Source: an optimization exercise on an open RTL-to-GDS flow (aim: small area). Production flows keep margins and buffers that such runs may drop. Where RTL was checked, it was by simulation tests only, not by an equivalence proof against the original. Not every run is shown, and edits may drop behaviour that the tests do not exercise. No functional check of the RTL was part of runs 2, 5 and 6. The clock cells of runs 4 to 11 come from the design's own scripts or RTL, not from TritonCTS. The flow treats the clock pin as an ideal source. Dropping or thinning the clock tree relies on that and would not hold on a real chip.

--- flow/config.mk ---
export PLATFORM = sky130hd
export DESIGN_NAME = top
export DESIGN_NICKNAME = top
export VERILOG_FILES = /design/flow/design.v
export SDC_FILE = /design/flow/constraint.sdc
export NUM_CORES = 4
export LEC_CHECK = 0
export CAP_MARGIN = 20
export CORE_MARGIN = 2
export CORE_UTILIZATION = 40
export SLEW_MARGIN = 20
--- flow/constraint.sdc ---
create_clock -name core_clock -period 20.0 [get_ports {clk}]
set_input_delay 4.0000 -clock core_clock [delete_from_list [all_inputs] [get_ports {clk}]]
set_output_delay 4.0000 -clock core_clock [all_outputs]
set_load 0.01 [all_outputs]
--- flow/design.v ---
`timescale 1ns / 1ps
module clock_divider #(parameter div_val = 24999)(  
input wire clk, 				 
input wire rst,				 
output reg divided_clk,		 
output wire rise			 
    );
integer counter_value;   
always@ (posedge clk)
begin
	if(rst)
		counter_value <= 0;
	else if(counter_value == div_val)
		counter_value <= 0;  
	else
		counter_value <= counter_value + 1;
end
always@ (posedge clk)
begin
	if(rst)
		divided_clk <= 1'b0;
	else if(counter_value == div_val)
		divided_clk <= ~divided_clk;	 
	else
		divided_clk <= divided_clk;	 
end
assign rise = (counter_value == div_val) && !divided_clk;
endmodule
`timescale 1ns / 1ps
module counter_14bit(
input wire clk,
input wire rst,					 
input wire counter_clk_signal,	 
input wire switch, 				 
output reg [13:0] counter 	 
    );
always@(posedge clk)
if (rst) begin
	counter <= 0;
end else if (counter_clk_signal) begin
	if (switch == 0) begin
		counter <= counter;
	end
	if (switch == 1) begin
		if (counter == 9999) begin
			counter <= 0;
		end else begin
			counter <= counter+1;
		end
	end
end
endmodule
`timescale 1ns / 1ps
module refreshcounter(
input clk,
input rst,					 
input refresh_clk,			 
output reg [1:0] refreshcounter
    );
always@ (posedge clk)
	if (rst) refreshcounter <= 0;
	else if (refresh_clk) refreshcounter <= refreshcounter+1;
endmodule
`timescale 1ns / 1ps
module bin_to_4dig_BCD(
input [13:0] bin,
output reg [15:0] bcd
    );
integer i;  
always @(bin) begin
    bcd=0;		 	
    for (i=0;i<14;i=i+1) begin					 
      if (bcd[3:0] >= 5) bcd[3:0] = bcd[3:0] + 3;		 
		if (bcd[7:4] >= 5) bcd[7:4] = bcd[7:4] + 3;
		if (bcd[11:8] >= 5) bcd[11:8] = bcd[11:8] + 3;
		if (bcd[15:12] >= 5) bcd[15:12] = bcd[15:12] + 3;
		bcd = {bcd[14:0],bin[13-i]};				 
    end
end
endmodule
`timescale 1ns / 1ps
module anode_control(
input [1:0] refreshcounter,
output reg [3:0] anode
    );
always@ (refreshcounter)
begin
	case (refreshcounter)
		2'b00:
			anode = 4'b1110;   
		2'b01:
			anode = 4'b1101;   
		2'b10:
			anode = 4'b1011;   
		2'b11:
			anode = 4'b0111;   
	endcase
end
endmodule
`timescale 1ns / 1ps
module BCD_control(
input [3:0] digit1,  
input [3:0] digit2,  
input [3:0] digit3,  
input [3:0] digit4,  
input [1:0] refreshcounter,
output reg [3:0] digit  
    );
always@ (*)  
begin
	case (refreshcounter)
		2'd0:
			digit = digit1;   
		2'd1:
			digit = digit2;   
		2'd2:
			digit = digit3;   
		2'd3:
			digit = digit4;   
	endcase
end
endmodule
`timescale 1ns / 1ps
module BCD_to_cathodes(
input [3:0] digit,
output reg [7:0] cathode
    );
always@ (digit)
begin
	case (digit)
		4'd0:
			cathode = 8'b00000011;  
		4'd1:
			cathode = 8'b10011111;  
		4'd2:
			cathode = 8'b00100101;  
		4'd3:
			cathode = 8'b00001101;  
		4'd4:
			cathode = 8'b10011001;  
		4'd5:
			cathode = 8'b01001001;  
		4'd6:
			cathode = 8'b01000001;  
		4'd7:
			cathode = 8'b00011111;  
		4'd8:
			cathode = 8'b00000001;  
		4'd9:
			cathode = 8'b00001001;  
		default:
			cathode = 8'b11111111;  
	endcase
end
endmodule
`timescale 1ns / 1ps
module top(
input wire clk,
input wire rst,		 
input switch,
output wire [3:0] anode,
output wire [7:0] cathode
    );
localparam REFRESH_DIV = 4;
localparam COUNT_DIV = 799;
wire refresh_clk_unused;
wire counter_clk_unused;
wire refresh_clk;			 
wire counter_clk_signal;
wire [1:0] refreshcounter;
wire [13:0] bin;
wire [15:0] bcd;
wire [3:0] digit;
clock_divider #(REFRESH_DIV) refreah_clk_generator(clk, rst, refresh_clk_unused, refresh_clk);  
clock_divider #(COUNT_DIV) counter_clk_generator(clk, rst, counter_clk_unused, counter_clk_signal);  
counter_14bit counter_14bit_uut (
.clk(clk),
.rst(rst),
.counter_clk_signal(counter_clk_signal),
.switch(switch),
.counter(bin)			
 );
bin_to_4dig_BCD bin_to_4dig_BCD_uut(
.bin(bin),
.bcd(bcd)
);
refreshcounter refreshcounter_uut (
.clk(clk),
.rst(rst),
.refresh_clk(refresh_clk),
.refreshcounter(refreshcounter)
);
anode_control anode_control_uut (
.refreshcounter(refreshcounter),
.anode(anode)
);
BCD_control BCD_control_uut (
.digit1(bcd[3:0]),
.digit2(bcd[7:4]),
.digit3(bcd[11:8]),
.digit4(bcd[15:12]),
.refreshcounter(refreshcounter),
.digit(digit)
);
BCD_to_cathodes BCD_to_cathode_uut (
.digit(digit),
.cathode(cathode)
);
endmodule
--- flow/run.sh ---
#!/bin/bash
# synth_recipe.tcl (not shown) runs the flow's synth.tcl, then flattens the netlist and writes it again
# the make line also repeats each setting of config.mk as NAME=value (left out here)
make -C /OpenROAD-flow-scripts/flow DESIGN_CONFIG=/design/flow/config.mk WORK_HOME=/design/flow/orfs CLKGATE_MAP_FILE= SYNTH_SCRIPT=/design/flow/synth_recipe.tcl finish
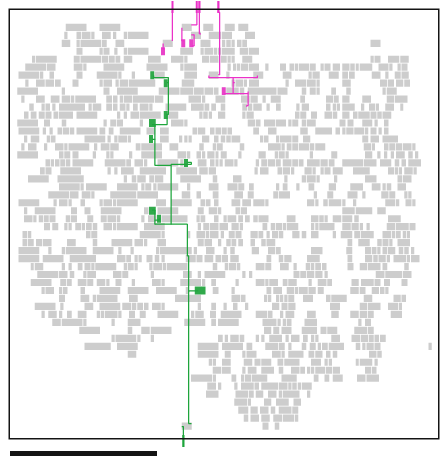
Fig. 1. I/O nets highlighted (run 1).
Scale bar: 50 microns.
Key: magenta = anode [bits 4, direction output, edge top, end cells 4, buffers 4, wire 97.8 microns]; green = rst [bits 1, direction input, edge bottom, end cells 9, buffers 1, wire 173 microns]

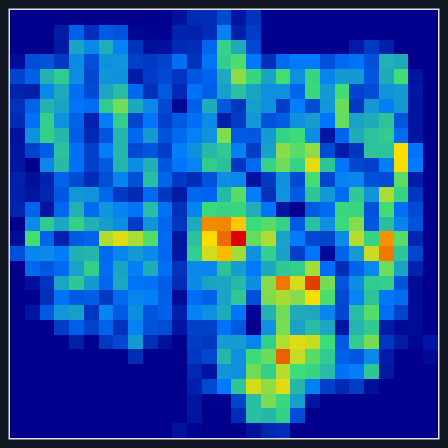
Fig. 2. Wiring heat map (run 1).
29 x 29 tiles, from dark blue (low) to red (high), scaled to the fullest tile. Values are wire area over tile area, all layers added.
The mean over all tiles is 0.14. The fullest tile reaches 0.63. 25% of the tiles are nearly empty. The densest ninth of the die: middle. 8.8% of the tiles are over half the peak.

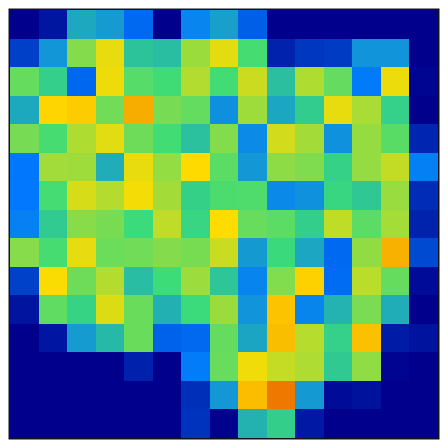
Fig. 3. Local utilization (run 1).
15 x 15 tiles, from dark blue (low) to red (high), 0 to 100% covered.
17% of the tiles are nearly empty. The fullest tile reaches 86%. The emptiest ninth of the die: bottom left. 4.9% of the tiles are over 75% full.

run 1: placed cells by master (no fill, tap or decap), types with 23 or more instances in the layout:
cell type	count
sky130_fd_sc_hd__xor2_1	35
sky130_fd_sc_hd__nand2_1	79
sky130_fd_sc_hd__nand3_1	52
sky130_fd_sc_hd__nor2_1	151
sky130_fd_sc_hd__nor3_1	32
sky130_fd_sc_hd__nor4_1	23
sky130_fd_sc_hd__a21oi_1	45
sky130_fd_sc_hd__dfxtp_1	82
sky130_fd_sc_hd__o21ai_0	40
sky130_fd_sc_hd__ha_1	40
sky130_fd_sc_hd__and3_1	29
sky130_fd_sc_hd__inv_1	59
sky130_fd_sc_hd__xnor2_1	44
run 1: how the worst min path moves through the flow:
| stage | end | cells past startpoint |
|---|---|---|
| floorplan | counter_clk_generator.counter_value[0] | 1 |
| global placement | counter_clk_generator.counter_value[0] | 1 |
| detailed placement | counter_clk_generator.counter_value[0] | 1 |
| CTS | counter_clk_generator.counter_value[0] | 1 |
| global route | counter_clk_generator.counter_value[0] | 1 |
| finish | counter_clk_generator.counter_value[0] | 1 |
run 1: layout make-up:
cell class	count	area, sq um	share of cell area
Clock buffer	11	243	0.0280
Clock inverter	5	53.8	0.00621
Inverter	66	250	0.0289
Multi-Input combinational cell	898	6010	0.693
Sequential cell	82	1640	0.189
Tap cell	265	332	0.0383
Timing Repair Buffer	14	138	0.0159
run 1: per-stage QoR:
| step | setup slack [ns] | instances | util | instance area [sq um] |
|---|---|---|---|---|
| floorplan | 4.90 | 1084 | - | 8070 |
| global placement | 3.20 | 1325 | 0.426 | 8360 |
| detailed placement | 2.76 | 1325 | 0.426 | 8360 |
| CTS | 2.36 | 1341 | 0.441 | 8660 |
| global route | 0.975 | 1341 | 0.441 | 8660 |
| finish | 2.34 | 1341 | 0.441 | 8660 |
run 1: kinds of logic after synthesis:
| family | count (synthesis) | synth area share |
|---|---|---|
| and+or+nand+nor | 471 | 0.292 |
| AOI/OAI and AO/OA | 276 | 0.261 |
| buffers and inverters | 104 | 0.0523 |
| xor gates and xnor gates | 83 | 0.0939 |
| DFF | 82 | 0.204 |
| adders and majority gates | 40 | 0.0621 |
| muxes | 27 | 0.0351 |
| other | 1 | 0.000465 |
run 1: flip-flops by register name (all words and copies together) (netlist names):
name                                 flops
refreah_clk_generator.divided_clk        1
counter_clk_generator.counter_value     32
refreah_clk_generator.counter_value     32
counter_14bit_uut.counter               14
counter_clk_generator.divided_clk        1
refreshcounter_uut.refreshcounter        2
run 1: layer usage:
| layer | track usage | share of wire | up-vias |
|---|---|---|---|
| met4 | 0.0471 | 0.014 | 2 |
| met5 | 0 | 0.00070 | - |
| met2 | 0.289 | 0.47 | 120 |
| met1 | 0.234 | 0.49 | 3569 |
| li1 | - | - | 3994 |
| met3 | 0.0248 | 0.030 | 27 |
run 1: critical path, delay by kind of cell (launching register included):
family                     cells  cell delay (ns)
AOI/OAI and AO/OA             22             4.86
xor gates and xnor gates       4             1.21
adders and majority gates     10             2.73
buffers and inverters          8             1.23
DFF                            1             0.58
and+or+nand+nor               12             2.70
==> flow_summary.yaml, run 1 <==
synthesis:
  synth_area_per_cell_sq_um: 7.44
  synth_top_area_cell: "sky130_fd_sc_hd__dfxtp_1"
  yosysSeqAreaShare: 0.204
  syn_area_sq_um: 8070
  synthesis.instances: 1084
  syn_nets: 1127
  cells_taking_the_most_area_after_synthesis: "sky130_fd_sc_hd__dfxtp_1, sky130_fd_sc_hd__nor2_1, sky130_fd_sc_hd__ha_1"
  post_synth_num_cell_types: 109
clocking:
  ctsHtreeMaxLevel: 3
  clock_slew_seen_by_the_registers_of_the_worst_setup_and_hold_paths_ns: 0.06
  clockBufferDepth: 2
  cts_root_buf: "sky130_fd_sc_hd__clkbuf_16"
grt:
  gr-total-overflow: 0
  first_global_vias: 7024
flow_run:
  drv.max_cap_violation_count: 0
drt:
  final_antenna_net_count: 0
  dr.pass1.iters: 4
  route.final.wire_length_microns: 18600
  vias_per_cell: 5.75
  drt-wirelength-per-cell_microns: 13.9
final_layout:
  area_growth_syn_to_layout_pct: 7.43
  num-nets-final: 1114
placed_design:
  gp_congestion: 0.910
  dp.final_hpwl_microns: 14000
setup_path:
  worst_r2r_startpoint: "counter_clk_generator.counter_value[20]"
  timing.critical_path.arrival_ns: 13.66
  worstSetupEndpointType: "output port"
  crit_type: "flip-flop to output port"
  slowest_stage: "sky130_fd_sc_hd__xnor2_1"
  timing.critical_path.slowest_cell_delay_ns: 0.60
  startpoint_kind_of_the_worst_setup_timing_path: "flip-flop"
sta:
  post-route-period-util: 0.883
  timing.final.setup_violations: 0
  timing_max_transition_violations_final: 0
  final_hold_violating_endpoints: 0
  setup_repair_after_global_routing_missed_its_margin: "no"
floorplan:
  core_region_area_sq_um: 19700
  rows: 51
run_status:
  outcome: "no timing/DRC/antenna violations"
==> inputs of run 2 (changes only) <==
==> flow/design.v (replaced) <==
module top(
input wire clk,
input wire rst,		 
input switch,
output wire [3:0] anode,
output wire [7:0] cathode
    );
reg [3:0] p;		 
reg [1:0] d;		 
reg [5:0] r;		 
reg [3:0] h, a, b, c;	 
wire pw    = p[3] & p[0];				 
wire rs    = p[2] & ~p[1] & ~p[0] & ~d[1] & ~d[0];	 
wire first = ~r[5] & ~r[3];				 
wire ev    = rs & (r == 6'd42);				 
wire d3    = d[1] & ~d[0];
wire cin   = pw ? (h[3] & h[1] & ~d3) : (ev & switch);
wire [3:0] x = pw ? a : h;
wire [3:0] xi = x + {3'd0, cin};
always @(posedge clk)
	if (rst) begin
		p <= 4'd5; d <= 2'd0; r <= 6'd23;
		h <= 4'd0;
	end else begin
		p <= pw ? 4'd0 : p + 4'd1;
		if (pw) d <= {d[0], ~d[1]};
		if (rs) r <= (&r) ? 6'd24 : r + 6'd1;
		h <= (pw & first) ? 4'd0 : xi;
	end
always @(posedge clk)
	if (pw) begin
		a <= b; b <= c; c <= {h[3] & ~h[1], h[2], h[1] & ~h[3], h[0]};
	end
assign anode = {~(d[1] & ~d[0]), ~(d[1] & d[0]), ~(~d[1] & d[0]), ~(~d[1] & ~d[0])};
wire w = h[3], xx = h[2], y = h[1], z = h[0];
assign cathode[7] = (~w & ~xx & ~y & z) | (xx & ~y & ~z);		 
assign cathode[6] = xx & (y ^ z);					 
assign cathode[5] = ~w & ~xx & y & ~z;					 
assign cathode[4] = (~w & ~xx & ~y & z) | (xx & ~y & ~z) | (xx & y & z);	 
assign cathode[3] = z | (xx & ~y);					 
assign cathode[2] = (~w & ~xx & (y | z)) | (y & z);			 
assign cathode[1] = (~w & ~xx & ~y) | (xx & y & z) | (w & y);		 
assign cathode[0] = 1'b1;						 
endmodule
==> flow/flow/run.sh (new file) <==
#!/bin/bash
# Standard layout, with small port buffers and a clock tree of one cluster without dummy loads.
export BUFFER_PORTS_ARGS="-buffer_cell sky130_fd_sc_hd__buf_1"
export CTS_ARGS="-sink_clustering_enable -repair_clock_nets -dont_use_dummy_load -buf_list sky130_fd_sc_hd__clkbuf_8 -root_buf sky130_fd_sc_hd__clkbuf_8 -sink_clustering_size 40 -sink_clustering_max_diameter 200"
bash standard.sh > standard.log 2>&1
==> flow/standard.sh (new file) <==
#!/bin/bash
# synth_recipe.tcl (not shown) runs the flow's synth.tcl, then flattens the netlist and writes it again
# the make line also repeats each setting of config.mk as NAME=value (left out here)
make -C /OpenROAD-flow-scripts/flow DESIGN_CONFIG=/design/flow/config.mk WORK_HOME=/design/flow/orfs CLKGATE_MAP_FILE= SYNTH_SCRIPT=/design/flow/synth_recipe.tcl "${@:-finish}"
--- a/flow/config.mk
+++ b/flow/config.mk
@@ -5,6 +5,7 @@
 export SDC_FILE = /design/flow/constraint.sdc
 export NUM_CORES = 4
 export LEC_CHECK = 0
+export ABC_AREA = 1
 export CAP_MARGIN = 20
 export CORE_MARGIN = 2
 export CORE_UTILIZATION = 40
removed: flow/run.sh
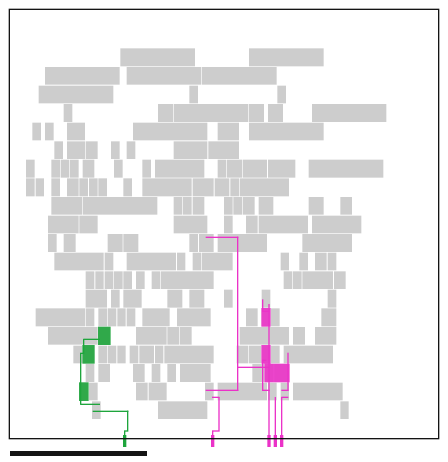
Fig. 4. I/O nets highlighted (run 2).
Scale bar: 20 microns.
Key: magenta = anode [bits 4, direction output, edge bottom, end cells 4, buffers 4, wire 89.8 microns]; green = rst [bits 1, direction input, edge bottom, end cells 3, buffers 1, wire 24.1 microns]

==> run 2 against run 1 <==
Still clean; synthesized area fell by 83%; cell count fell by 84%; routed wire length fell by 87%; setup slack improved by 12 ns.
==> flow_summary.yaml, run 2 <==
flow_run:
  drv.max_cap_violation_count: 0
final_layout:
  num-nets-final: 176
  finish.instance_area_sq_um: 1500
  area_growth_syn_to_layout_pct: 8.81
  most-common-layout-cells: "sky130_fd_sc_hd__nand2_1, sky130_fd_sc_hd__inv_1, sky130_fd_sc_hd__dfxtp_1, sky130_fd_sc_hd__buf_1, sky130_fd_sc_hd__edfxtp_1"
  max_flop_register: "r"
  mostFrequentLayoutCell: "sky130_fd_sc_hd__nand2_1"
  largest_register_ff_count: 6
synthesis:
  syn_nets: 161
  synth_top_area_cell: "sky130_fd_sc_hd__edfxtp_1"
  synthesis.instances: 151
  cells_taking_the_most_area_after_synthesis: "sky130_fd_sc_hd__edfxtp_1, sky130_fd_sc_hd__dfxtp_1, sky130_fd_sc_hd__nand2_1"
  syn_area_sq_um: 1380
  yosysSeqAreaShare: 0.494
  post_synth_num_cell_types: 30
  synth_area_per_cell_sq_um: 9.12
drt:
  dr.pass1.iters: 4
  vias_per_cell: 4.83
  final_antenna_net_count: 0
  drt-wirelength-per-cell_microns: 11.8
  route.final.wire_length_microns: 2480
placed_design:
  gp_congestion: 0.846
  dp.final_hpwl_microns: 1800
  placed_cell_area_sq_um: 1460
clocking:
  cts_root_buf: "sky130_fd_sc_hd__clkbuf_8"
  clock_slew_seen_by_the_registers_of_the_worst_setup_and_hold_paths_ns: 0.09
  ctsHtreeMaxLevel: 1
  clockBufferDepth: 2
setup_path:
  crit_type: "flip-flop to output port"
  startpoint_kind_of_the_worst_setup_timing_path: "flip-flop"
  timing.critical_path.slowest_cell_delay_ns: 0.49
  timing.critical_path.arrival_ns: 1.50
  slowest_stage: "sky130_fd_sc_hd__dfxtp_1"
sta:
  post-route-period-util: 0.275
  setup_repair_after_global_routing_missed_its_margin: "no"
  timing_max_transition_violations_final: 0
  finalClockSkew_ns: 0.00869
  timing.final.setup_violations: 0
grt:
  gr-total-overflow: 0
  first_global_vias: 994
floorplan:
  core_region_area_sq_um: 3310
  num_io_pins: 15
  rows: 21
run_status:
  outcome: "no timing/DRC/antenna violations"
hold_path:
  min_path_type: "flip-flop to flip-flop"
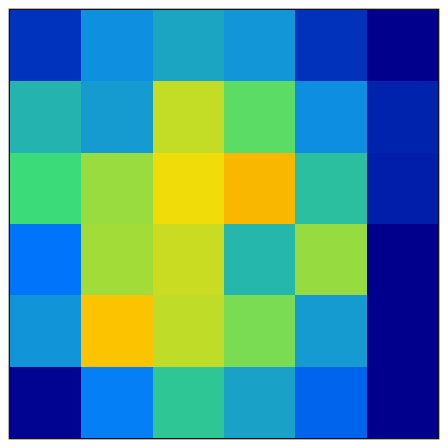
Fig. 5. Local utilization (run 2).
6 x 6 tiles, from dark blue (low) to red (high), 0 to 100% covered.
The fullest tile reaches 79%. The mean over all tiles is 37%. The densest ninth of the die: middle. 5.6% of the tiles are over 75% full.

-- run 2: layout make-up --
cell class | instances | area (sq um)
fillers | 350 | 1810
clock buffers | 3 | 41.3
inverters | 22 | 85.1
multi-input cells | 98 | 586
flip-flops and latches | 28 | 681
repair buffers | 13 | 48.8
well taps | 46 | 57.6
-- run 2: critical path: cells and delay by family, from the launching register on --
family,cells,cell delay (ns)
fa+ha+maj,1,0.32
buf+inv,3,0.38
flops,1,0.49
simple gates,1,0.05
-- run 2: path summary, 6_finish.rpt --
path,startpoint,to,slack (ns),cells past startpoint
min reg2reg,c[2],b[2],0.43,0
max reg2reg,p[0],h[1],17.99,9
min,c[2],b[2],0.43,0
max,h[1],cathode[6],14.50,5
-- run 2: routing by layer --
layer	part of all wire	track usage	routed length (microns)
met1	0.47	0.171	1160
met2	0.50	0.233	1230
met3	0.021	0.0216	53
met4	0.013	0.0583	33
met5	0	0	0
-- run 2: cell families after synthesis --
family	share of synthesized area
fa+ha+maj	0.0636
xor+xnor	0.00636
flops	0.494
simple gates	0.240
compound gates	0.113
other cells	0.00272
buf+inv	0.0808
-- run 2: stage by stage --
stage	worst slack, ns	util	cells	hold slack, ns
3_5_place_dp	14.79	0.440	207	0.405
4_1_cts	14.49	0.453	210	0.429
5_1_grt	14.38	0.453	210	0.436
3_3_place_gp	14.84	0.440	207	0.402
6_report	14.50	0.453	210	0.426
2_1_floorplan	15.02	-	151	0.400
==> inputs of run 3 (changes only) <==
==> flow/design.v (replaced) <==
module top(
input wire clk,
input wire rst,		 
input switch,
output wire [3:0] anode,
output wire [7:0] cathode
    );
reg [3:0] p;		 
reg [1:0] d;		 
reg [5:0] r;		 
reg [3:0] h, a, b, c;	 
reg cy;			 
wire pw    = p[3] & p[0];				 
wire first = r[5] & r[4];				 
wire rw    = r[5] & r[2] & r[1] & r[0];			 
wire ev    = p[2] & ~p[1] & ~p[0] & ~d[1] & ~d[0] & (r == 6'd19);	 
function [3:0] binc(input [3:0] x);
	binc = {(x[2] & x[1] & x[0]) | (x[3] & ~x[0]), x[2] ^ (x[1] & x[0]), (x[1] ^ x[0]) & ~x[3], ~x[0]};
endfunction
always @(posedge clk)
	if (rst) begin
		p <= 4'd5; d <= 2'd0; r <= 6'd63;
		h <= 4'd0;
	end else begin
		p <= pw ? 4'd0 : p + 4'd1;
		if (pw) d <= d + 2'd1;
		if (pw & d[1] & d[0]) r <= rw ? 6'd0 : r + 6'd1;
		if (pw) h <= first ? 4'd0 : cy ? binc(a) : a;
		else if (ev & switch) h <= binc(h);
	end
always @(posedge clk) begin
	if (pw) begin
		a <= b; b <= c; c <= h;
	end
	if (pw) cy <= cy & a[3] & a[0] & ~d[1];
	else if (ev) cy <= switch & h[3] & h[0];
end
assign anode = ~(4'b0001 << d);
wire w = h[3], x = h[2], y = h[1], z = h[0];
assign cathode[7] = (~w & ~x & ~y & z) | (x & ~y & ~z);		 
assign cathode[6] = x & (y ^ z);				 
assign cathode[5] = ~x & y & ~z;				 
assign cathode[4] = (~w & ~x & ~y & z) | (x & ~y & ~z) | (x & y & z);	 
assign cathode[3] = z | (x & ~y);				 
assign cathode[2] = (~x & y) | (y & z) | (~w & ~x & z);		 
assign cathode[1] = (~w & ~x & ~y) | (x & y & z);		 
assign cathode[0] = 1'b1;					 
endmodule
==> flow/run.sh (new file) <==
#!/bin/bash
# synth_recipe.tcl (not shown) runs the flow's synth.tcl, then flattens the netlist and writes it again
# the make line also repeats each setting of config.mk as NAME=value (left out here)
make -C /OpenROAD-flow-scripts/flow DESIGN_CONFIG=/design/flow/config.mk WORK_HOME=/design/flow/orfs CLKGATE_MAP_FILE= SYNTH_SCRIPT=/design/flow/synth_recipe.tcl finish
removed: flow/flow/run.sh
removed: flow/standard.sh
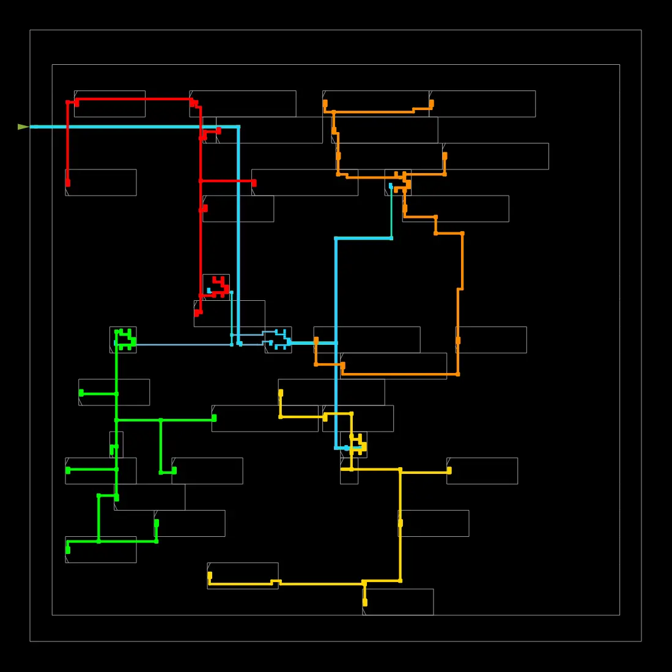
Fig. 6. Clock tree after CTS (run 3).
CTS Root Buffer Type: sky130_fd_sc_hd__clkbuf_4
count of clock tree sinks: 29
H-tree depth: 2
number of sequential storage elements: 29

==> run 3 against run 2 <==
Still clean on timing, DRC and antenna; clock-buffer cell count is 2 higher; global-route usage is 1.0 points higher; utilization is 3.3 points higher; hold slack worse by 0.011 ns; die area is 2.4% higher; fmax is 5.2% lower; clock skew is 0.00051 ns higher; critical endpoint is now cathode[2]; highest routed layer unchanged.
==> flow_summary.yaml, run 3 <==
floorplan:
  num_io_pins: 15
setup_path:
  slowest_stage: "sky130_fd_sc_hd__clkdlybuf4s50_1"
  worstSetupEndpointType: "output port"
  cp_top_family: "buffers and inverters"
  crit_type: "flip-flop to output port"
  startpoint_kind_of_the_worst_setup_timing_path: "flip-flop"
  cp.buffers_inverters: 2
grt:
  first_global_vias: 996
  gr-total-overflow: 0
final_layout:
  num-nets-final: 188
  fill_cells: 358
  most-common-layout-cells: "sky130_fd_sc_hd__nand2_1, sky130_fd_sc_hd__inv_1, sky130_fd_sc_hd__nand3_1, sky130_fd_sc_hd__dfxtp_1, sky130_fd_sc_hd__nor2_1"
  mostFrequentLayoutCell: "sky130_fd_sc_hd__nand2_1"
  area_growth_syn_to_layout_pct: 15.6
  max_flop_register: "r"
  largest_register_ff_count: 6
synthesis:
  postSynth.topFlopCell: "sky130_fd_sc_hd__dfxtp_1"
  synth_top_area_cell: "sky130_fd_sc_hd__edfxtp_1"
  synthesis.instances: 160
  post_synth_num_cell_types: 26
  yosysSeqAreaShare: 0.503
  synth_area_per_cell_sq_um: 8.83
  syn_area_sq_um: 1410
  cells_taking_the_most_area_after_synthesis: "sky130_fd_sc_hd__edfxtp_1, sky130_fd_sc_hd__dfxtp_1, sky130_fd_sc_hd__nand2_1"
clocking:
  clock_slew_seen_by_the_registers_of_the_worst_setup_and_hold_paths_ns: 0.10
  clockBufferDepth: 2
hold_path:
  min_path_type: "flip-flop to flip-flop"
placed_design:
  dpl.cell_count: 216
  gp_congestion: 0.880
sta:
  post-route-period-util: 0.290
  finalClockSkew_ns: 0.00920
  timing.final.setup_violations: 0
  setup_repair_after_global_routing_missed_its_margin: "no"
drt:
  drt-wirelength-per-cell_microns: 11.5
  vias_per_cell: 4.84
  dr.pass1.iters: 4
  final_antenna_net_count: 0
flow_run:
  drv.max_cap_violation_count: 0
run_status:
  outcome: "no timing/DRC/antenna violations"
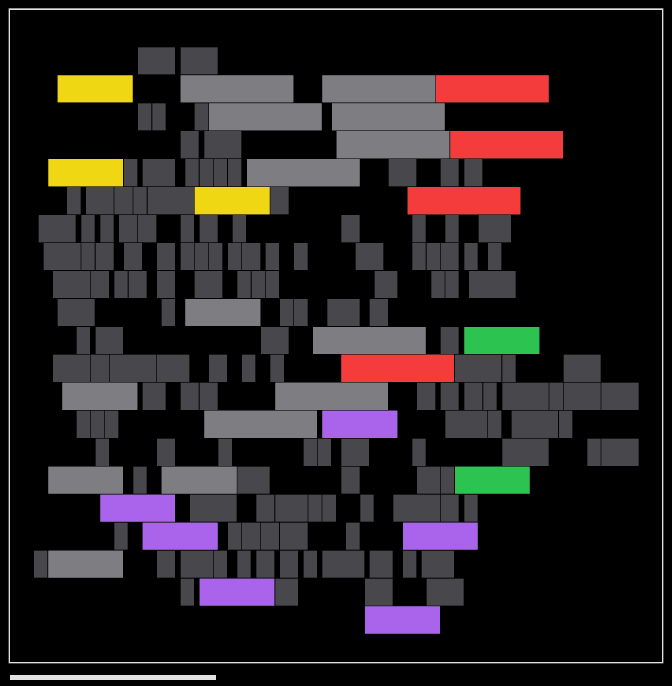
Fig. 7. Register map, names as in the netlist (run 3).
Scale bar: 20 microns.
Key: red = a [flops 4]; purple = r [flops 6]; green = d [flops 2]; yellow = h [flops 3]
Another 14 sequential cells are not coloured.

-- run 3: cell count changes after synthesis, moves of 2 or more --
cell / change
sky130_fd_sc_hd__nand3_1: +12
sky130_fd_sc_hd__nand2_2: -5
sky130_fd_sc_hd__xor2_1: +4
sky130_fd_sc_hd__nor2_1: +3
sky130_fd_sc_hd__a21oi_1: -2
sky130_fd_sc_hd__buf_2: +2
sky130_fd_sc_hd__nand4_1: -2
sky130_fd_sc_hd__o21ai_2: -2
-- run 3: cells by family after synthesis --
group           Yosys count  share of synthesized area
compound gates           19                     0.0859
xor+xnor                  5                     0.0310
fa+ha+maj                 8                     0.0709
buf+inv                  25                     0.0717
flops                    29                      0.503
other cells               1                    0.00265
simple gates             73                      0.235
-- run 3: worst register-to-register path, delay by kind of cell, from the launching register on --
kind,cells,cell delay (ns)
AND/OR/NAND/NOR,6,0.71
flip-flops,1,0.36
buffers and inverters,1,0.34
AO/OA/AOI/OAI,1,0.07
-- run 3: layout make-up --
type	instances	area [sq um]	share of cell area
clock buffers	5	37.5	0.0230
clock inverters	3	12.5	0.00766
flip-flops and latches	29	711	0.435
well taps	46	57.6	0.0352
inverters	22	83.8	0.0513
multi-input cells	106	601	0.368
repair buffers	13	130	0.0797
-- run 3: metal layers --
layer | share of wire | global-route usage
met1 | 0.52 | 0.202
met2 | 0.43 | 0.217
met3 | 0.035 | 0.0375
met4 | 0.017 | 0.0652
met5 | 0 | 0
-- run 3: final timing paths --
kind | start | slack, ns | end | cells after the start
max | h[0] | 14.20 | cathode[2] | 3
min | c[0] | 0.42 | b[0] | 0
max reg2reg | p[0] | 18.42 | flip-flop | 8
min reg2reg | c[0] | 0.42 | b[0] | 0
-- run 3: through the flow --
stage	hold slack, ns	utilization	cell area [sq um]	worst slack [ns]
finish	0.415	0.485	1630	14.20
global route	0.429	0.485	1630	14.08
CTS	0.423	0.485	1630	14.17
detailed placement	0.405	0.471	1580	14.52
global placement	0.402	0.471	1580	14.59
floorplan	0.400	-	1410	15.02
--- run 4 (changed files replaced; the others as in run 3) ---
removed: flow/run.sh
==> flow/design.v <==
module top(
input wire clk,
input wire rst,		 
input switch,
output wire [3:0] anode,
output wire [7:0] cathode
    );
reg [3:0] p;		 
reg [1:0] d;		 
reg [2:0] q;		 
reg [2:0] e;		 
reg [3:0] h, a, b, c;	 
wire pw    = ~p[0] & p[1] & p[2];			 
wire rs    = ~p[0] & ~p[1] & ~p[2] & ~d[1] & ~d[0];	 
wire first = q[2] & q[0];				 
wire ev    = rs & ~q[1] & q[0] & (&e);		 
wire d3    = d[1] & ~d[0];
wire cin   = pw ? (h[3] & h[1] & ~d3) : (ev & switch);
wire [3:0] x = pw ? a : h;
wire [3:0] xi = x + {3'd0, cin};
always @(posedge clk)
	if (rst) begin
		p <= 4'b0001; d <= 2'd0; q <= 3'b111; e <= 3'b100;
		h <= 4'd0;
	end else begin
		p <= {p[2:0], (~p[3] & p[0]) | (p[3] & ~p[1] & ~p[0])};
		if (pw) d <= {d[0], ~d[1]};
		if (rs) begin
			q <= {q[1:0], ~q[2] & ~q[1]};
			e <= e + 3'd1;
		end
		h <= (pw & first) ? 4'd0 : xi;
	end
always @(posedge clk)
	if (pw) begin
		a <= b; b <= c; c <= {h[3] & ~h[1], h[2], h[1] & ~h[3], h[0]};
	end
assign anode = {~(d[1] & ~d[0]), ~(d[1] & d[0]), ~(~d[1] & d[0]), ~(~d[1] & ~d[0])};
wire w = h[3], xx = h[2], y = h[1], z = h[0];
assign cathode[7] = (~w & ~xx & ~y & z) | (xx & ~y & ~z);		 
assign cathode[6] = xx & (y ^ z);					 
assign cathode[5] = ~w & ~xx & y & ~z;					 
assign cathode[4] = (~w & ~xx & ~y & z) | (xx & ~y & ~z) | (xx & y & z);	 
assign cathode[3] = z | (xx & ~y);					 
assign cathode[2] = (~w & ~xx & (y | z)) | (y & z);			 
assign cathode[1] = (~w & ~xx & ~y) | (xx & y & z) | (w & y);		 
assign cathode[0] = 1'b1;						 
endmodule
==> flow/flow/run.sh <==
#!/bin/bash
# The standard layout (standard.sh), changed in four ways to save area:
#  - synthesis maps the logic with an area-oriented ABC script (flow/abc_amap.script);
#    everything else in synth_recipe.tcl is unchanged, so the registers are the same;
#  - the port buffers are buf_1;
#  - the clock tree is one clock buffer driving every flip-flop (flow/cts_one_buffer.tcl);
#  - repair_timing recovers power (downsizes cells) where there is slack.
set -euo pipefail
here=$(pwd)
{
  head -n 1 synth_recipe.tcl
  cat <<'TCL'
proc abc {args} {
  set i [lsearch -exact $args -script]
  if { $i >= 0 } {
    set args [lreplace $args [expr {$i + 1}] [expr {$i + 1}] $::env(FLOW_ABC_SCRIPT)]
  }
  yosys abc {*}$args
}
TCL
  tail -n +2 synth_recipe.tcl
} > flow_synth.tcl
sed "s|SYNTH_SCRIPT=[^ ]*|SYNTH_SCRIPT=$here/flow_synth.tcl|" standard.sh > flow_standard.sh
export FLOW_ABC_SCRIPT=$here/flow/abc_amap.script
export BUFFER_PORTS_ARGS="-buffer_cell sky130_fd_sc_hd__buf_1"
export PRE_CTS_TCL=$here/flow/cts_one_buffer.tcl
export FLOW_CLOCK_BUFFER=sky130_fd_sc_hd__clkbuf_16
export RECOVER_POWER=100
bash flow_standard.sh > flow_standard.log 2>&1
==> flow/flow/abc_amap.script <==
strash
dch
amap
==> flow/flow/cts_one_buffer.tcl <==
# Sourced by ORFS's cts.tcl before its clock_tree_synthesis call (PRE_CTS_TCL).
# The design has a few dozen flip-flops close together, so the clock tree is a
# single buffer: clk -> FLOW_CLOCK_BUFFER -> every clock sink. This replaces
# clock_tree_synthesis; the rest of cts.tcl (legalization, timing repair) runs as usual.
rename clock_tree_synthesis orfs_clock_tree_synthesis
proc clock_tree_synthesis { args } {
  set db [ord::get_db]
  set block [ord::get_db_block]
  set master [$db findMaster $::env(FLOW_CLOCK_BUFFER)]
  set clknet [$block findNet clk]
  set sinks {}
  set sx 0
  set sy 0
  foreach it [$clknet getITerms] {
    set inst [$it getInst]
    set loc [$inst getLocation]
    set sx [expr { $sx + [lindex $loc 0] }]
    set sy [expr { $sy + [lindex $loc 1] }]
    lappend sinks $it
  }
  set n [llength $sinks]
  puts "one-buffer clock tree: $n sinks"
  set buf [odb::dbInst_create $block $master clkbuf_0_clk]
  set net [odb::dbNet_create $block clknet_0_clk]
  foreach it $sinks {
    $it disconnect
    $it connect $net
  }
  [$buf findITerm A] connect $clknet
  [$buf findITerm X] connect $net
  $clknet setSigType CLOCK
  $net setSigType CLOCK
  $buf setLocation [expr { $sx / $n }] [expr { $sy / $n }]
  $buf setPlacementStatus PLACED
  global_connect
  set_propagated_clock [all_clocks]
}
==> flow/standard.sh <==
#!/bin/bash
# synth_recipe.tcl (not shown) runs the flow's synth.tcl, then flattens the netlist and writes it again
# the make line also repeats each setting of config.mk as NAME=value (left out here)
make -C /OpenROAD-flow-scripts/flow DESIGN_CONFIG=/design/flow/config.mk WORK_HOME=/design/flow/orfs CLKGATE_MAP_FILE= SYNTH_SCRIPT=/design/flow/synth_recipe.tcl "${@:-finish}"
==> flow/config.mk <==
export PLATFORM = sky130hd
export DESIGN_NAME = top
export DESIGN_NICKNAME = top
export VERILOG_FILES = /design/flow/design.v
export SDC_FILE = /design/flow/constraint.sdc
export NUM_CORES = 4
export LEC_CHECK = 0
export CAP_MARGIN = 20
export CORE_MARGIN = 2
export CORE_UTILIZATION = 25
export SLEW_MARGIN = 20
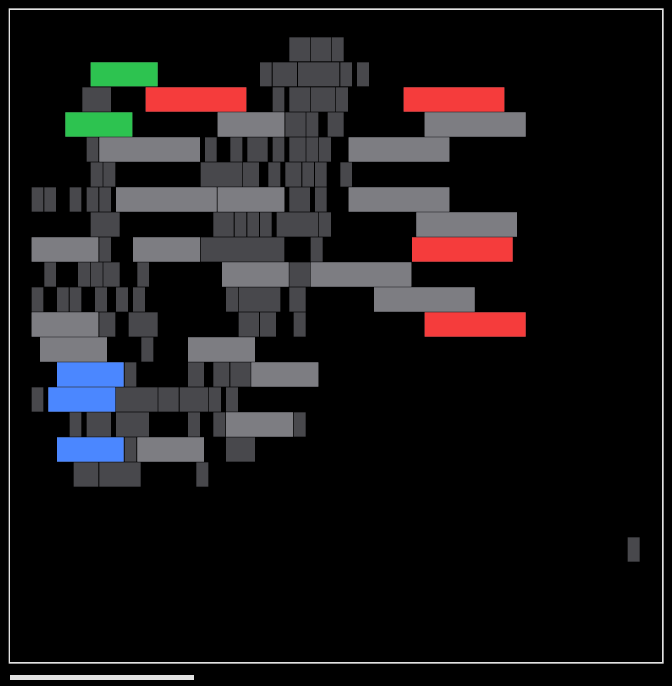
Fig. 8. Register map, names as in the netlist (run 4).
Scale bar: 20 microns.
Key: red = a [flops 4]; green = d [flops 2]; blue = e [flops 3]

==> run 4 against run 3 <==
Global-route usage fell by 6.4 points; utilization fell by 20 points; critical endpoint is now cathode[4]; largest cell class unchanged.
==> flow_summary.yaml, run 4 <==
hold_path:
  min_path_type: "flip-flop to flip-flop"
sta:
  timing.final.setup_violations: 0
  worst_hold_slack_ns: 0.430
  setup_repair_after_global_routing_missed_its_margin: "no"
  final_hold_violating_endpoints: 0
  finalClockSkew_ns: 0.00224
  post-route-period-util: 0.271
  timing_max_transition_violations_final: 0
synthesis:
  synthesis.instances: 107
  yosysSeqAreaShare: 0.608
  postSynth.topFlopCell: "sky130_fd_sc_hd__dfxtp_1"
  synth_top_area_cell: "sky130_fd_sc_hd__edfxtp_1"
  syn_area_sq_um: 1120
  syn_nets: 116
  cells_taking_the_most_area_after_synthesis: "sky130_fd_sc_hd__edfxtp_1, sky130_fd_sc_hd__dfxtp_1, sky130_fd_sc_hd__ha_1"
  synth_area_per_cell_sq_um: 10.5
  post_synth_num_cell_types: 24
setup_path:
  cp.buffers_inverters: 2
  slowest_stage: "sky130_fd_sc_hd__dfxtp_1"
  startpoint_kind_of_the_worst_setup_timing_path: "flip-flop"
  timing.critical_path.arrival_ns: 1.42
  worstSetupEndpointType: "output port"
  crit_type: "flip-flop to output port"
  cp_top_family: "compound AO/OA/AOI/OAI gates"
final_layout:
  most-common-layout-cells: "sky130_fd_sc_hd__clkinv_1, sky130_fd_sc_hd__dfxtp_1, sky130_fd_sc_hd__nor2_1, sky130_fd_sc_hd__edfxtp_1, sky130_fd_sc_hd__buf_1"
  num-nets-final: 132
  area_growth_syn_to_layout_pct: 12.1
drt:
  vias_per_cell: 4.72
  drt-wirelength-per-cell_microns: 11.8
  dr.pass1.iters: 4
  route.final.wire_length_microns: 2040
  final_antenna_net_count: 0
floorplan:
  num_io_pins: 15
  fp.dieArea_sq_um: 5030
  rows: 24
  core_region_area_sq_um: 4320
placed_design:
  dp.final_hpwl_microns: 1510
  gp_congestion: 0.863
run_status:
  outcome: "no timing/DRC/antenna violations"
clocking:
  clock_slew_seen_by_the_registers_of_the_worst_setup_and_hold_paths_ns: 0.10
flow_run:
  drv.max_cap_violation_count: 0
grt:
  first_global_vias: 778
  gr-total-overflow: 0
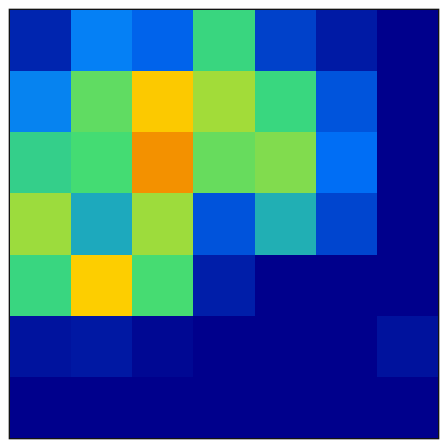
Fig. 9. Local utilization (run 4).
7 x 7 tiles, from dark blue (low) to red (high), 0 to 100% covered.
37% of the tiles are nearly empty. 6.1% of the tiles are over 75% full. The fullest tile reaches 84%. The mean over all tiles is 24%. The densest ninth of the die: left middle.

run 4: cell types whose count changed in the layout (fill, tap and decap cells not counted), moves of 4 or more:
cell,previous run,this run
sky130_fd_sc_hd__o21ai_0,7,3
sky130_fd_sc_hd__xor2_1,4,0
sky130_fd_sc_hd__buf_1,0,12
sky130_fd_sc_hd__nand3_1,19,0
sky130_fd_sc_hd__o22ai_1,0,4
sky130_fd_sc_hd__clkbuf_4,5,0
sky130_fd_sc_hd__nand2_1,30,10
sky130_fd_sc_hd__clkdlybuf4s50_1,13,0
sky130_fd_sc_hd__clkinv_1,2,16
sky130_fd_sc_hd__inv_1,20,0
run 4: area by class of cell:
type,instances,area (sq um)
fill,464,3070
sequential,28,681
multi-input combinational,62,372
tap,52,65.1
inverter,16,60.1
timing repair buffer,14,52.6
buffer,1,25.0
run 4: logic make-up (layout without fill, tap and decap cells):
logic type                 count (synthesis)  count (layout)  share of synthesized area
DFF                                       28              28                      0.608
and+or+nand+nor                           34              34                      0.132
adders and majority gates                  6               6                     0.0670
buffers and inverters                     17              31                     0.0603
AOI/OAI and AO/OA                         21              21                      0.130
other                                      1               1                    0.00335
run 4: worst paths after layout:
check	slack, ns	end	cells past startpoint	start
max reg2reg	17.05	h[1]	9	p[1]
max	14.58	cathode[4]	5	h[2]
min reg2reg	0.43	b[3]	0	c[3]
min	0.43	b[3]	0	c[3]
run 4: stage by stage:
step / area [sq um] / cells / utilization / setup slack, ns
2_1_floorplan: 1120 / 107 / - / 14.80
3_3_place_gp: 1240 / 172 / 0.286 / 14.89
3_5_place_dp: 1240 / 172 / 0.286 / 14.80
4_1_cts: 1260 / 173 / 0.292 / 14.59
5_1_grt: 1250 / 173 / 0.290 / 14.46
6_report: 1250 / 173 / 0.290 / 14.58
run 4: per-layer routing:
metal	up-vias	track usage	share of wire
met3	0	0.00570	0.029
met1	403	0.104	0.45
met2	12	0.164	0.52
met5	-	0	0
li1	401	-	-
met4	0	0.00210	0
==> inputs of run 5 (changes only) <==
==> flow/design.v (replaced) <==
module top(
input wire clk,
input wire rst,		 
input switch,
output wire [3:0] anode,
output wire [7:0] cathode
    );
localparam [3:0] PM = 4'd1;
localparam [1:0] DM = 2'd0;
localparam [2:0] QM = 3'd2;
localparam [2:0] EM = 3'd0;
localparam [3:0] HM = 4'd5;
reg [3:0] ps;		 
reg [1:0] ds;		 
reg [2:0] qs;		 
reg [2:0] es;		 
reg [3:0] hs, as, bs, cs;	 
wire [3:0] p = ps ^ PM;
wire [1:0] d = ds ^ DM;
wire [2:0] q = qs ^ QM;
wire [2:0] e = es ^ EM;
wire [3:0] h = hs ^ HM;		 
wire [3:0] a = as ^ HM;
wire pw    = ~p[0] & p[1] & p[2];			 
wire rs    = ~p[0] & ~p[1] & ~p[2] & ~d[1] & ~d[0];	 
wire first = q[2] & q[0];				 
wire ev    = rs & ~q[1] & q[0] & (&e);		 
wire d3    = d[1] & ~d[0];
wire cin   = pw ? (h[3] & h[1] & ~d3) : (ev & switch);	 
wire [3:0] x = pw ? a : h;
wire [3:0] xi = x + {3'd0, cin};
always @(posedge clk)
	if (rst) begin
		ps <= 4'b0001 ^ PM; ds <= 2'd0 ^ DM; qs <= 3'b111 ^ QM; es <= 3'b100 ^ EM;
		hs <= 4'd0 ^ HM;
	end else begin
		ps <= {p[2:0], (~p[3] & p[0]) | (p[3] & ~p[1] & ~p[0])} ^ PM;
		if (pw) ds <= {d[0], ~d[1]} ^ DM;
		if (rs) begin
			qs <= {q[1:0], ~q[2] & ~q[1]} ^ QM;
			es <= (e + 3'd1) ^ EM;
		end
		hs <= ((pw & first) ? 4'd0 : xi) ^ HM;
	end
always @(posedge clk)
	if (pw) begin
		as <= bs; bs <= cs; cs <= {h[3] & ~h[1], h[2], h[1] & ~h[3], h[0]} ^ HM;
	end
assign anode = {~(d[1] & ~d[0]), ~(d[1] & d[0]), ~(~d[1] & d[0]), ~(~d[1] & ~d[0])};
wire w = h[3], xx = h[2], y = h[1], z = h[0];
assign cathode[7] = (~w & ~xx & ~y & z) | (xx & ~y & ~z);
assign cathode[6] = xx & (y ^ z);
assign cathode[5] = ~w & ~xx & y & ~z;
assign cathode[4] = (~w & ~xx & ~y & z) | (xx & ~y & ~z) | (xx & y & z);
assign cathode[3] = z | (xx & ~y);
assign cathode[2] = (~w & ~xx & (y | z)) | (y & z);
assign cathode[1] = (~w & ~xx & ~y) | (xx & y & z) | (w & y);
assign cathode[0] = 1'b1;
endmodule
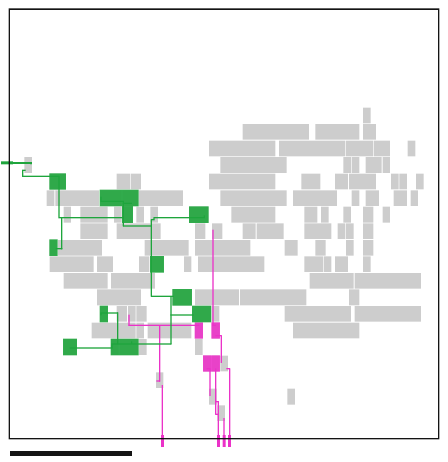
Fig. 10. I/O nets highlighted (run 5).
Scale bar: 20 microns.
Key: green = rst [bits 1, direction input, edge left, end cells 13, buffers 1, wire 111 microns]; magenta = anode [bits 4, direction output, edge bottom, end cells 4, buffers 4, wire 85.9 microns]

==> run 5 against run 4 <==
Synthesized cell count is 7.5% lower; fmax up 0.62%; global-route usage decreased by 0.38 points; utilization shrank 0.32 points; largest cell class unchanged; clock skew is 0.00068 ns lower; critical path depth fell by 1; die area decreased by 1.6%; synthesized area down 1.7%; routed wire length down 3.8%.
==> flow_summary.yaml, run 5 <==
sta:
  timing_worst_slew_pin_value_ns: 0.624
  final_hold_violating_endpoints: 0
  finalClockSkew_ns: 0.00156
  post-route-period-util: 0.270
  timing.final.setup_violations: 0
  setup_repair_after_global_routing_missed_its_margin: "no"
  final.setup.worst_slack_ns: 14.61
  timing_max_transition_violations_final: 0
final_layout:
  area_growth_syn_to_layout_pct: 11.9
  multi_input_area_sq_um: 383
  num-nets-final: 123
  fill_cells: 450
  drive_gt1_frac: 0.00893
  seqCellArea_sq_um: 681
  mostFrequentLayoutCell: "sky130_fd_sc_hd__dfxtp_1"
  most-common-layout-cells: "sky130_fd_sc_hd__dfxtp_1, sky130_fd_sc_hd__nor2_1, sky130_fd_sc_hd__edfxtp_1, sky130_fd_sc_hd__buf_1, sky130_fd_sc_hd__clkinv_1"
grt:
  first_global_vias: 716
  gr-total-overflow: 0
synthesis:
  cells_taking_the_most_area_after_synthesis: "sky130_fd_sc_hd__edfxtp_1, sky130_fd_sc_hd__dfxtp_1, sky130_fd_sc_hd__ha_1"
  yosysSeqAreaShare: 0.618
  syn_nets: 108
  synth_area_per_cell_sq_um: 11.1
  synthesis.instances: 99
  synth_top_area_cell: "sky130_fd_sc_hd__edfxtp_1"
  synth_enable_flop_cells: 12
  syn_area_sq_um: 1100
  post_synth_num_cell_types: 28
  postSynth.topFlopCell: "sky130_fd_sc_hd__dfxtp_1"
run_status:
  outcome: "no timing/DRC/antenna violations"
clocking:
  worst_skew_pair.late_latency_ns: 0.16
  postCtsHoldBufs: 0
  clock_slew_seen_by_the_registers_of_the_worst_setup_and_hold_paths_ns: 0.10
placed_design:
  dp.final_hpwl_microns: 1500
  gp_congestion: 0.732
  pre_cts_ws_ns: 14.79
hold_path:
  min_path_type: "flip-flop to flip-flop"
  hp-start: "cs[1]"
setup_path:
  crit_type: "flip-flop to output port"
  crit_path_start: "hs[1]"
  worstSetupEndpointType: "output port"
  startpoint_kind_of_the_worst_setup_timing_path: "flip-flop"
  timing.critical_path.arrival_ns: 1.39
  worst_r2r_startpoint: "ps[0]"
drt:
  vias_per_cell: 4.63
  final_antenna_net_count: 0
  remaining_drc_errors: 0
  drt-wirelength-per-cell_microns: 11.9
  dr.pass1.iters: 4
  route.final.wire_length_microns: 1960
floorplan:
  rows: 24
  num_io_pins: 15
  fp.dieArea_sq_um: 4950
  core_region_area_sq_um: 4290
flow_run:
  drv.max_cap_violation_count: 0
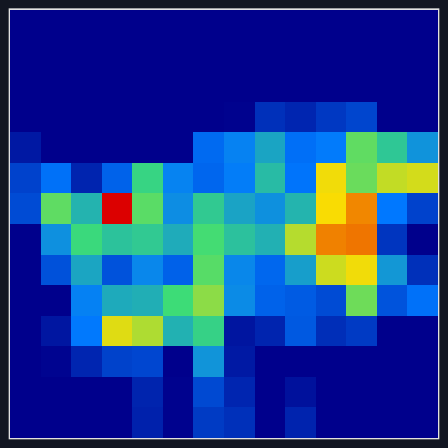
Fig. 11. Wiring heat map (run 5).
14 x 14 tiles, from dark blue (low) to red (high), scaled to the fullest tile. Values are wire area over tile area, all layers added.
The mean over all tiles is 0.061. The emptiest ninth of the die: top left. The fullest tile reaches 0.36.

[run 5: cell count changes in the layout (fill, tap and decap cells not counted), sizes merged, moves of 2 or more]
cell	change
clkinv	-8
o221ai	-3
a21oi	-2
nor3	-2
nand2	-3
o21ai	+2
nand2b	+2
nand3	+4
[run 5: final timing paths]
| kind | end | slack [ns] | cells past startpoint |
|---|---|---|---|
| hold / removal | bs[1] | 0.43 | 0 |
| setup reg to reg | hs[2] | 17.59 | 7 |
| hold reg to reg | bs[1] | 0.43 | 0 |
| setup / recovery | cathode[6] | 14.61 | 4 |
[run 5: metrics by stage]
stage               instance area (sq um)  utilization  hold WS, ns  std cells
floorplan                            1100            -        0.400         99
finish                               1230        0.287        0.429        164
CTS                                  1230        0.287        0.430        164
detailed placement                   1210        0.281        0.405        163
global placement                     1210        0.281        0.406        163
global route                         1230        0.287        0.438        164
[run 5: kinds of logic (layout without fill, tap and decap cells)]
| family | after synthesis | count (layout) | share of synthesized area |
|---|---|---|---|
| xor gates and xnor gates | 1 | 1 | 0.00796 |
| adders and majority gates | 6 | 6 | 0.0682 |
| buffers and inverters | 9 | 22 | 0.0341 |
| other | 1 | 1 | 0.00341 |
| DFF | 28 | 28 | 0.618 |
| and+or+nand+nor | 34 | 34 | 0.141 |
| AOI/OAI and AO/OA | 20 | 20 | 0.127 |
[run 5: area by class of cell]
class	count	share of cell area
Sequential cell	28	0.552
Inverter	8	0.0244
Buffer	1	0.0203
Multi-Input combinational cell	62	0.311
Tap cell	52	0.0528
Timing Repair Buffer	13	0.0396
[run 5: worst max-delay path, stage by stage, from the launching register on]
cell and delay [ns]:
sky130_fd_sc_hd__dfxtp_1 0.42, sky130_fd_sc_hd__clkinv_1 0.20, sky130_fd_sc_hd__ha_1 0.32, sky130_fd_sc_hd__nor2b_1 0.12
sky130_fd_sc_hd__buf_1 0.16
[run 5: routing by layer]
| metal | track usage | share of wire | vias up |
|---|---|---|---|
| li1 | - | - | 381 |
| met1 | 0.115 | 0.49 | 367 |
| met2 | 0.135 | 0.46 | 12 |
| met3 | 0.00722 | 0.046 | 0 |
| met4 | 0.00214 | 0 | 0 |
| met5 | 0 | 0 | - |
==> inputs of run 6 (changes only) <==
==> flow/design.v (replaced) <==
module top(
input wire clk,
input wire rst,		 
input switch,
output wire [3:0] anode,
output wire [7:0] cathode
    );
localparam [3:0] PM = 4'd1;
localparam [1:0] DM = 2'd0;
localparam [2:0] QM = 3'd2;
localparam [2:0] EM = 3'd0;
localparam [3:0] HM = 4'd15;
reg [3:0] ps;		 
reg [1:0] ds;		 
reg [2:0] qs;		 
reg [2:0] es;		 
reg [3:0] hs, as, bs, cs;	 
wire [3:0] p = ps ^ PM;
wire [1:0] d = ds ^ DM;
wire [2:0] q = qs ^ QM;
wire [2:0] e = es ^ EM;
wire [3:0] h = hs ^ HM;		 
wire [3:0] a = as ^ HM;
wire pw    = ~p[0] & p[1] & p[2];			 
wire rs    = ~p[0] & ~p[1] & ~p[2] & ~d[1] & ~d[0];	 
wire first = q[2] & q[0];				 
wire ev    = rs & ~q[1] & q[0] & (&e);		 
wire d3    = d[1] & ~d[0];
wire hz    = (~h[0] & h[2] & ~h[3]);	 
wire cin   = pw ? (hz & ~d3) : (ev & switch);	 
wire [3:0] x = pw ? a : h;
wire [3:0] xt = {	 
	1'b1, (x[1]), (~x[1] & ~x[2]) | (~x[3]), (x[1]) | (x[0] & ~x[3])};
wire [3:0] xi = x ^ ({4{cin}} & xt);
always @(posedge clk)
	if (rst) begin
		ps <= 4'b0001 ^ PM; ds <= 2'd0 ^ DM; qs <= 3'b111 ^ QM; es <= 3'b100 ^ EM;
		hs <= 4'd0 ^ HM;
	end else begin
		ps <= {p[2:0], (~p[3] & p[0]) | (p[3] & ~p[1] & ~p[0])} ^ PM;
		if (pw) ds <= {d[0], ~d[1]} ^ DM;
		if (rs) begin
			qs <= {q[1:0], ~q[2] & ~q[1]} ^ QM;
			es <= (e + 3'd1) ^ EM;
		end
		hs <= ((pw & first) ? 4'd0 : xi) ^ HM;
	end
always @(posedge clk)
	if (pw) begin
		as <= bs; bs <= cs; cs <= {h[3], h[2] & ~hz, h[1], h[0]} ^ HM;
	end
assign anode = {~(d[1] & ~d[0]), ~(d[1] & d[0]), ~(~d[1] & d[0]), ~(~d[1] & ~d[0])};
assign cathode[7] = (~h[0] & h[1] & ~h[2]);	 
assign cathode[6] = (h[0] & ~h[1]);	 
assign cathode[5] = (h[0] & h[1] & h[2]);	 
assign cathode[4] = (~h[0] & h[1]);	 
assign cathode[3] = (~h[0] & h[1]) | (h[3]);	 
assign cathode[2] = (h[1] & h[2]) | (~h[2] & h[3]);	 
assign cathode[1] = (h[1] & h[3]) | (~h[0] & ~h[1] & ~h[3]);	 
assign cathode[0] = 1'b1;
endmodule
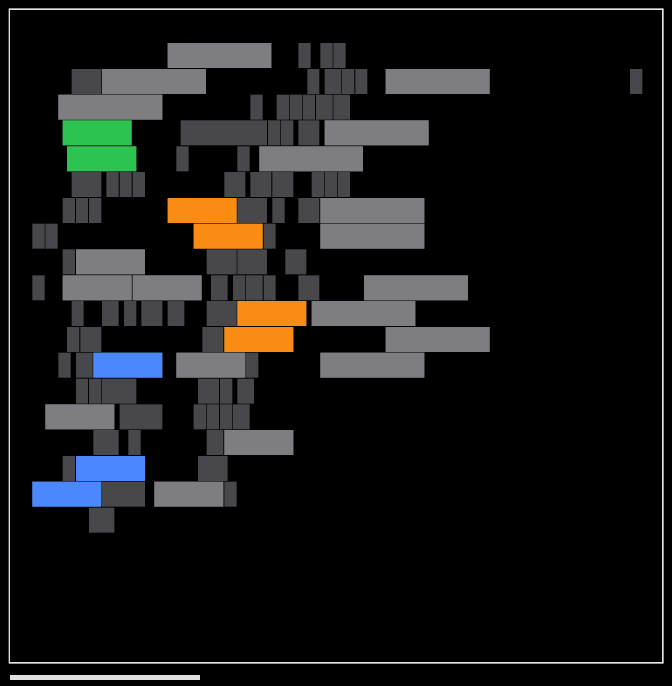
Fig. 12. Register map, names as in the netlist (run 6).
Scale bar: 20 microns.
Key: green = ds [flops 2]; blue = es [flops 3]; orange = hs [flops 4]

==> run 6 against run 5 <==
Still clean on timing, DRC and antenna; via count down 2.1%; sequential share of layout area rose by 2.6 points; die area down 4.6%; utilization grew 0.49 points; hold slack gained 0.0012 ns; sequential cell count stayed put; critical endpoint is now cathode[1]; highest routed layer is now met4.
==> flow_summary.yaml, run 6 <==
synthesis:
  synth_area_per_cell_sq_um: 10.9
  synthesis.instances: 96
  syn_nets: 101
  cells_taking_the_most_area_after_synthesis: "sky130_fd_sc_hd__edfxtp_1, sky130_fd_sc_hd__dfxtp_1, sky130_fd_sc_hd__clkinv_1"
  synth_enable_flop_cells: 12
  post_synth_num_cell_types: 21
final_layout:
  fill_cells: 426
  area_growth_syn_to_layout_pct: 12.3
  drive_gt1_frac: 0.00917
  num-nets-final: 116
  mostFrequentLayoutCell: "sky130_fd_sc_hd__dfxtp_1"
setup_path:
  worstSetupEndpointType: "output port"
  crit_type: "flip-flop to output port"
  startpoint_kind_of_the_worst_setup_timing_path: "flip-flop"
  timing.critical_path.arrival_ns: 1.21
grt:
  first_global_vias: 649
drt:
  dr.pass1.iters: 4
  vias_per_cell: 4.68
  drt-wirelength-per-cell_microns: 11.5
  final_antenna_net_count: 0
  remaining_drc_errors: 0
sta:
  timing_worst_slew_pin_value_ns: 0.588
  timing.final.setup_violations: 0
  finalClockSkew_ns: 0.00548
  post-route-period-util: 0.260
  final_hold_violating_endpoints: 0
  timing_max_transition_violations_final: 0
clocking:
  worst_skew_pair.late_latency_ns: 0.16
  postCtsHoldBufs: 0
  clock_slew_seen_by_the_registers_of_the_worst_setup_and_hold_paths_ns: 0.10
floorplan:
  fp.dieArea_sq_um: 4720
  num_io_pins: 15
  rows: 23
placed_design:
  dpl.cell_count: 158
  gp_congestion: 0.755
hold_path:
  min_path_type: "flip-flop to flip-flop"
run_status:
  outcome: "no timing/DRC/antenna violations"
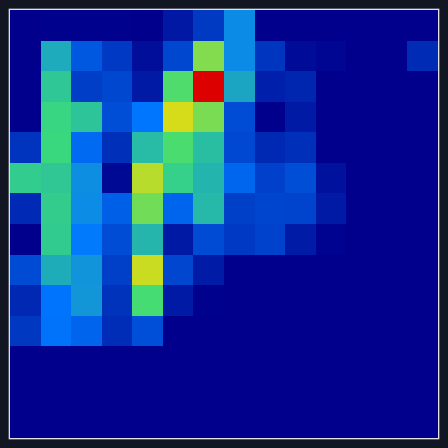
Fig. 13. Wiring heat map (run 6).
14 x 14 tiles, from dark blue (low) to red (high), scaled to the fullest tile. Values are wire area over tile area, all layers added.
The emptiest ninth of the die: bottom right. 5.1% of the tiles are over half the peak. The fullest tile reaches 0.52. 55% of the tiles are nearly empty. The mean over all tiles is 0.060.

-- run 6: stage by stage --
step           worst slack [ns]  hold slack [ns]  instance area (sq um)  utilization
3_3_place_gp              15.05            0.405                   1150        0.286
4_1_cts                   14.81            0.434                   1180        0.292
3_5_place_dp              14.97            0.408                   1150        0.286
6_report                  14.79            0.430                   1180        0.292
2_1_floorplan             15.19            0.400                   1050            -
5_1_grt                   14.74            0.447                   1180        0.292
-- run 6: final timing paths --
path / start / end / slack (ns) / depth (start not counted)
max reg2reg: ps[0] / hs[0] / 17.72 / 6
min: bs[1] / as[1] / 0.43 / 0
min reg2reg: bs[1] / as[1] / 0.43 / 0
max: hs[1] / cathode[1] / 14.79 / 3
-- run 6: layout make-up --
type                    count  area, sq um  share of cell area
repair buffers             13         48.8              0.0415
flip-flops and latches     28          681               0.579
multi-input cells          52          303               0.257
well taps                  50         62.6              0.0532
plain buffers               1         25.0              0.0213
inverters                  15         56.3              0.0479
-- run 6: per-layer routing --
layer	part of all wire	track usage	wire length, microns
met3	0.033	0.00325	61
met4	0.016	0.0147	29
met1	0.44	0.103	795
met5	0	0	0
met2	0.51	0.135	934
-- run 6: cell families (layout without fill, tap and decap cells) --
logic type	count (synthesis)	count (layout)	share of synthesized area
compound gates	26	26	0.170
buf+inv	16	29	0.0609
simple gates	23	23	0.0920
flops	28	28	0.650
fa+ha+maj	2	2	0.0239
other cells	1	1	0.00358
-- run 6: worst max-delay path, stage by stage (launching register included) --
cell,delay [ns]
sky130_fd_sc_hd__dfxtp_1,0.51
sky130_fd_sc_hd__clkinv_1,0.16
sky130_fd_sc_hd__o22ai_1,0.20
sky130_fd_sc_hd__buf_1,0.18
==> inputs of run 7 (changes only) <==
--- a/flow/design.v
+++ b/flow/design.v
@@ -6,7 +6,7 @@
 output wire [7:0] cathode
     );
 localparam [3:0] PM = 4'd1;
-localparam [1:0] DM = 2'd0;
+localparam [1:0] DM = 2'd2;
 localparam [2:0] QM = 3'd2;
 localparam [2:0] EM = 3'd0;
 localparam [3:0] HM = 4'd15;
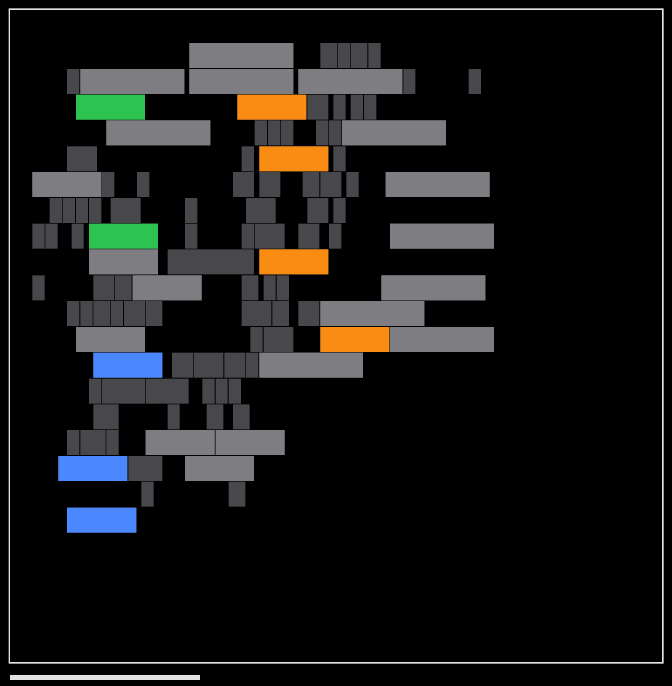
Fig. 14. Register map, names as in the netlist (run 7).
Scale bar: 20 microns.
Key: green = ds [flops 2]; blue = es [flops 3]; orange = hs [flops 4]

==> run 7 against run 6 <==
Register-to-register slack got worse by 0.02 ns; synthesized area stayed put; sequential share of layout area did not move; cell count is the same; critical endpoint unchanged; highest routed layer is now met3.
==> flow_summary.yaml, run 7 <==
run_status:
  outcome: "no timing/DRC/antenna violations"
drt:
  remaining_drc_errors: 0
  final_antenna_net_count: 0
  drt-wirelength-per-cell_microns: 11.8
  dr.pass1.iters: 4
  route.final.wire_length_microns: 1880
grt:
  groute.layer.met3.usage: 0.00487
  grt.busiest_layer: "met2"
  met2_track_utilization_from_global_routing: 0.161
  grt_start_max_net_pins: 29
  grt_util_met1: 0.105
setup_path:
  startpoint_kind_of_the_worst_setup_timing_path: "flip-flop"
  worstSetupEndpointType: "output port"
  rrSetupSlack_ns: 17.70
  crit_type: "flip-flop to output port"
  timing.critical_path.arrival_ns: 1.18
placed_design:
  dp.final_hpwl_microns: 1470
  gp_congestion: 0.736
floorplan:
  core_region_area_sq_um: 4030
  num_io_pins: 15
  rows: 23
  fp.dieArea_sq_um: 4720
synthesis:
  yosysSeqAreaShare: 0.650
  syn_area_sq_um: 1050
  postSynth.asyncResetShare: 0
  synth_area_per_cell_sq_um: 10.9
  synth_enable_flop_cells: 12
  cells_taking_the_most_area_after_synthesis: "sky130_fd_sc_hd__edfxtp_1, sky130_fd_sc_hd__dfxtp_1, sky130_fd_sc_hd__clkinv_1"
  synthesis.instances: 96
  post_synth_num_cell_types: 21
  synth_top_area_cell: "sky130_fd_sc_hd__edfxtp_1"
  syn_nets: 101
  postSynth.topFlopCell: "sky130_fd_sc_hd__dfxtp_1"
final_layout:
  most-common-layout-cells: "sky130_fd_sc_hd__dfxtp_1, sky130_fd_sc_hd__clkinv_1, sky130_fd_sc_hd__edfxtp_1, sky130_fd_sc_hd__buf_1, sky130_fd_sc_hd__nor2_1"
  mostFrequentLayoutCell: "sky130_fd_sc_hd__dfxtp_1"
  area_growth_syn_to_layout_pct: 12.3
  fill_cells: 420
clocking:
  postCtsHoldBufs: 0
flow_run:
  drv.max_cap_violation_count: 0
sta:
  post-route-period-util: 0.259
  timing.final.setup_violations: 0
  setup_repair_after_global_routing_missed_its_margin: "no"
  timing_max_transition_violations_final: 0
  timing_worst_slew_pin_value_ns: 0.612
  finalClockSkew_ns: 0.00502
hold_path:
  min_path_type: "flip-flop to flip-flop"
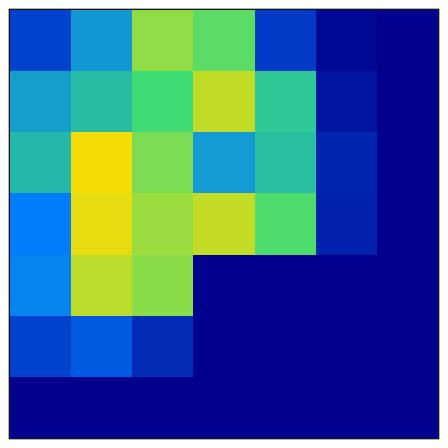
Fig. 15. Local utilization (run 7).
7 x 7 tiles, from dark blue (low) to red (high), 0 to 100% covered.
The mean over all tiles is 24%. The fullest tile reaches 74%. The emptiest ninth of the die: bottom right. 41% of the tiles are nearly empty.

## run 7: area by class of cell
cell class	instances	area, sq um	share of cell area
sequential	28	681	0.579
multi-input combinational	52	303	0.257
tap	50	62.6	0.0532
inverter	15	56.3	0.0479
timing repair buffer	13	48.8	0.0415
buffer	1	25.0	0.0213
## run 7: logic make-up (layout without fill, tap and decap cells)
family | after synthesis | in the layout | synth area share
buf+inv | 16 | 29 | 0.0609
other cells | 1 | 1 | 0.00358
flops | 28 | 28 | 0.650
fa+ha+maj | 2 | 2 | 0.0239
compound gates | 26 | 26 | 0.170
simple gates | 23 | 23 | 0.0920
## run 7: worst paths after layout
| path | start | to | depth (start not counted) |
|---|---|---|---|
| max | hs[1] | cathode[1] | 3 |
| min | bs[0] | as[0] | 0 |
| max reg2reg | ps[0] | hs[0] | 6 |
| min reg2reg | bs[0] | as[0] | 0 |
## run 7: stage by stage
step                      hold slack, ns  utilization  setup slack [ns]  instance area, sq um  std cells
after floorplan                    0.400            -             15.19                  1050         96
after global placement             0.405        0.286             15.05                  1150        158
after detailed placement           0.410        0.286             14.94                  1150        158
after CTS                          0.432        0.292             14.81                  1180        159
after global routing               0.446        0.292             14.70                  1180        159
final                              0.430        0.292             14.82                  1180        159
## run 7: layer usage
| layer | vias to the layer above | wire (microns) |
|---|---|---|
| met2 | 6 | 1060 |
| li1 | 375 | - |
| met5 | - | 0 |
| met1 | 354 | 788 |
| met3 | 0 | 31 |
| met4 | 0 | 0 |
## run 7: critical path, stage by stage (launching register included)
cell and delay, ns:
sky130_fd_sc_hd__dfxtp_1 0.51, sky130_fd_sc_hd__clkinv_1 0.15, sky130_fd_sc_hd__o22ai_1 0.18, sky130_fd_sc_hd__buf_1 0.19
==> inputs of run 8 (changes only) <==
--- a/flow/flow/run.sh
+++ b/flow/flow/run.sh
@@ -24,6 +24,6 @@
 export FLOW_ABC_SCRIPT=$here/flow/abc_amap.script
 export BUFFER_PORTS_ARGS="-buffer_cell sky130_fd_sc_hd__buf_1"
 export PRE_CTS_TCL=$here/flow/cts_one_buffer.tcl
-export FLOW_CLOCK_BUFFER=sky130_fd_sc_hd__clkbuf_16
+export FLOW_CLOCK_BUFFER=sky130_fd_sc_hd__buf_12
 export RECOVER_POWER=100
 bash flow_standard.sh > flow_standard.log 2>&1
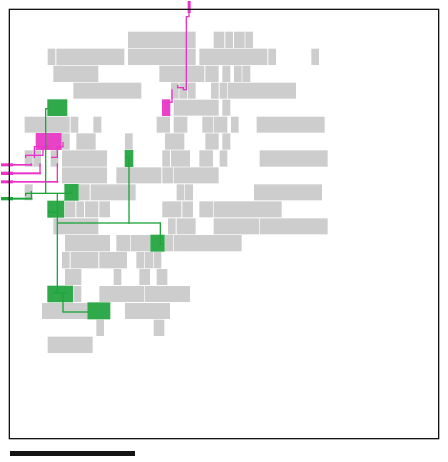
Fig. 16. I/O nets highlighted (run 8).
Scale bar: 20 microns.
Key: magenta = anode [bits 4, direction output, edge 3 left, 1 top, end cells 4, buffers 4, wire 49.2 microns]; green = rst [bits 1, direction input, edge left, end cells 9, buffers 1, wire 85.2 microns]

==> run 8 against run 7 <==
First-iteration DRC count shrank 6.1%; register-to-register slack is essentially flat; routed wire length is 0.21% higher; die area stayed put.
==> flow_summary.yaml, run 8 <==
run_status:
  outcome: "no timing/DRC/antenna violations"
drt:
  route.top_layer_used: "met3"
  vias_per_cell: 4.64
  dr.pass1.iters: 4
  drt-wirelength-per-cell_microns: 11.8
  wl_met3_microns: 34
final_layout:
  final_core_utilization: 0.291
  num-nets-final: 116
  area_growth_syn_to_layout_pct: 11.8
  finish.instance_area_sq_um: 1170
flow_run:
  drv.max_cap_violation_count: 0
setup_path:
  timing.critical_path.arrival_ns: 1.16
  rrSetupSlack_ns: 17.69
  crit_type: "flip-flop to output port"
  rr_worst_depth: 6
  worst_r2r_startpoint: "ps[0]"
  worstSetupEndpointType: "output port"
placed_design:
  gp_congestion: 0.736
  dp.final_hpwl_microns: 1470
floorplan:
  fp.dieArea_sq_um: 4720
  num_io_pins: 15
sta:
  timing.final.setup_violations: 0
  setup_repair_after_global_routing_missed_its_margin: "no"
clocking:
  worst_skew_pair.late_latency_ns: 0.13
synthesis:
  synthXorXnorAreaFrac: 0
  cells_taking_the_most_area_after_synthesis: "sky130_fd_sc_hd__edfxtp_1, sky130_fd_sc_hd__dfxtp_1, sky130_fd_sc_hd__clkinv_1"
  post_synthesis_share_of_cell_area_spent_on_and_or_nand_and_nor_gates: 0.0920
  combinational_family_with_the_most_area_after_synthesis: "compound AO/OA/AOI/OAI gates"
  post_synth_num_cell_types: 21
  synth_top_area_cell: "sky130_fd_sc_hd__edfxtp_1"
  synth_area_per_cell_sq_um: 10.9
  synthesis.instances: 96
  synth_compound_gate_area_share: 0.170
hold_path:
  min_path_type: "flip-flop to flip-flop"
grt:
  first_global_vias: 697
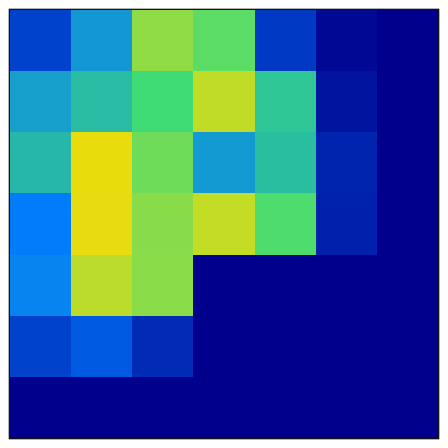
Fig. 17. Local utilization (run 8).
7 x 7 tiles, from dark blue (low) to red (high), 0 to 100% covered.
The emptiest ninth of the die: bottom right. The mean over all tiles is 24%. 41% of the tiles are nearly empty. The fullest tile reaches 72%.

## run 8: worst max-delay path by stage
stage	slack [ns]	cells past startpoint	to	startpoint
after global placement	15.05	6	hs[2]	switch
after global routing	14.72	3	cathode[1]	hs[1]
after floorplan	15.19	5	hs[0]	switch
final	14.84	3	cathode[1]	hs[1]
after CTS	14.84	3	cathode[1]	hs[1]
after detailed placement	14.94	6	hs[2]	switch
## run 8: layer usage
metal	global-route usage	vias to the layer above
met2	0.162	6
met1	0.103	357
met5	0	-
li1	-	374
met3	0.00487	0
met4	0.00245	0
## run 8: cell type report
class,instances,area (sq um),area share
Tap cell,50,62.6,0.0534
Multi-Input combinational cell,52,303,0.259
Inverter,15,56.3,0.0481
Buffer,1,20.0,0.0171
Sequential cell,28,681,0.581
Timing Repair Buffer,13,48.8,0.0417
## run 8: logic make-up (layout without fill, tap and decap cells)
kind of cell,Yosys count,count (layout)
other cells,1,1
flops,28,28
fa+ha+maj,2,2
buf+inv,16,29
simple gates,23,23
compound gates,26,26
## run 8: worst max-delay path, cell delays in order (launching register included)
cell	delay, ns
sky130_fd_sc_hd__dfxtp_1	0.51
sky130_fd_sc_hd__clkinv_1	0.15
sky130_fd_sc_hd__o22ai_1	0.18
sky130_fd_sc_hd__buf_1	0.19
## run 8: metrics by stage
stage          setup WS (ns)  hold WS, ns
6_report               14.84        0.431
5_1_grt                14.72        0.445
4_1_cts                14.84        0.433
3_5_place_dp           14.94        0.410
3_3_place_gp           15.05        0.405
2_1_floorplan          15.19        0.400
==> inputs of run 9 (changes only) <==
--- a/flow/design.v
+++ b/flow/design.v
@@ -14,13 +14,14 @@
 reg [1:0] ds;		 
 reg [2:0] qs;		 
 reg [2:0] es;		 
-reg [3:0] hs, as, bs, cs;	 
+reg [3:0] hs;		 
+reg [3:0] r0s, r1s, r2s;	 
 wire [3:0] p = ps ^ PM;
 wire [1:0] d = ds ^ DM;
 wire [2:0] q = qs ^ QM;
 wire [2:0] e = es ^ EM;
 wire [3:0] h = hs ^ HM;		 
-wire [3:0] a = as ^ HM;
+wire [3:0] r2 = r2s ^ HM;	 
 wire pw    = ~p[0] & p[1] & p[2];			 
 wire rs    = ~p[0] & ~p[1] & ~p[2] & ~d[1] & ~d[0];	 
 wire first = q[2] & q[0];				 
@@ -28,7 +29,7 @@
 wire d3    = d[1] & ~d[0];
 wire hz    = (~h[0] & h[2] & ~h[3]);	 
 wire cin   = pw ? (hz & ~d3) : (ev & switch);	 
-wire [3:0] x = pw ? a : h;
+wire [3:0] x = pw ? r2 : h;
 wire [3:0] xt = {	 
 	1'b1, (x[1]), (~x[1] & ~x[2]) | (~x[3]), (x[1]) | (x[0] & ~x[3])};
 wire [3:0] xi = x ^ ({4{cin}} & xt);
@@ -45,10 +46,11 @@
 		end
 		hs <= ((pw & first) ? 4'd0 : xi) ^ HM;
 	end
-always @(posedge clk)
-	if (pw) begin
-		as <= bs; bs <= cs; cs <= {h[3], h[2] & ~hz, h[1], h[0]} ^ HM;
-	end
+always @(posedge clk) begin
+	r1s <= r0s;
+	r2s <= r1s;
+	r0s <= pw ? {h[3], h[2] & ~hz, h[1], h[0]} ^ HM : r2s;
+end
 assign anode = {~(d[1] & ~d[0]), ~(d[1] & d[0]), ~(~d[1] & d[0]), ~(~d[1] & ~d[0])};
 assign cathode[7] = (~h[0] & h[1] & ~h[2]);	 
 assign cathode[6] = (h[0] & ~h[1]);	 
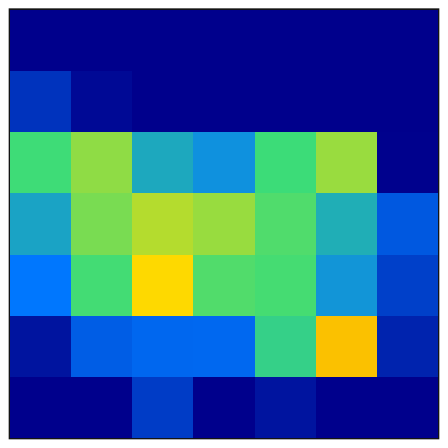
Fig. 18. Local utilization (run 9).
7 x 7 tiles, from dark blue (low) to red (high), 0 to 100% covered.
39% of the tiles are nearly empty. 4.1% of the tiles are over 75% full. The fullest tile reaches 78%. The mean over all tiles is 24%. The emptiest ninth of the die: top right.

==> run 9 against run 8 <==
Cell count up 5.7%; global-route usage up 0.31 points; clock skew up 0.0039 ns; via count up 3.4%; setup slack worse by 0.11 ns; utilization up 0.39 points; die area down 6.6%; cell area down 6.5%; largest cell class unchanged; highest routed layer unchanged.
==> flow_summary.yaml, run 9 <==
run_status:
  outcome: "no timing/DRC/antenna violations"
sta:
  worst_hold_slack_ns: 0.337
  timing.final.setup_violations: 0
  timing_max_transition_violations_final: 0
  finalClockSkew_ns: 0.00535
  timing_worst_slew_pin_value_ns: 0.556
  fin_tns_setup_ns: 0
  setup_repair_after_global_routing_missed_its_margin: "no"
  post-route-period-util: 0.264
synthesis:
  syn_area_sq_um: 973
  synth_enable_flop_cells: 0
  yosysSeqAreaShare: 0.576
  postSynth.asyncResetShare: 0
  postSynth.topFlopCell: "sky130_fd_sc_hd__dfxtp_1"
  synth_area_per_cell_sq_um: 9.10
  post_synth_num_cell_types: 22
  synthesis.instances: 107
  syn_nets: 112
final_layout:
  fill_cells: 419
  mostFrequentLayoutCell: "sky130_fd_sc_hd__dfxtp_1"
  seqCellArea_sq_um: 561
  multi_input_area_sq_um: 353
  drive_gt1_frac: 0.00833
  most-common-layout-cells: "sky130_fd_sc_hd__dfxtp_1, sky130_fd_sc_hd__clkinv_1, sky130_fd_sc_hd__nor2_1, sky130_fd_sc_hd__o21ai_0, sky130_fd_sc_hd__buf_1"
  area_growth_syn_to_layout_pct: 12.5
setup_path:
  timing.critical_path.arrival_ns: 1.27
  worst_r2r_startpoint: "ps[2]"
  startpoint_kind_of_the_worst_setup_timing_path: "flip-flop"
  timing.critical_path.slowest_cell_delay_ns: 0.40
  crit_type: "flip-flop to output port"
  slowest_stage: "sky130_fd_sc_hd__dfxtp_1"
  worstSetupEndpointType: "output port"
grt:
  grt_util_met1: 0.127
  gr-total-overflow: 0
  met2_track_utilization_from_global_routing: 0.140
  first_global_vias: 723
  grt_start_max_net_pins: 29
  grt.busiest_layer: "met2"
  grt_first_pass_wirelength_microns: 3170
  groute.layer.met3.usage: 0.00681
floorplan:
  rows: 22
  fp.dieArea_sq_um: 4410
  core_region_area_sq_um: 3720
  num_io_pins: 15
drt:
  vias_per_cell: 4.54
  route.final.wire_length_microns: 1760
  dr.pass1.iters: 4
  drt-wirelength-per-cell_microns: 10.5
  final_antenna_net_count: 0
hold_path:
  hp-start: "r1s[2]"
  min_path_type: "flip-flop to flip-flop"
clocking:
  cts_setup_buffers: 0
  postCtsHoldBufs: 0
  worst_skew_pair.late_latency_ns: 0.14
  clock_slew_seen_by_the_registers_of_the_worst_setup_and_hold_paths_ns: 0.11
placed_design:
  dp.final_hpwl_microns: 1330
flow_run:
  drv.max_cap_violation_count: 0
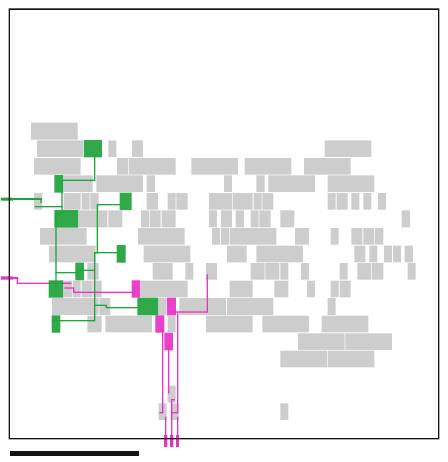
Fig. 19. I/O nets highlighted (run 9).
Scale bar: 20 microns.
Key: magenta = anode [bits 4, direction output, edge 3 bottom, 1 left, end cells 4, buffers 4, wire 82.2 microns]; green = rst [bits 1, direction input, edge left, end cells 9, buffers 1, wire 81.9 microns]

==> run 9: logic make-up after synthesis <==
group | share of synthesized area
DFF | 0.576
other | 0.00385
AOI/OAI and AO/OA | 0.206
adders and majority gates | 0.0257
and+or+nand+nor | 0.127
buffers and inverters | 0.0617
==> run 9: path summary, 6_finish.rpt <==
| check | endpoint | slack, ns | depth (start not counted) |
|---|---|---|---|
| worst max-delay path | cathode[1] | 14.73 | 5 |
| worst min-delay path | r2s[2] | 0.34 | 0 |
| worst max register to register | hs[2] | 17.76 | 7 |
| worst min register to register | r2s[2] | 0.34 | 0 |
==> run 9: critical path, delay by kind of cell, from the launching register on <==
family,cells,cell delay [ns]
DFF,1,0.40
and+or+nand+nor,2,0.32
AOI/OAI and AO/OA,1,0.08
buffers and inverters,2,0.34
==> run 9: layout make-up <==
cell class / count / share of cell area
sequential: 28 / 0.512
tap: 48 / 0.0549
timing repair buffer: 13 / 0.0446
buffer: 1 / 0.0183
inverter: 14 / 0.0480
multi-input combinational: 64 / 0.322
==> run 9: routing by layer <==
metal / up-vias / wire length, microns
met5: - / 0
met4: 0 / 0
met3: 0 / 86
met2: 15 / 748
met1: 348 / 922
li1: 399 / -
==> run 9: metrics by stage <==
step	std cells	worst slack [ns]	utilization	instance area, sq um
after global routing	168	14.60	0.295	1090
after floorplan	107	14.99	-	973
after CTS	168	14.72	0.295	1090
after global placement	167	14.82	0.289	1070
after detailed placement	167	14.72	0.289	1070
final	168	14.73	0.295	1090
==> inputs of run 10 (changes only) <==
--- a/flow/design.v
+++ b/flow/design.v
@@ -24,7 +24,7 @@
 wire [3:0] r2 = r2s ^ HM;	 
 wire pw    = ~p[0] & p[1] & p[2];			 
 wire rs    = ~p[0] & ~p[1] & ~p[2] & ~d[1] & ~d[0];	 
-wire first = q[2] & q[0];				 
+wire first = &q;					 
 wire ev    = rs & ~q[1] & q[0] & (&e);		 
 wire d3    = d[1] & ~d[0];
 wire hz    = (~h[0] & h[2] & ~h[3]);	 
@@ -35,15 +35,13 @@
 wire [3:0] xi = x ^ ({4{cin}} & xt);
 always @(posedge clk)
 	if (rst) begin
-		ps <= 4'b0001 ^ PM; ds <= 2'd0 ^ DM; qs <= 3'b111 ^ QM; es <= 3'b100 ^ EM;
+		ps <= 4'b0001 ^ PM; ds <= 2'd0 ^ DM; qs <= 3'b111 ^ QM; es <= 3'b010 ^ EM;
 		hs <= 4'd0 ^ HM;
 	end else begin
 		ps <= {p[2:0], (~p[3] & p[0]) | (p[3] & ~p[1] & ~p[0])} ^ PM;
 		if (pw) ds <= {d[0], ~d[1]} ^ DM;
-		if (rs) begin
-			qs <= {q[1:0], ~q[2] & ~q[1]} ^ QM;
-			es <= (e + 3'd1) ^ EM;
-		end
+		qs <= {q[1:0], rs ? ~q[2] & ~q[1] : q[2]} ^ QM;
+		es <= {e[1:0], rs ? e[2] ^ (e[1] | ~e[0]) : e[2]} ^ EM;
 		hs <= ((pw & first) ? 4'd0 : xi) ^ HM;
 	end
 always @(posedge clk) begin
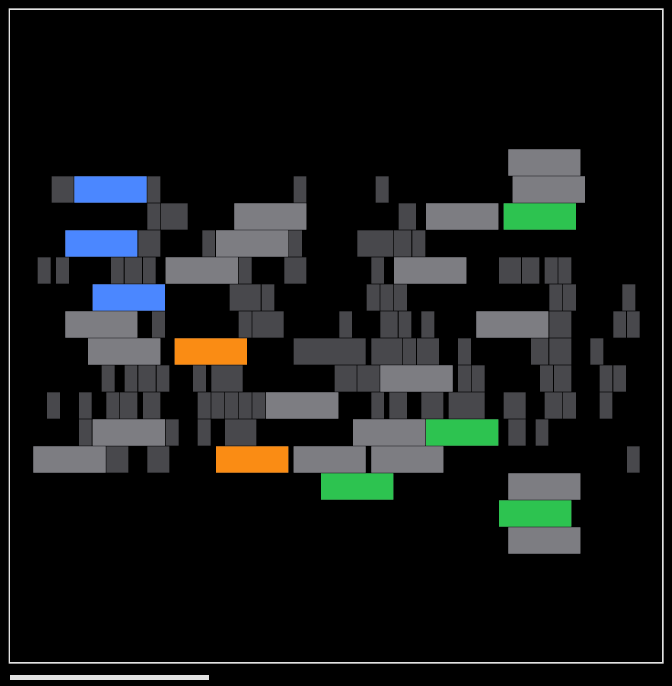
Fig. 20. Register map, names as in the netlist (run 10).
Scale bar: 20 microns.
Key: green = r2s [flops 4]; orange = ds [flops 2]; blue = es [flops 3]
Another 19 sequential cells are not coloured.

==> run 10 against run 9 <==
Still clean; die area decreased by 2.2%; sequential share of layout area up 1.1 points; synthesized cell count did not move.
==> flow_summary.yaml, run 10 <==
drt:
  met2WireLength_microns: 730
  route.top_layer_used: "met4"
  met1_length_microns: 922
  vias_per_cell: 4.41
final_layout:
  mostFrequentLayoutCell: "sky130_fd_sc_hd__dfxtp_1"
  most-common-layout-cells: "sky130_fd_sc_hd__dfxtp_1, sky130_fd_sc_hd__clkinv_1, sky130_fd_sc_hd__nor2_1, sky130_fd_sc_hd__buf_1, sky130_fd_sc_hd__nand2_1"
synthesis:
  cells_taking_the_most_area_after_synthesis: "sky130_fd_sc_hd__dfxtp_1, sky130_fd_sc_hd__clkinv_1, sky130_fd_sc_hd__nor2_1"
  syn_nets: 110
  synth_compound_gate_area_share: 0.182
  post_synth_num_cell_types: 22
  postSynth.asyncResetShare: 0
  post_synth_mux_area_share: 0
  postSynth.topFlopCell: "sky130_fd_sc_hd__dfxtp_1"
  synth_top_area_cell: "sky130_fd_sc_hd__dfxtp_1"
clocking:
  postCtsHoldBufs: 0
  worst_skew_pair.late_latency_ns: 0.13
sta:
  worst_hold_slack_ns: 0.336
  fin_tns_setup_ns: 0
  timing_worst_slew_pin_value_ns: 0.713
  post-route-period-util: 0.264
run_status:
  outcome: "no timing/DRC/antenna violations"
setup_path:
  slowest_stage: "sky130_fd_sc_hd__dfxtp_1"
  rrSetupSlack_ns: 17.88
  timing.critical_path.arrival_ns: 1.29
  worstSetupEndpointType: "output port"
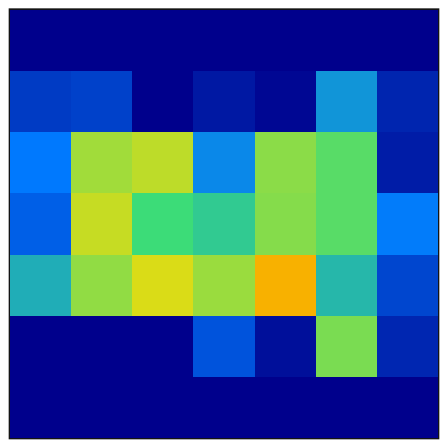
Fig. 21. Local utilization (run 10).
7 x 7 tiles, from dark blue (low) to red (high), 0 to 100% covered.
The fullest tile reaches 80%. 2.0% of the tiles are over 75% full. The densest ninth of the die: middle. 39% of the tiles are nearly empty. The mean over all tiles is 24%.

run 10: per-layer routing:
metal,vias to the layer above,track usage
met5,-,0
met3,2,0.0103
met4,0,0.00521
met2,17,0.145
li1,390,-
met1,332,0.130
run 10: final cells by class:
cell class	count	area, sq um	share of cell area
repair buffers	13	48.8	0.0455
multi-input cells	59	312	0.291
flip-flops and latches	28	561	0.523
well taps	48	60.1	0.0560
inverters	19	71.3	0.0665
plain buffers	1	20.0	0.0187
run 10: path summary, 6_finish.rpt:
path | end | startpoint | cells after the start
setup / recovery | cathode[1] | hs[0] | 5
hold / removal | r2s[2] | r1s[2] | 0
setup reg to reg | hs[2] | ps[0] | 7
hold reg to reg | r2s[2] | r1s[2] | 0
run 10: kinds of logic after synthesis:
kind of cell	Yosys count
flops	28
compound gates	26
simple gates	32
buf+inv	20
other cells	1
run 10: worst reg2reg max path, cell delays in order (launching register included):
cell and delay [ns]:
sky130_fd_sc_hd__dfxtp_1 0.35, sky130_fd_sc_hd__nand3_1 0.44, sky130_fd_sc_hd__clkinv_1 0.38, sky130_fd_sc_hd__o22ai_1 0.33, sky130_fd_sc_hd__nand2_1 0.12, sky130_fd_sc_hd__clkinv_1 0.09
sky130_fd_sc_hd__nor2_1 0.04, sky130_fd_sc_hd__a211o_1 0.26
run 10: per-stage QoR:
step / worst slack, ns / utilization / instances / cell area [sq um]
2_1_floorplan: 15.06 / - / 107 / 951
3_3_place_gp: 14.95 / 0.287 / 167 / 1050
3_5_place_dp: 14.87 / 0.287 / 167 / 1050
4_1_cts: 14.70 / 0.293 / 168 / 1070
5_1_grt: 14.55 / 0.293 / 168 / 1070
6_report: 14.71 / 0.293 / 168 / 1070
==> inputs of run 11 (changes only) <==
--- a/flow/design.v
+++ b/flow/design.v
@@ -5,10 +5,10 @@
 output wire [3:0] anode,
 output wire [7:0] cathode
     );
-localparam [3:0] PM = 4'd1;
+localparam [3:0] PM = 4'd10;
 localparam [1:0] DM = 2'd2;
-localparam [2:0] QM = 3'd2;
-localparam [2:0] EM = 3'd0;
+localparam [2:0] QM = 3'd5;
+localparam [2:0] EM = 3'd2;
 localparam [3:0] HM = 4'd15;
 reg [3:0] ps;		 
 reg [1:0] ds;		 
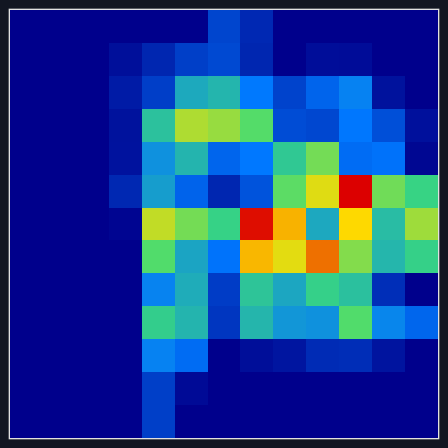
Fig. 22. Wiring heat map (run 11).
13 x 13 tiles, from dark blue (low) to red (high), scaled to the fullest tile. Values are wire area over tile area, all layers added.
12% of the tiles are over half the peak. The densest ninth of the die: right middle. 46% of the tiles are nearly empty. The fullest tile reaches 0.36. The mean over all tiles is 0.063. The emptiest ninth of the die: bottom left.

==> run 11 against run 10 <==
Utilization is 0.33 points lower; critical path depth stayed put; cell count is 3.0% lower; cell area is 1.9% lower; setup slack better by 0.014 ns; synthesized area is 2.1% lower; sequential share of layout area is 0.99 points higher; global-route usage is 0.78 points lower; largest cell class unchanged; clock skew hardly changed.
==> flow_summary.yaml, run 11 <==
drt:
  final_antenna_net_count: 0
  route.final.wire_length_microns: 1680
  drt-wirelength-per-cell_microns: 10.3
  vias_per_cell: 4.46
  dr.pass1.iters: 4
  remaining_drc_errors: 0
floorplan:
  core_region_area_sq_um: 3630
  fp.dieArea_sq_um: 4230
  rows: 22
sta:
  post-route-period-util: 0.264
  finalClockSkew_ns: 0.00263
  setup_repair_after_global_routing_missed_its_margin: "no"
  timing.final.setup_violations: 0
setup_path:
  timing.critical_path.slowest_cell_delay_ns: 0.39
  worstSetupEndpointType: "output port"
  worst_r2r_startpoint: "ps[0]"
  rrSetupSlack_ns: 18.03
  crit_path_start: "hs[0]"
  cell_repeated_most_along_the_worst_path: "sky130_fd_sc_hd__clkinv_1"
  timing.critical_path.arrival_ns: 1.28
  crit_type: "flip-flop to output port"
  rr_endpoint: "hs[1]"
synthesis:
  synthXorXnorAreaFrac: 0
  synth_compound_gate_area_share: 0.191
  postSynth.asyncResetShare: 0
  synthesis.instances: 102
  post_synth_num_cell_types: 18
  post_synth_mux_area_share: 0
  cells_taking_the_most_area_after_synthesis: "sky130_fd_sc_hd__dfxtp_1, sky130_fd_sc_hd__clkinv_1, sky130_fd_sc_hd__nand2_1"
  synth_top_area_cell: "sky130_fd_sc_hd__dfxtp_1"
  postSynth.topFlopCell: "sky130_fd_sc_hd__dfxtp_1"
  yosys.area_share.adder: 0
  synth_area_per_cell_sq_um: 9.13
  syn_area_sq_um: 931
hold_path:
  min_path_type: "flip-flop to flip-flop"
  min_path_cells: 0
placed_design:
  placed_cell_area_sq_um: 1030
  dp.final_hpwl_microns: 1370
clocking:
  worst_skew_pair.late_latency_ns: 0.13
  cts_setup_buffers: 0
run_status:
  outcome: "no timing/DRC/antenna violations"
flow_run:
  drv.max_cap_violation_count: 0
final_layout:
  drive_gt1_frac: 0.00870
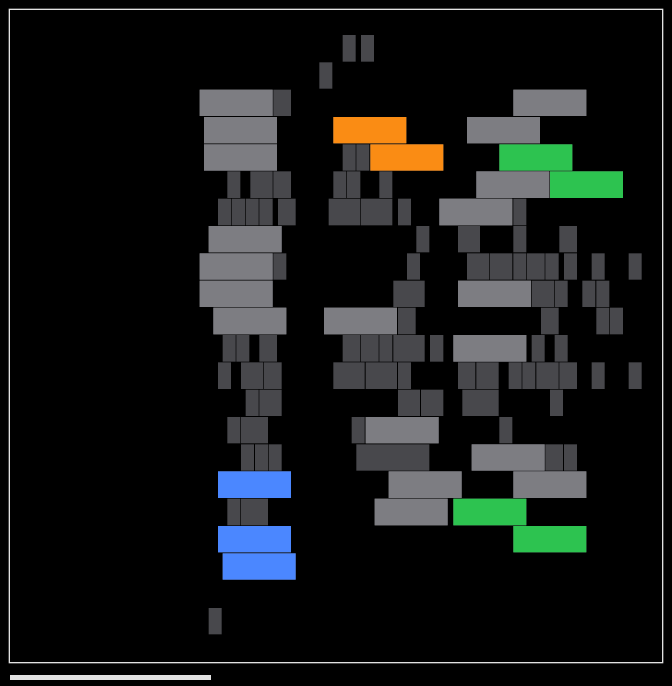
Fig. 23. Register map, names as in the netlist (run 11).
Scale bar: 20 microns.
Key: blue = es [flops 3]; green = r2s [flops 4]; orange = ds [flops 2]

-- run 11: changes by cell type in the layout (fill, tap and decap cells not counted), moves of 2 or more --
| cell | previous run | this run |
|---|---|---|
| sky130_fd_sc_hd__nor2_1 | 13 | 10 |
| sky130_fd_sc_hd__o21ai_0 | 8 | 6 |
| sky130_fd_sc_hd__a21oi_1 | 1 | 4 |
| sky130_fd_sc_hd__nor2b_1 | 2 | 0 |
| sky130_fd_sc_hd__o221ai_1 | 2 | 5 |
| sky130_fd_sc_hd__clkinv_1 | 19 | 16 |
-- run 11: kinds of logic after synthesis --
logic type	Yosys count
flops	28
other cells	1
buf+inv	17
simple gates	29
compound gates	27
-- run 11: critical path: cells and delay by family, from the launching register on --
| family | cells | cell delay, ns |
|---|---|---|
| compound gates | 1 | 0.15 |
| buf+inv | 3 | 0.43 |
| flops | 1 | 0.39 |
| simple gates | 1 | 0.18 |
-- run 11: cell type report --
cell class / instances / area, sq um / share of cell area
flip-flops and latches: 28 / 561 / 0.533
multi-input cells: 57 / 303 / 0.288
well taps: 48 / 60.1 / 0.0571
plain buffers: 1 / 20.0 / 0.0190
repair buffers: 13 / 48.8 / 0.0464
inverters: 16 / 60.1 / 0.0571
-- run 11: worst min path at each step --
stage | end | slack, ns
after floorplan | r1s[0] | 0.31
after global placement | r2s[2] | 0.31
after detailed placement | r2s[2] | 0.31
after CTS | r2s[3] | 0.34
after global routing | r1s[1] | 0.34
final | r2s[3] | 0.33
-- run 11: metrics by stage --
stage | setup WS [ns] | utilization | hold slack (ns) | instances
final | 14.72 | 0.290 | 0.335 | 163
after CTS | 14.71 | 0.290 | 0.337 | 163
after global routing | 14.56 | 0.290 | 0.344 | 163
after global placement | 14.95 | 0.284 | 0.313 | 162
after detailed placement | 14.88 | 0.284 | 0.313 | 162
after floorplan | 15.06 | - | 0.310 | 102
-- run 11: per-layer routing --
layer,up-vias,GRT usage,routed length [microns]
met4,0,0,0
met3,0,0.00521,105
met2,20,0.152,832
met5,-,0,0
met1,329,0.108,743
li1,378,-,-

==> gallery <==
Wiring heat map.
picture 1
14 x 14 tiles, from dark blue (low) to red (high), scaled to the fullest tile. Values are wire area over tile area, all layers added.
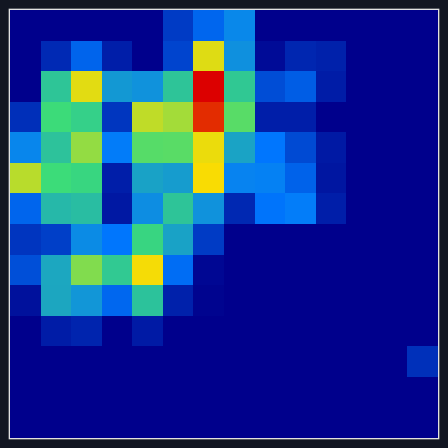
picture 2
13 x 13 tiles, from dark blue (low) to red (high), scaled to the fullest tile. Values are wire area over tile area, all layers added.
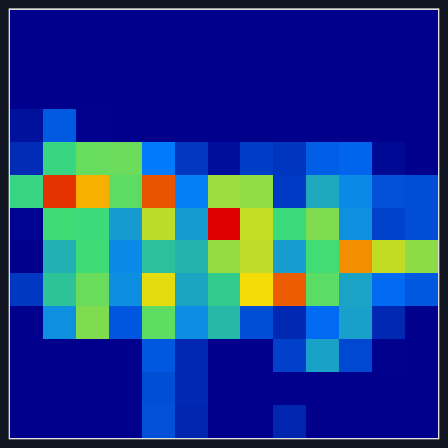
picture 3
13 x 13 tiles, from dark blue (low) to red (high), scaled to the fullest tile. Values are wire area over tile area, all layers added.
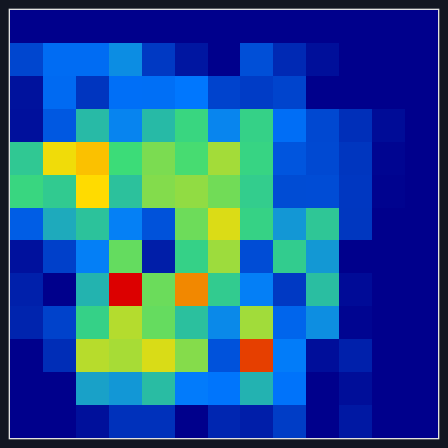
picture 4
13 x 13 tiles, from dark blue (low) to red (high), scaled to the fullest tile. Values are wire area over tile area, all layers added.
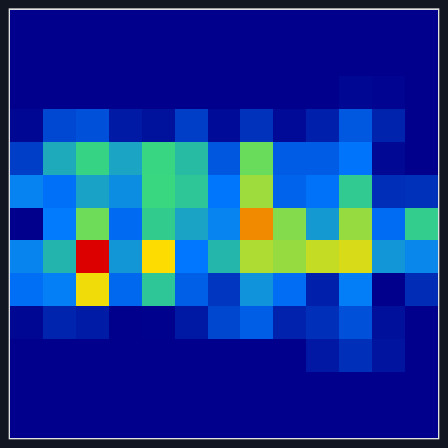
picture 5
13 x 13 tiles, from dark blue (low) to red (high), scaled to the fullest tile. Values are wire area over tile area, all layers added.
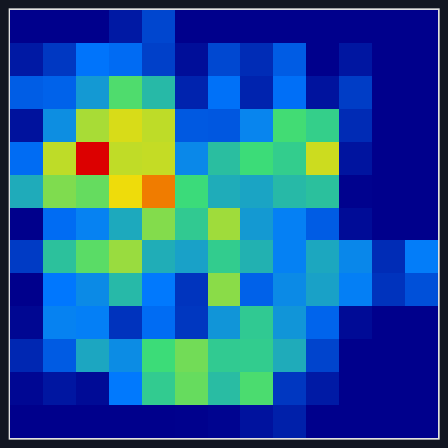
run 4 -> picture 1
run 2 -> picture 3
run 3 -> picture 5
run 9 -> picture 2
run 10 -> picture 4


## Gallery

Register map, names as in the netlist.
panel A
Scale bar: 20 microns.
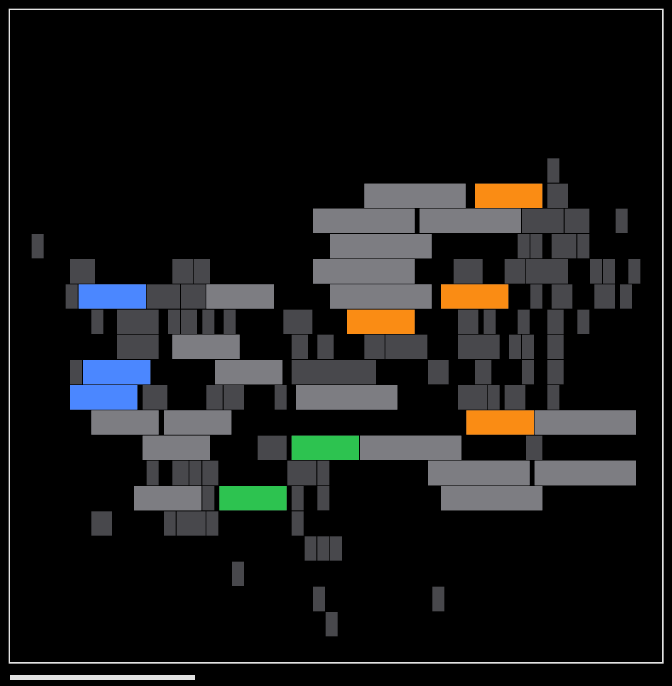
panel B
Scale bar: 20 microns.
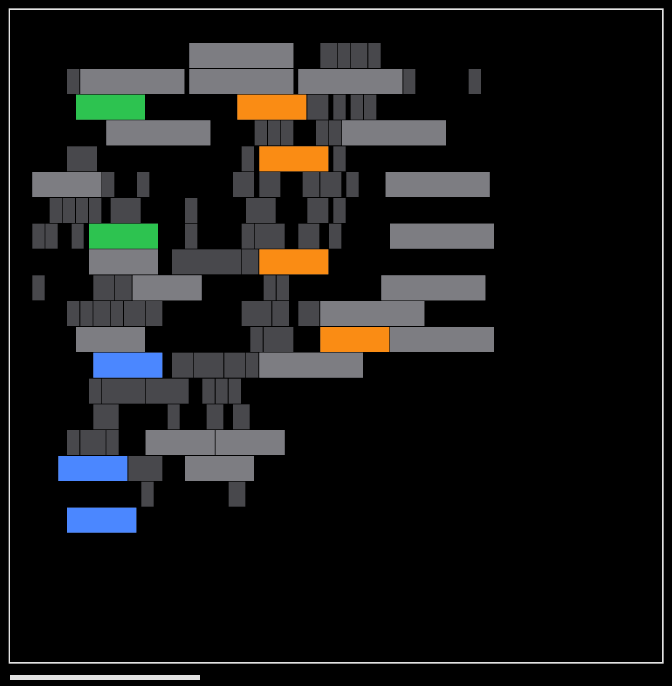
panel C
Scale bar: 50 microns.
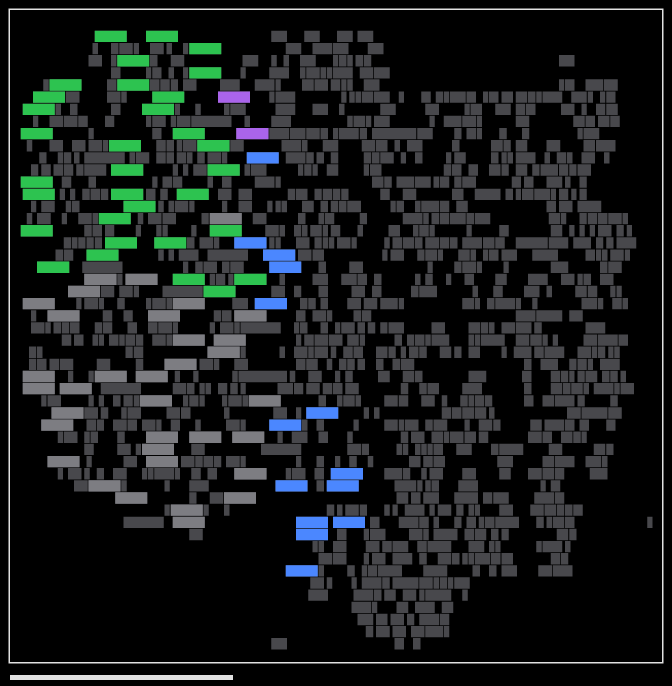
panel D
Scale bar: 20 microns.
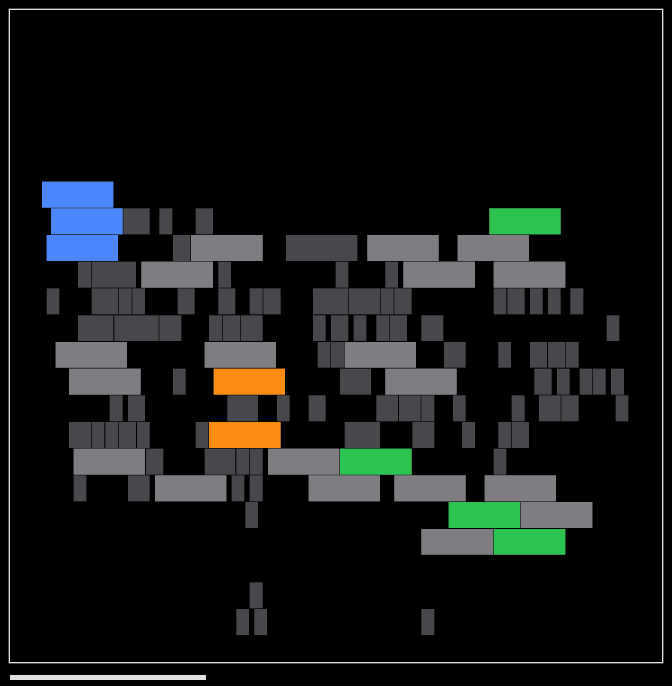
panel E
Scale bar: 20 microns.
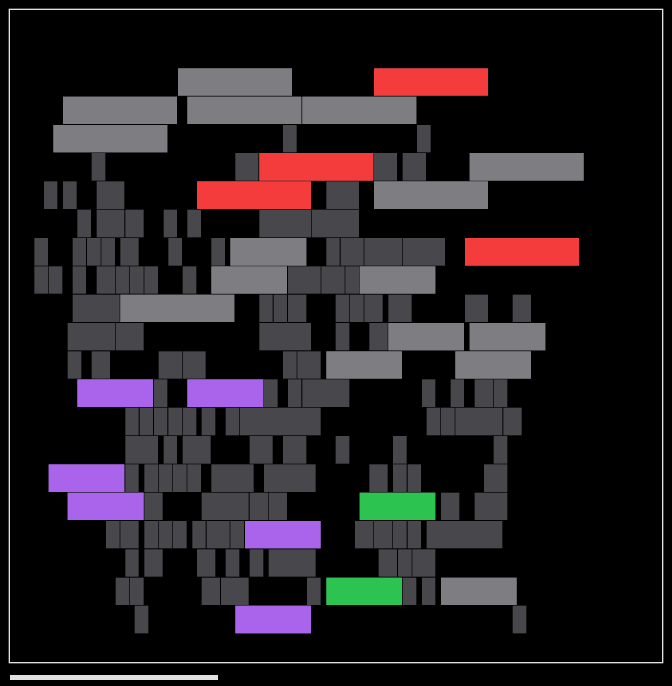
- run 9 = panel D
- run 1 = panel C
- run 2 = panel E
- run 5 = panel A
- run 8 = panel B

what the ideal ports hide:
No port has a modelled driver above. Below, the same layouts with a new extraction and two added sets of constraints.
Step 1: set_driving_cell puts a clkbuf_16 on clk and a buf_2 on each other input, an assumption about the parent block.
Step 2 also shifts input and output timing later by t, the mid clock arrival at the registers, as if the neighbouring blocks saw the same clock.
Three values: ideal, step 1, step 2; two values: the first two.
run	t (ns)	setup slack, ns	worst data-port slew with drivers (ns)	cell pins on the clock port's net
run 1	0.367	2.337 / 2.301 / 2.669	0.07	1
run 2	0.291	14.500 / 14.476 / 14.767	0.03	1
run 3	0.338	14.197 / 14.175 / 14.512	0.03	1
run 4	0.183	14.576 / 14.551 / 14.735	0.03	1
run 5	0.187	14.609 / 14.581 / 14.768	0.03	1
run 6	0.188	14.792 / 14.765 / 14.953	0.03	1
run 7	0.181	14.823 / 14.799 / 14.953	0.03	1
run 8	0.158	14.843 / 14.817 / 14.943	0.03	1
run 9	0.163	14.728 / 14.701 / 14.698	0.03	1
run 10	0.163	14.711 / 14.680 / 14.843	0.03	1
run 11	0.158	14.725 / 14.697 / 14.854	0.04	1
After both steps setup and hold are still met in every run listed. The setup slack of run 9, which loses most, moves by -0.027 ns with the drivers and by -0.030 ns with both steps.
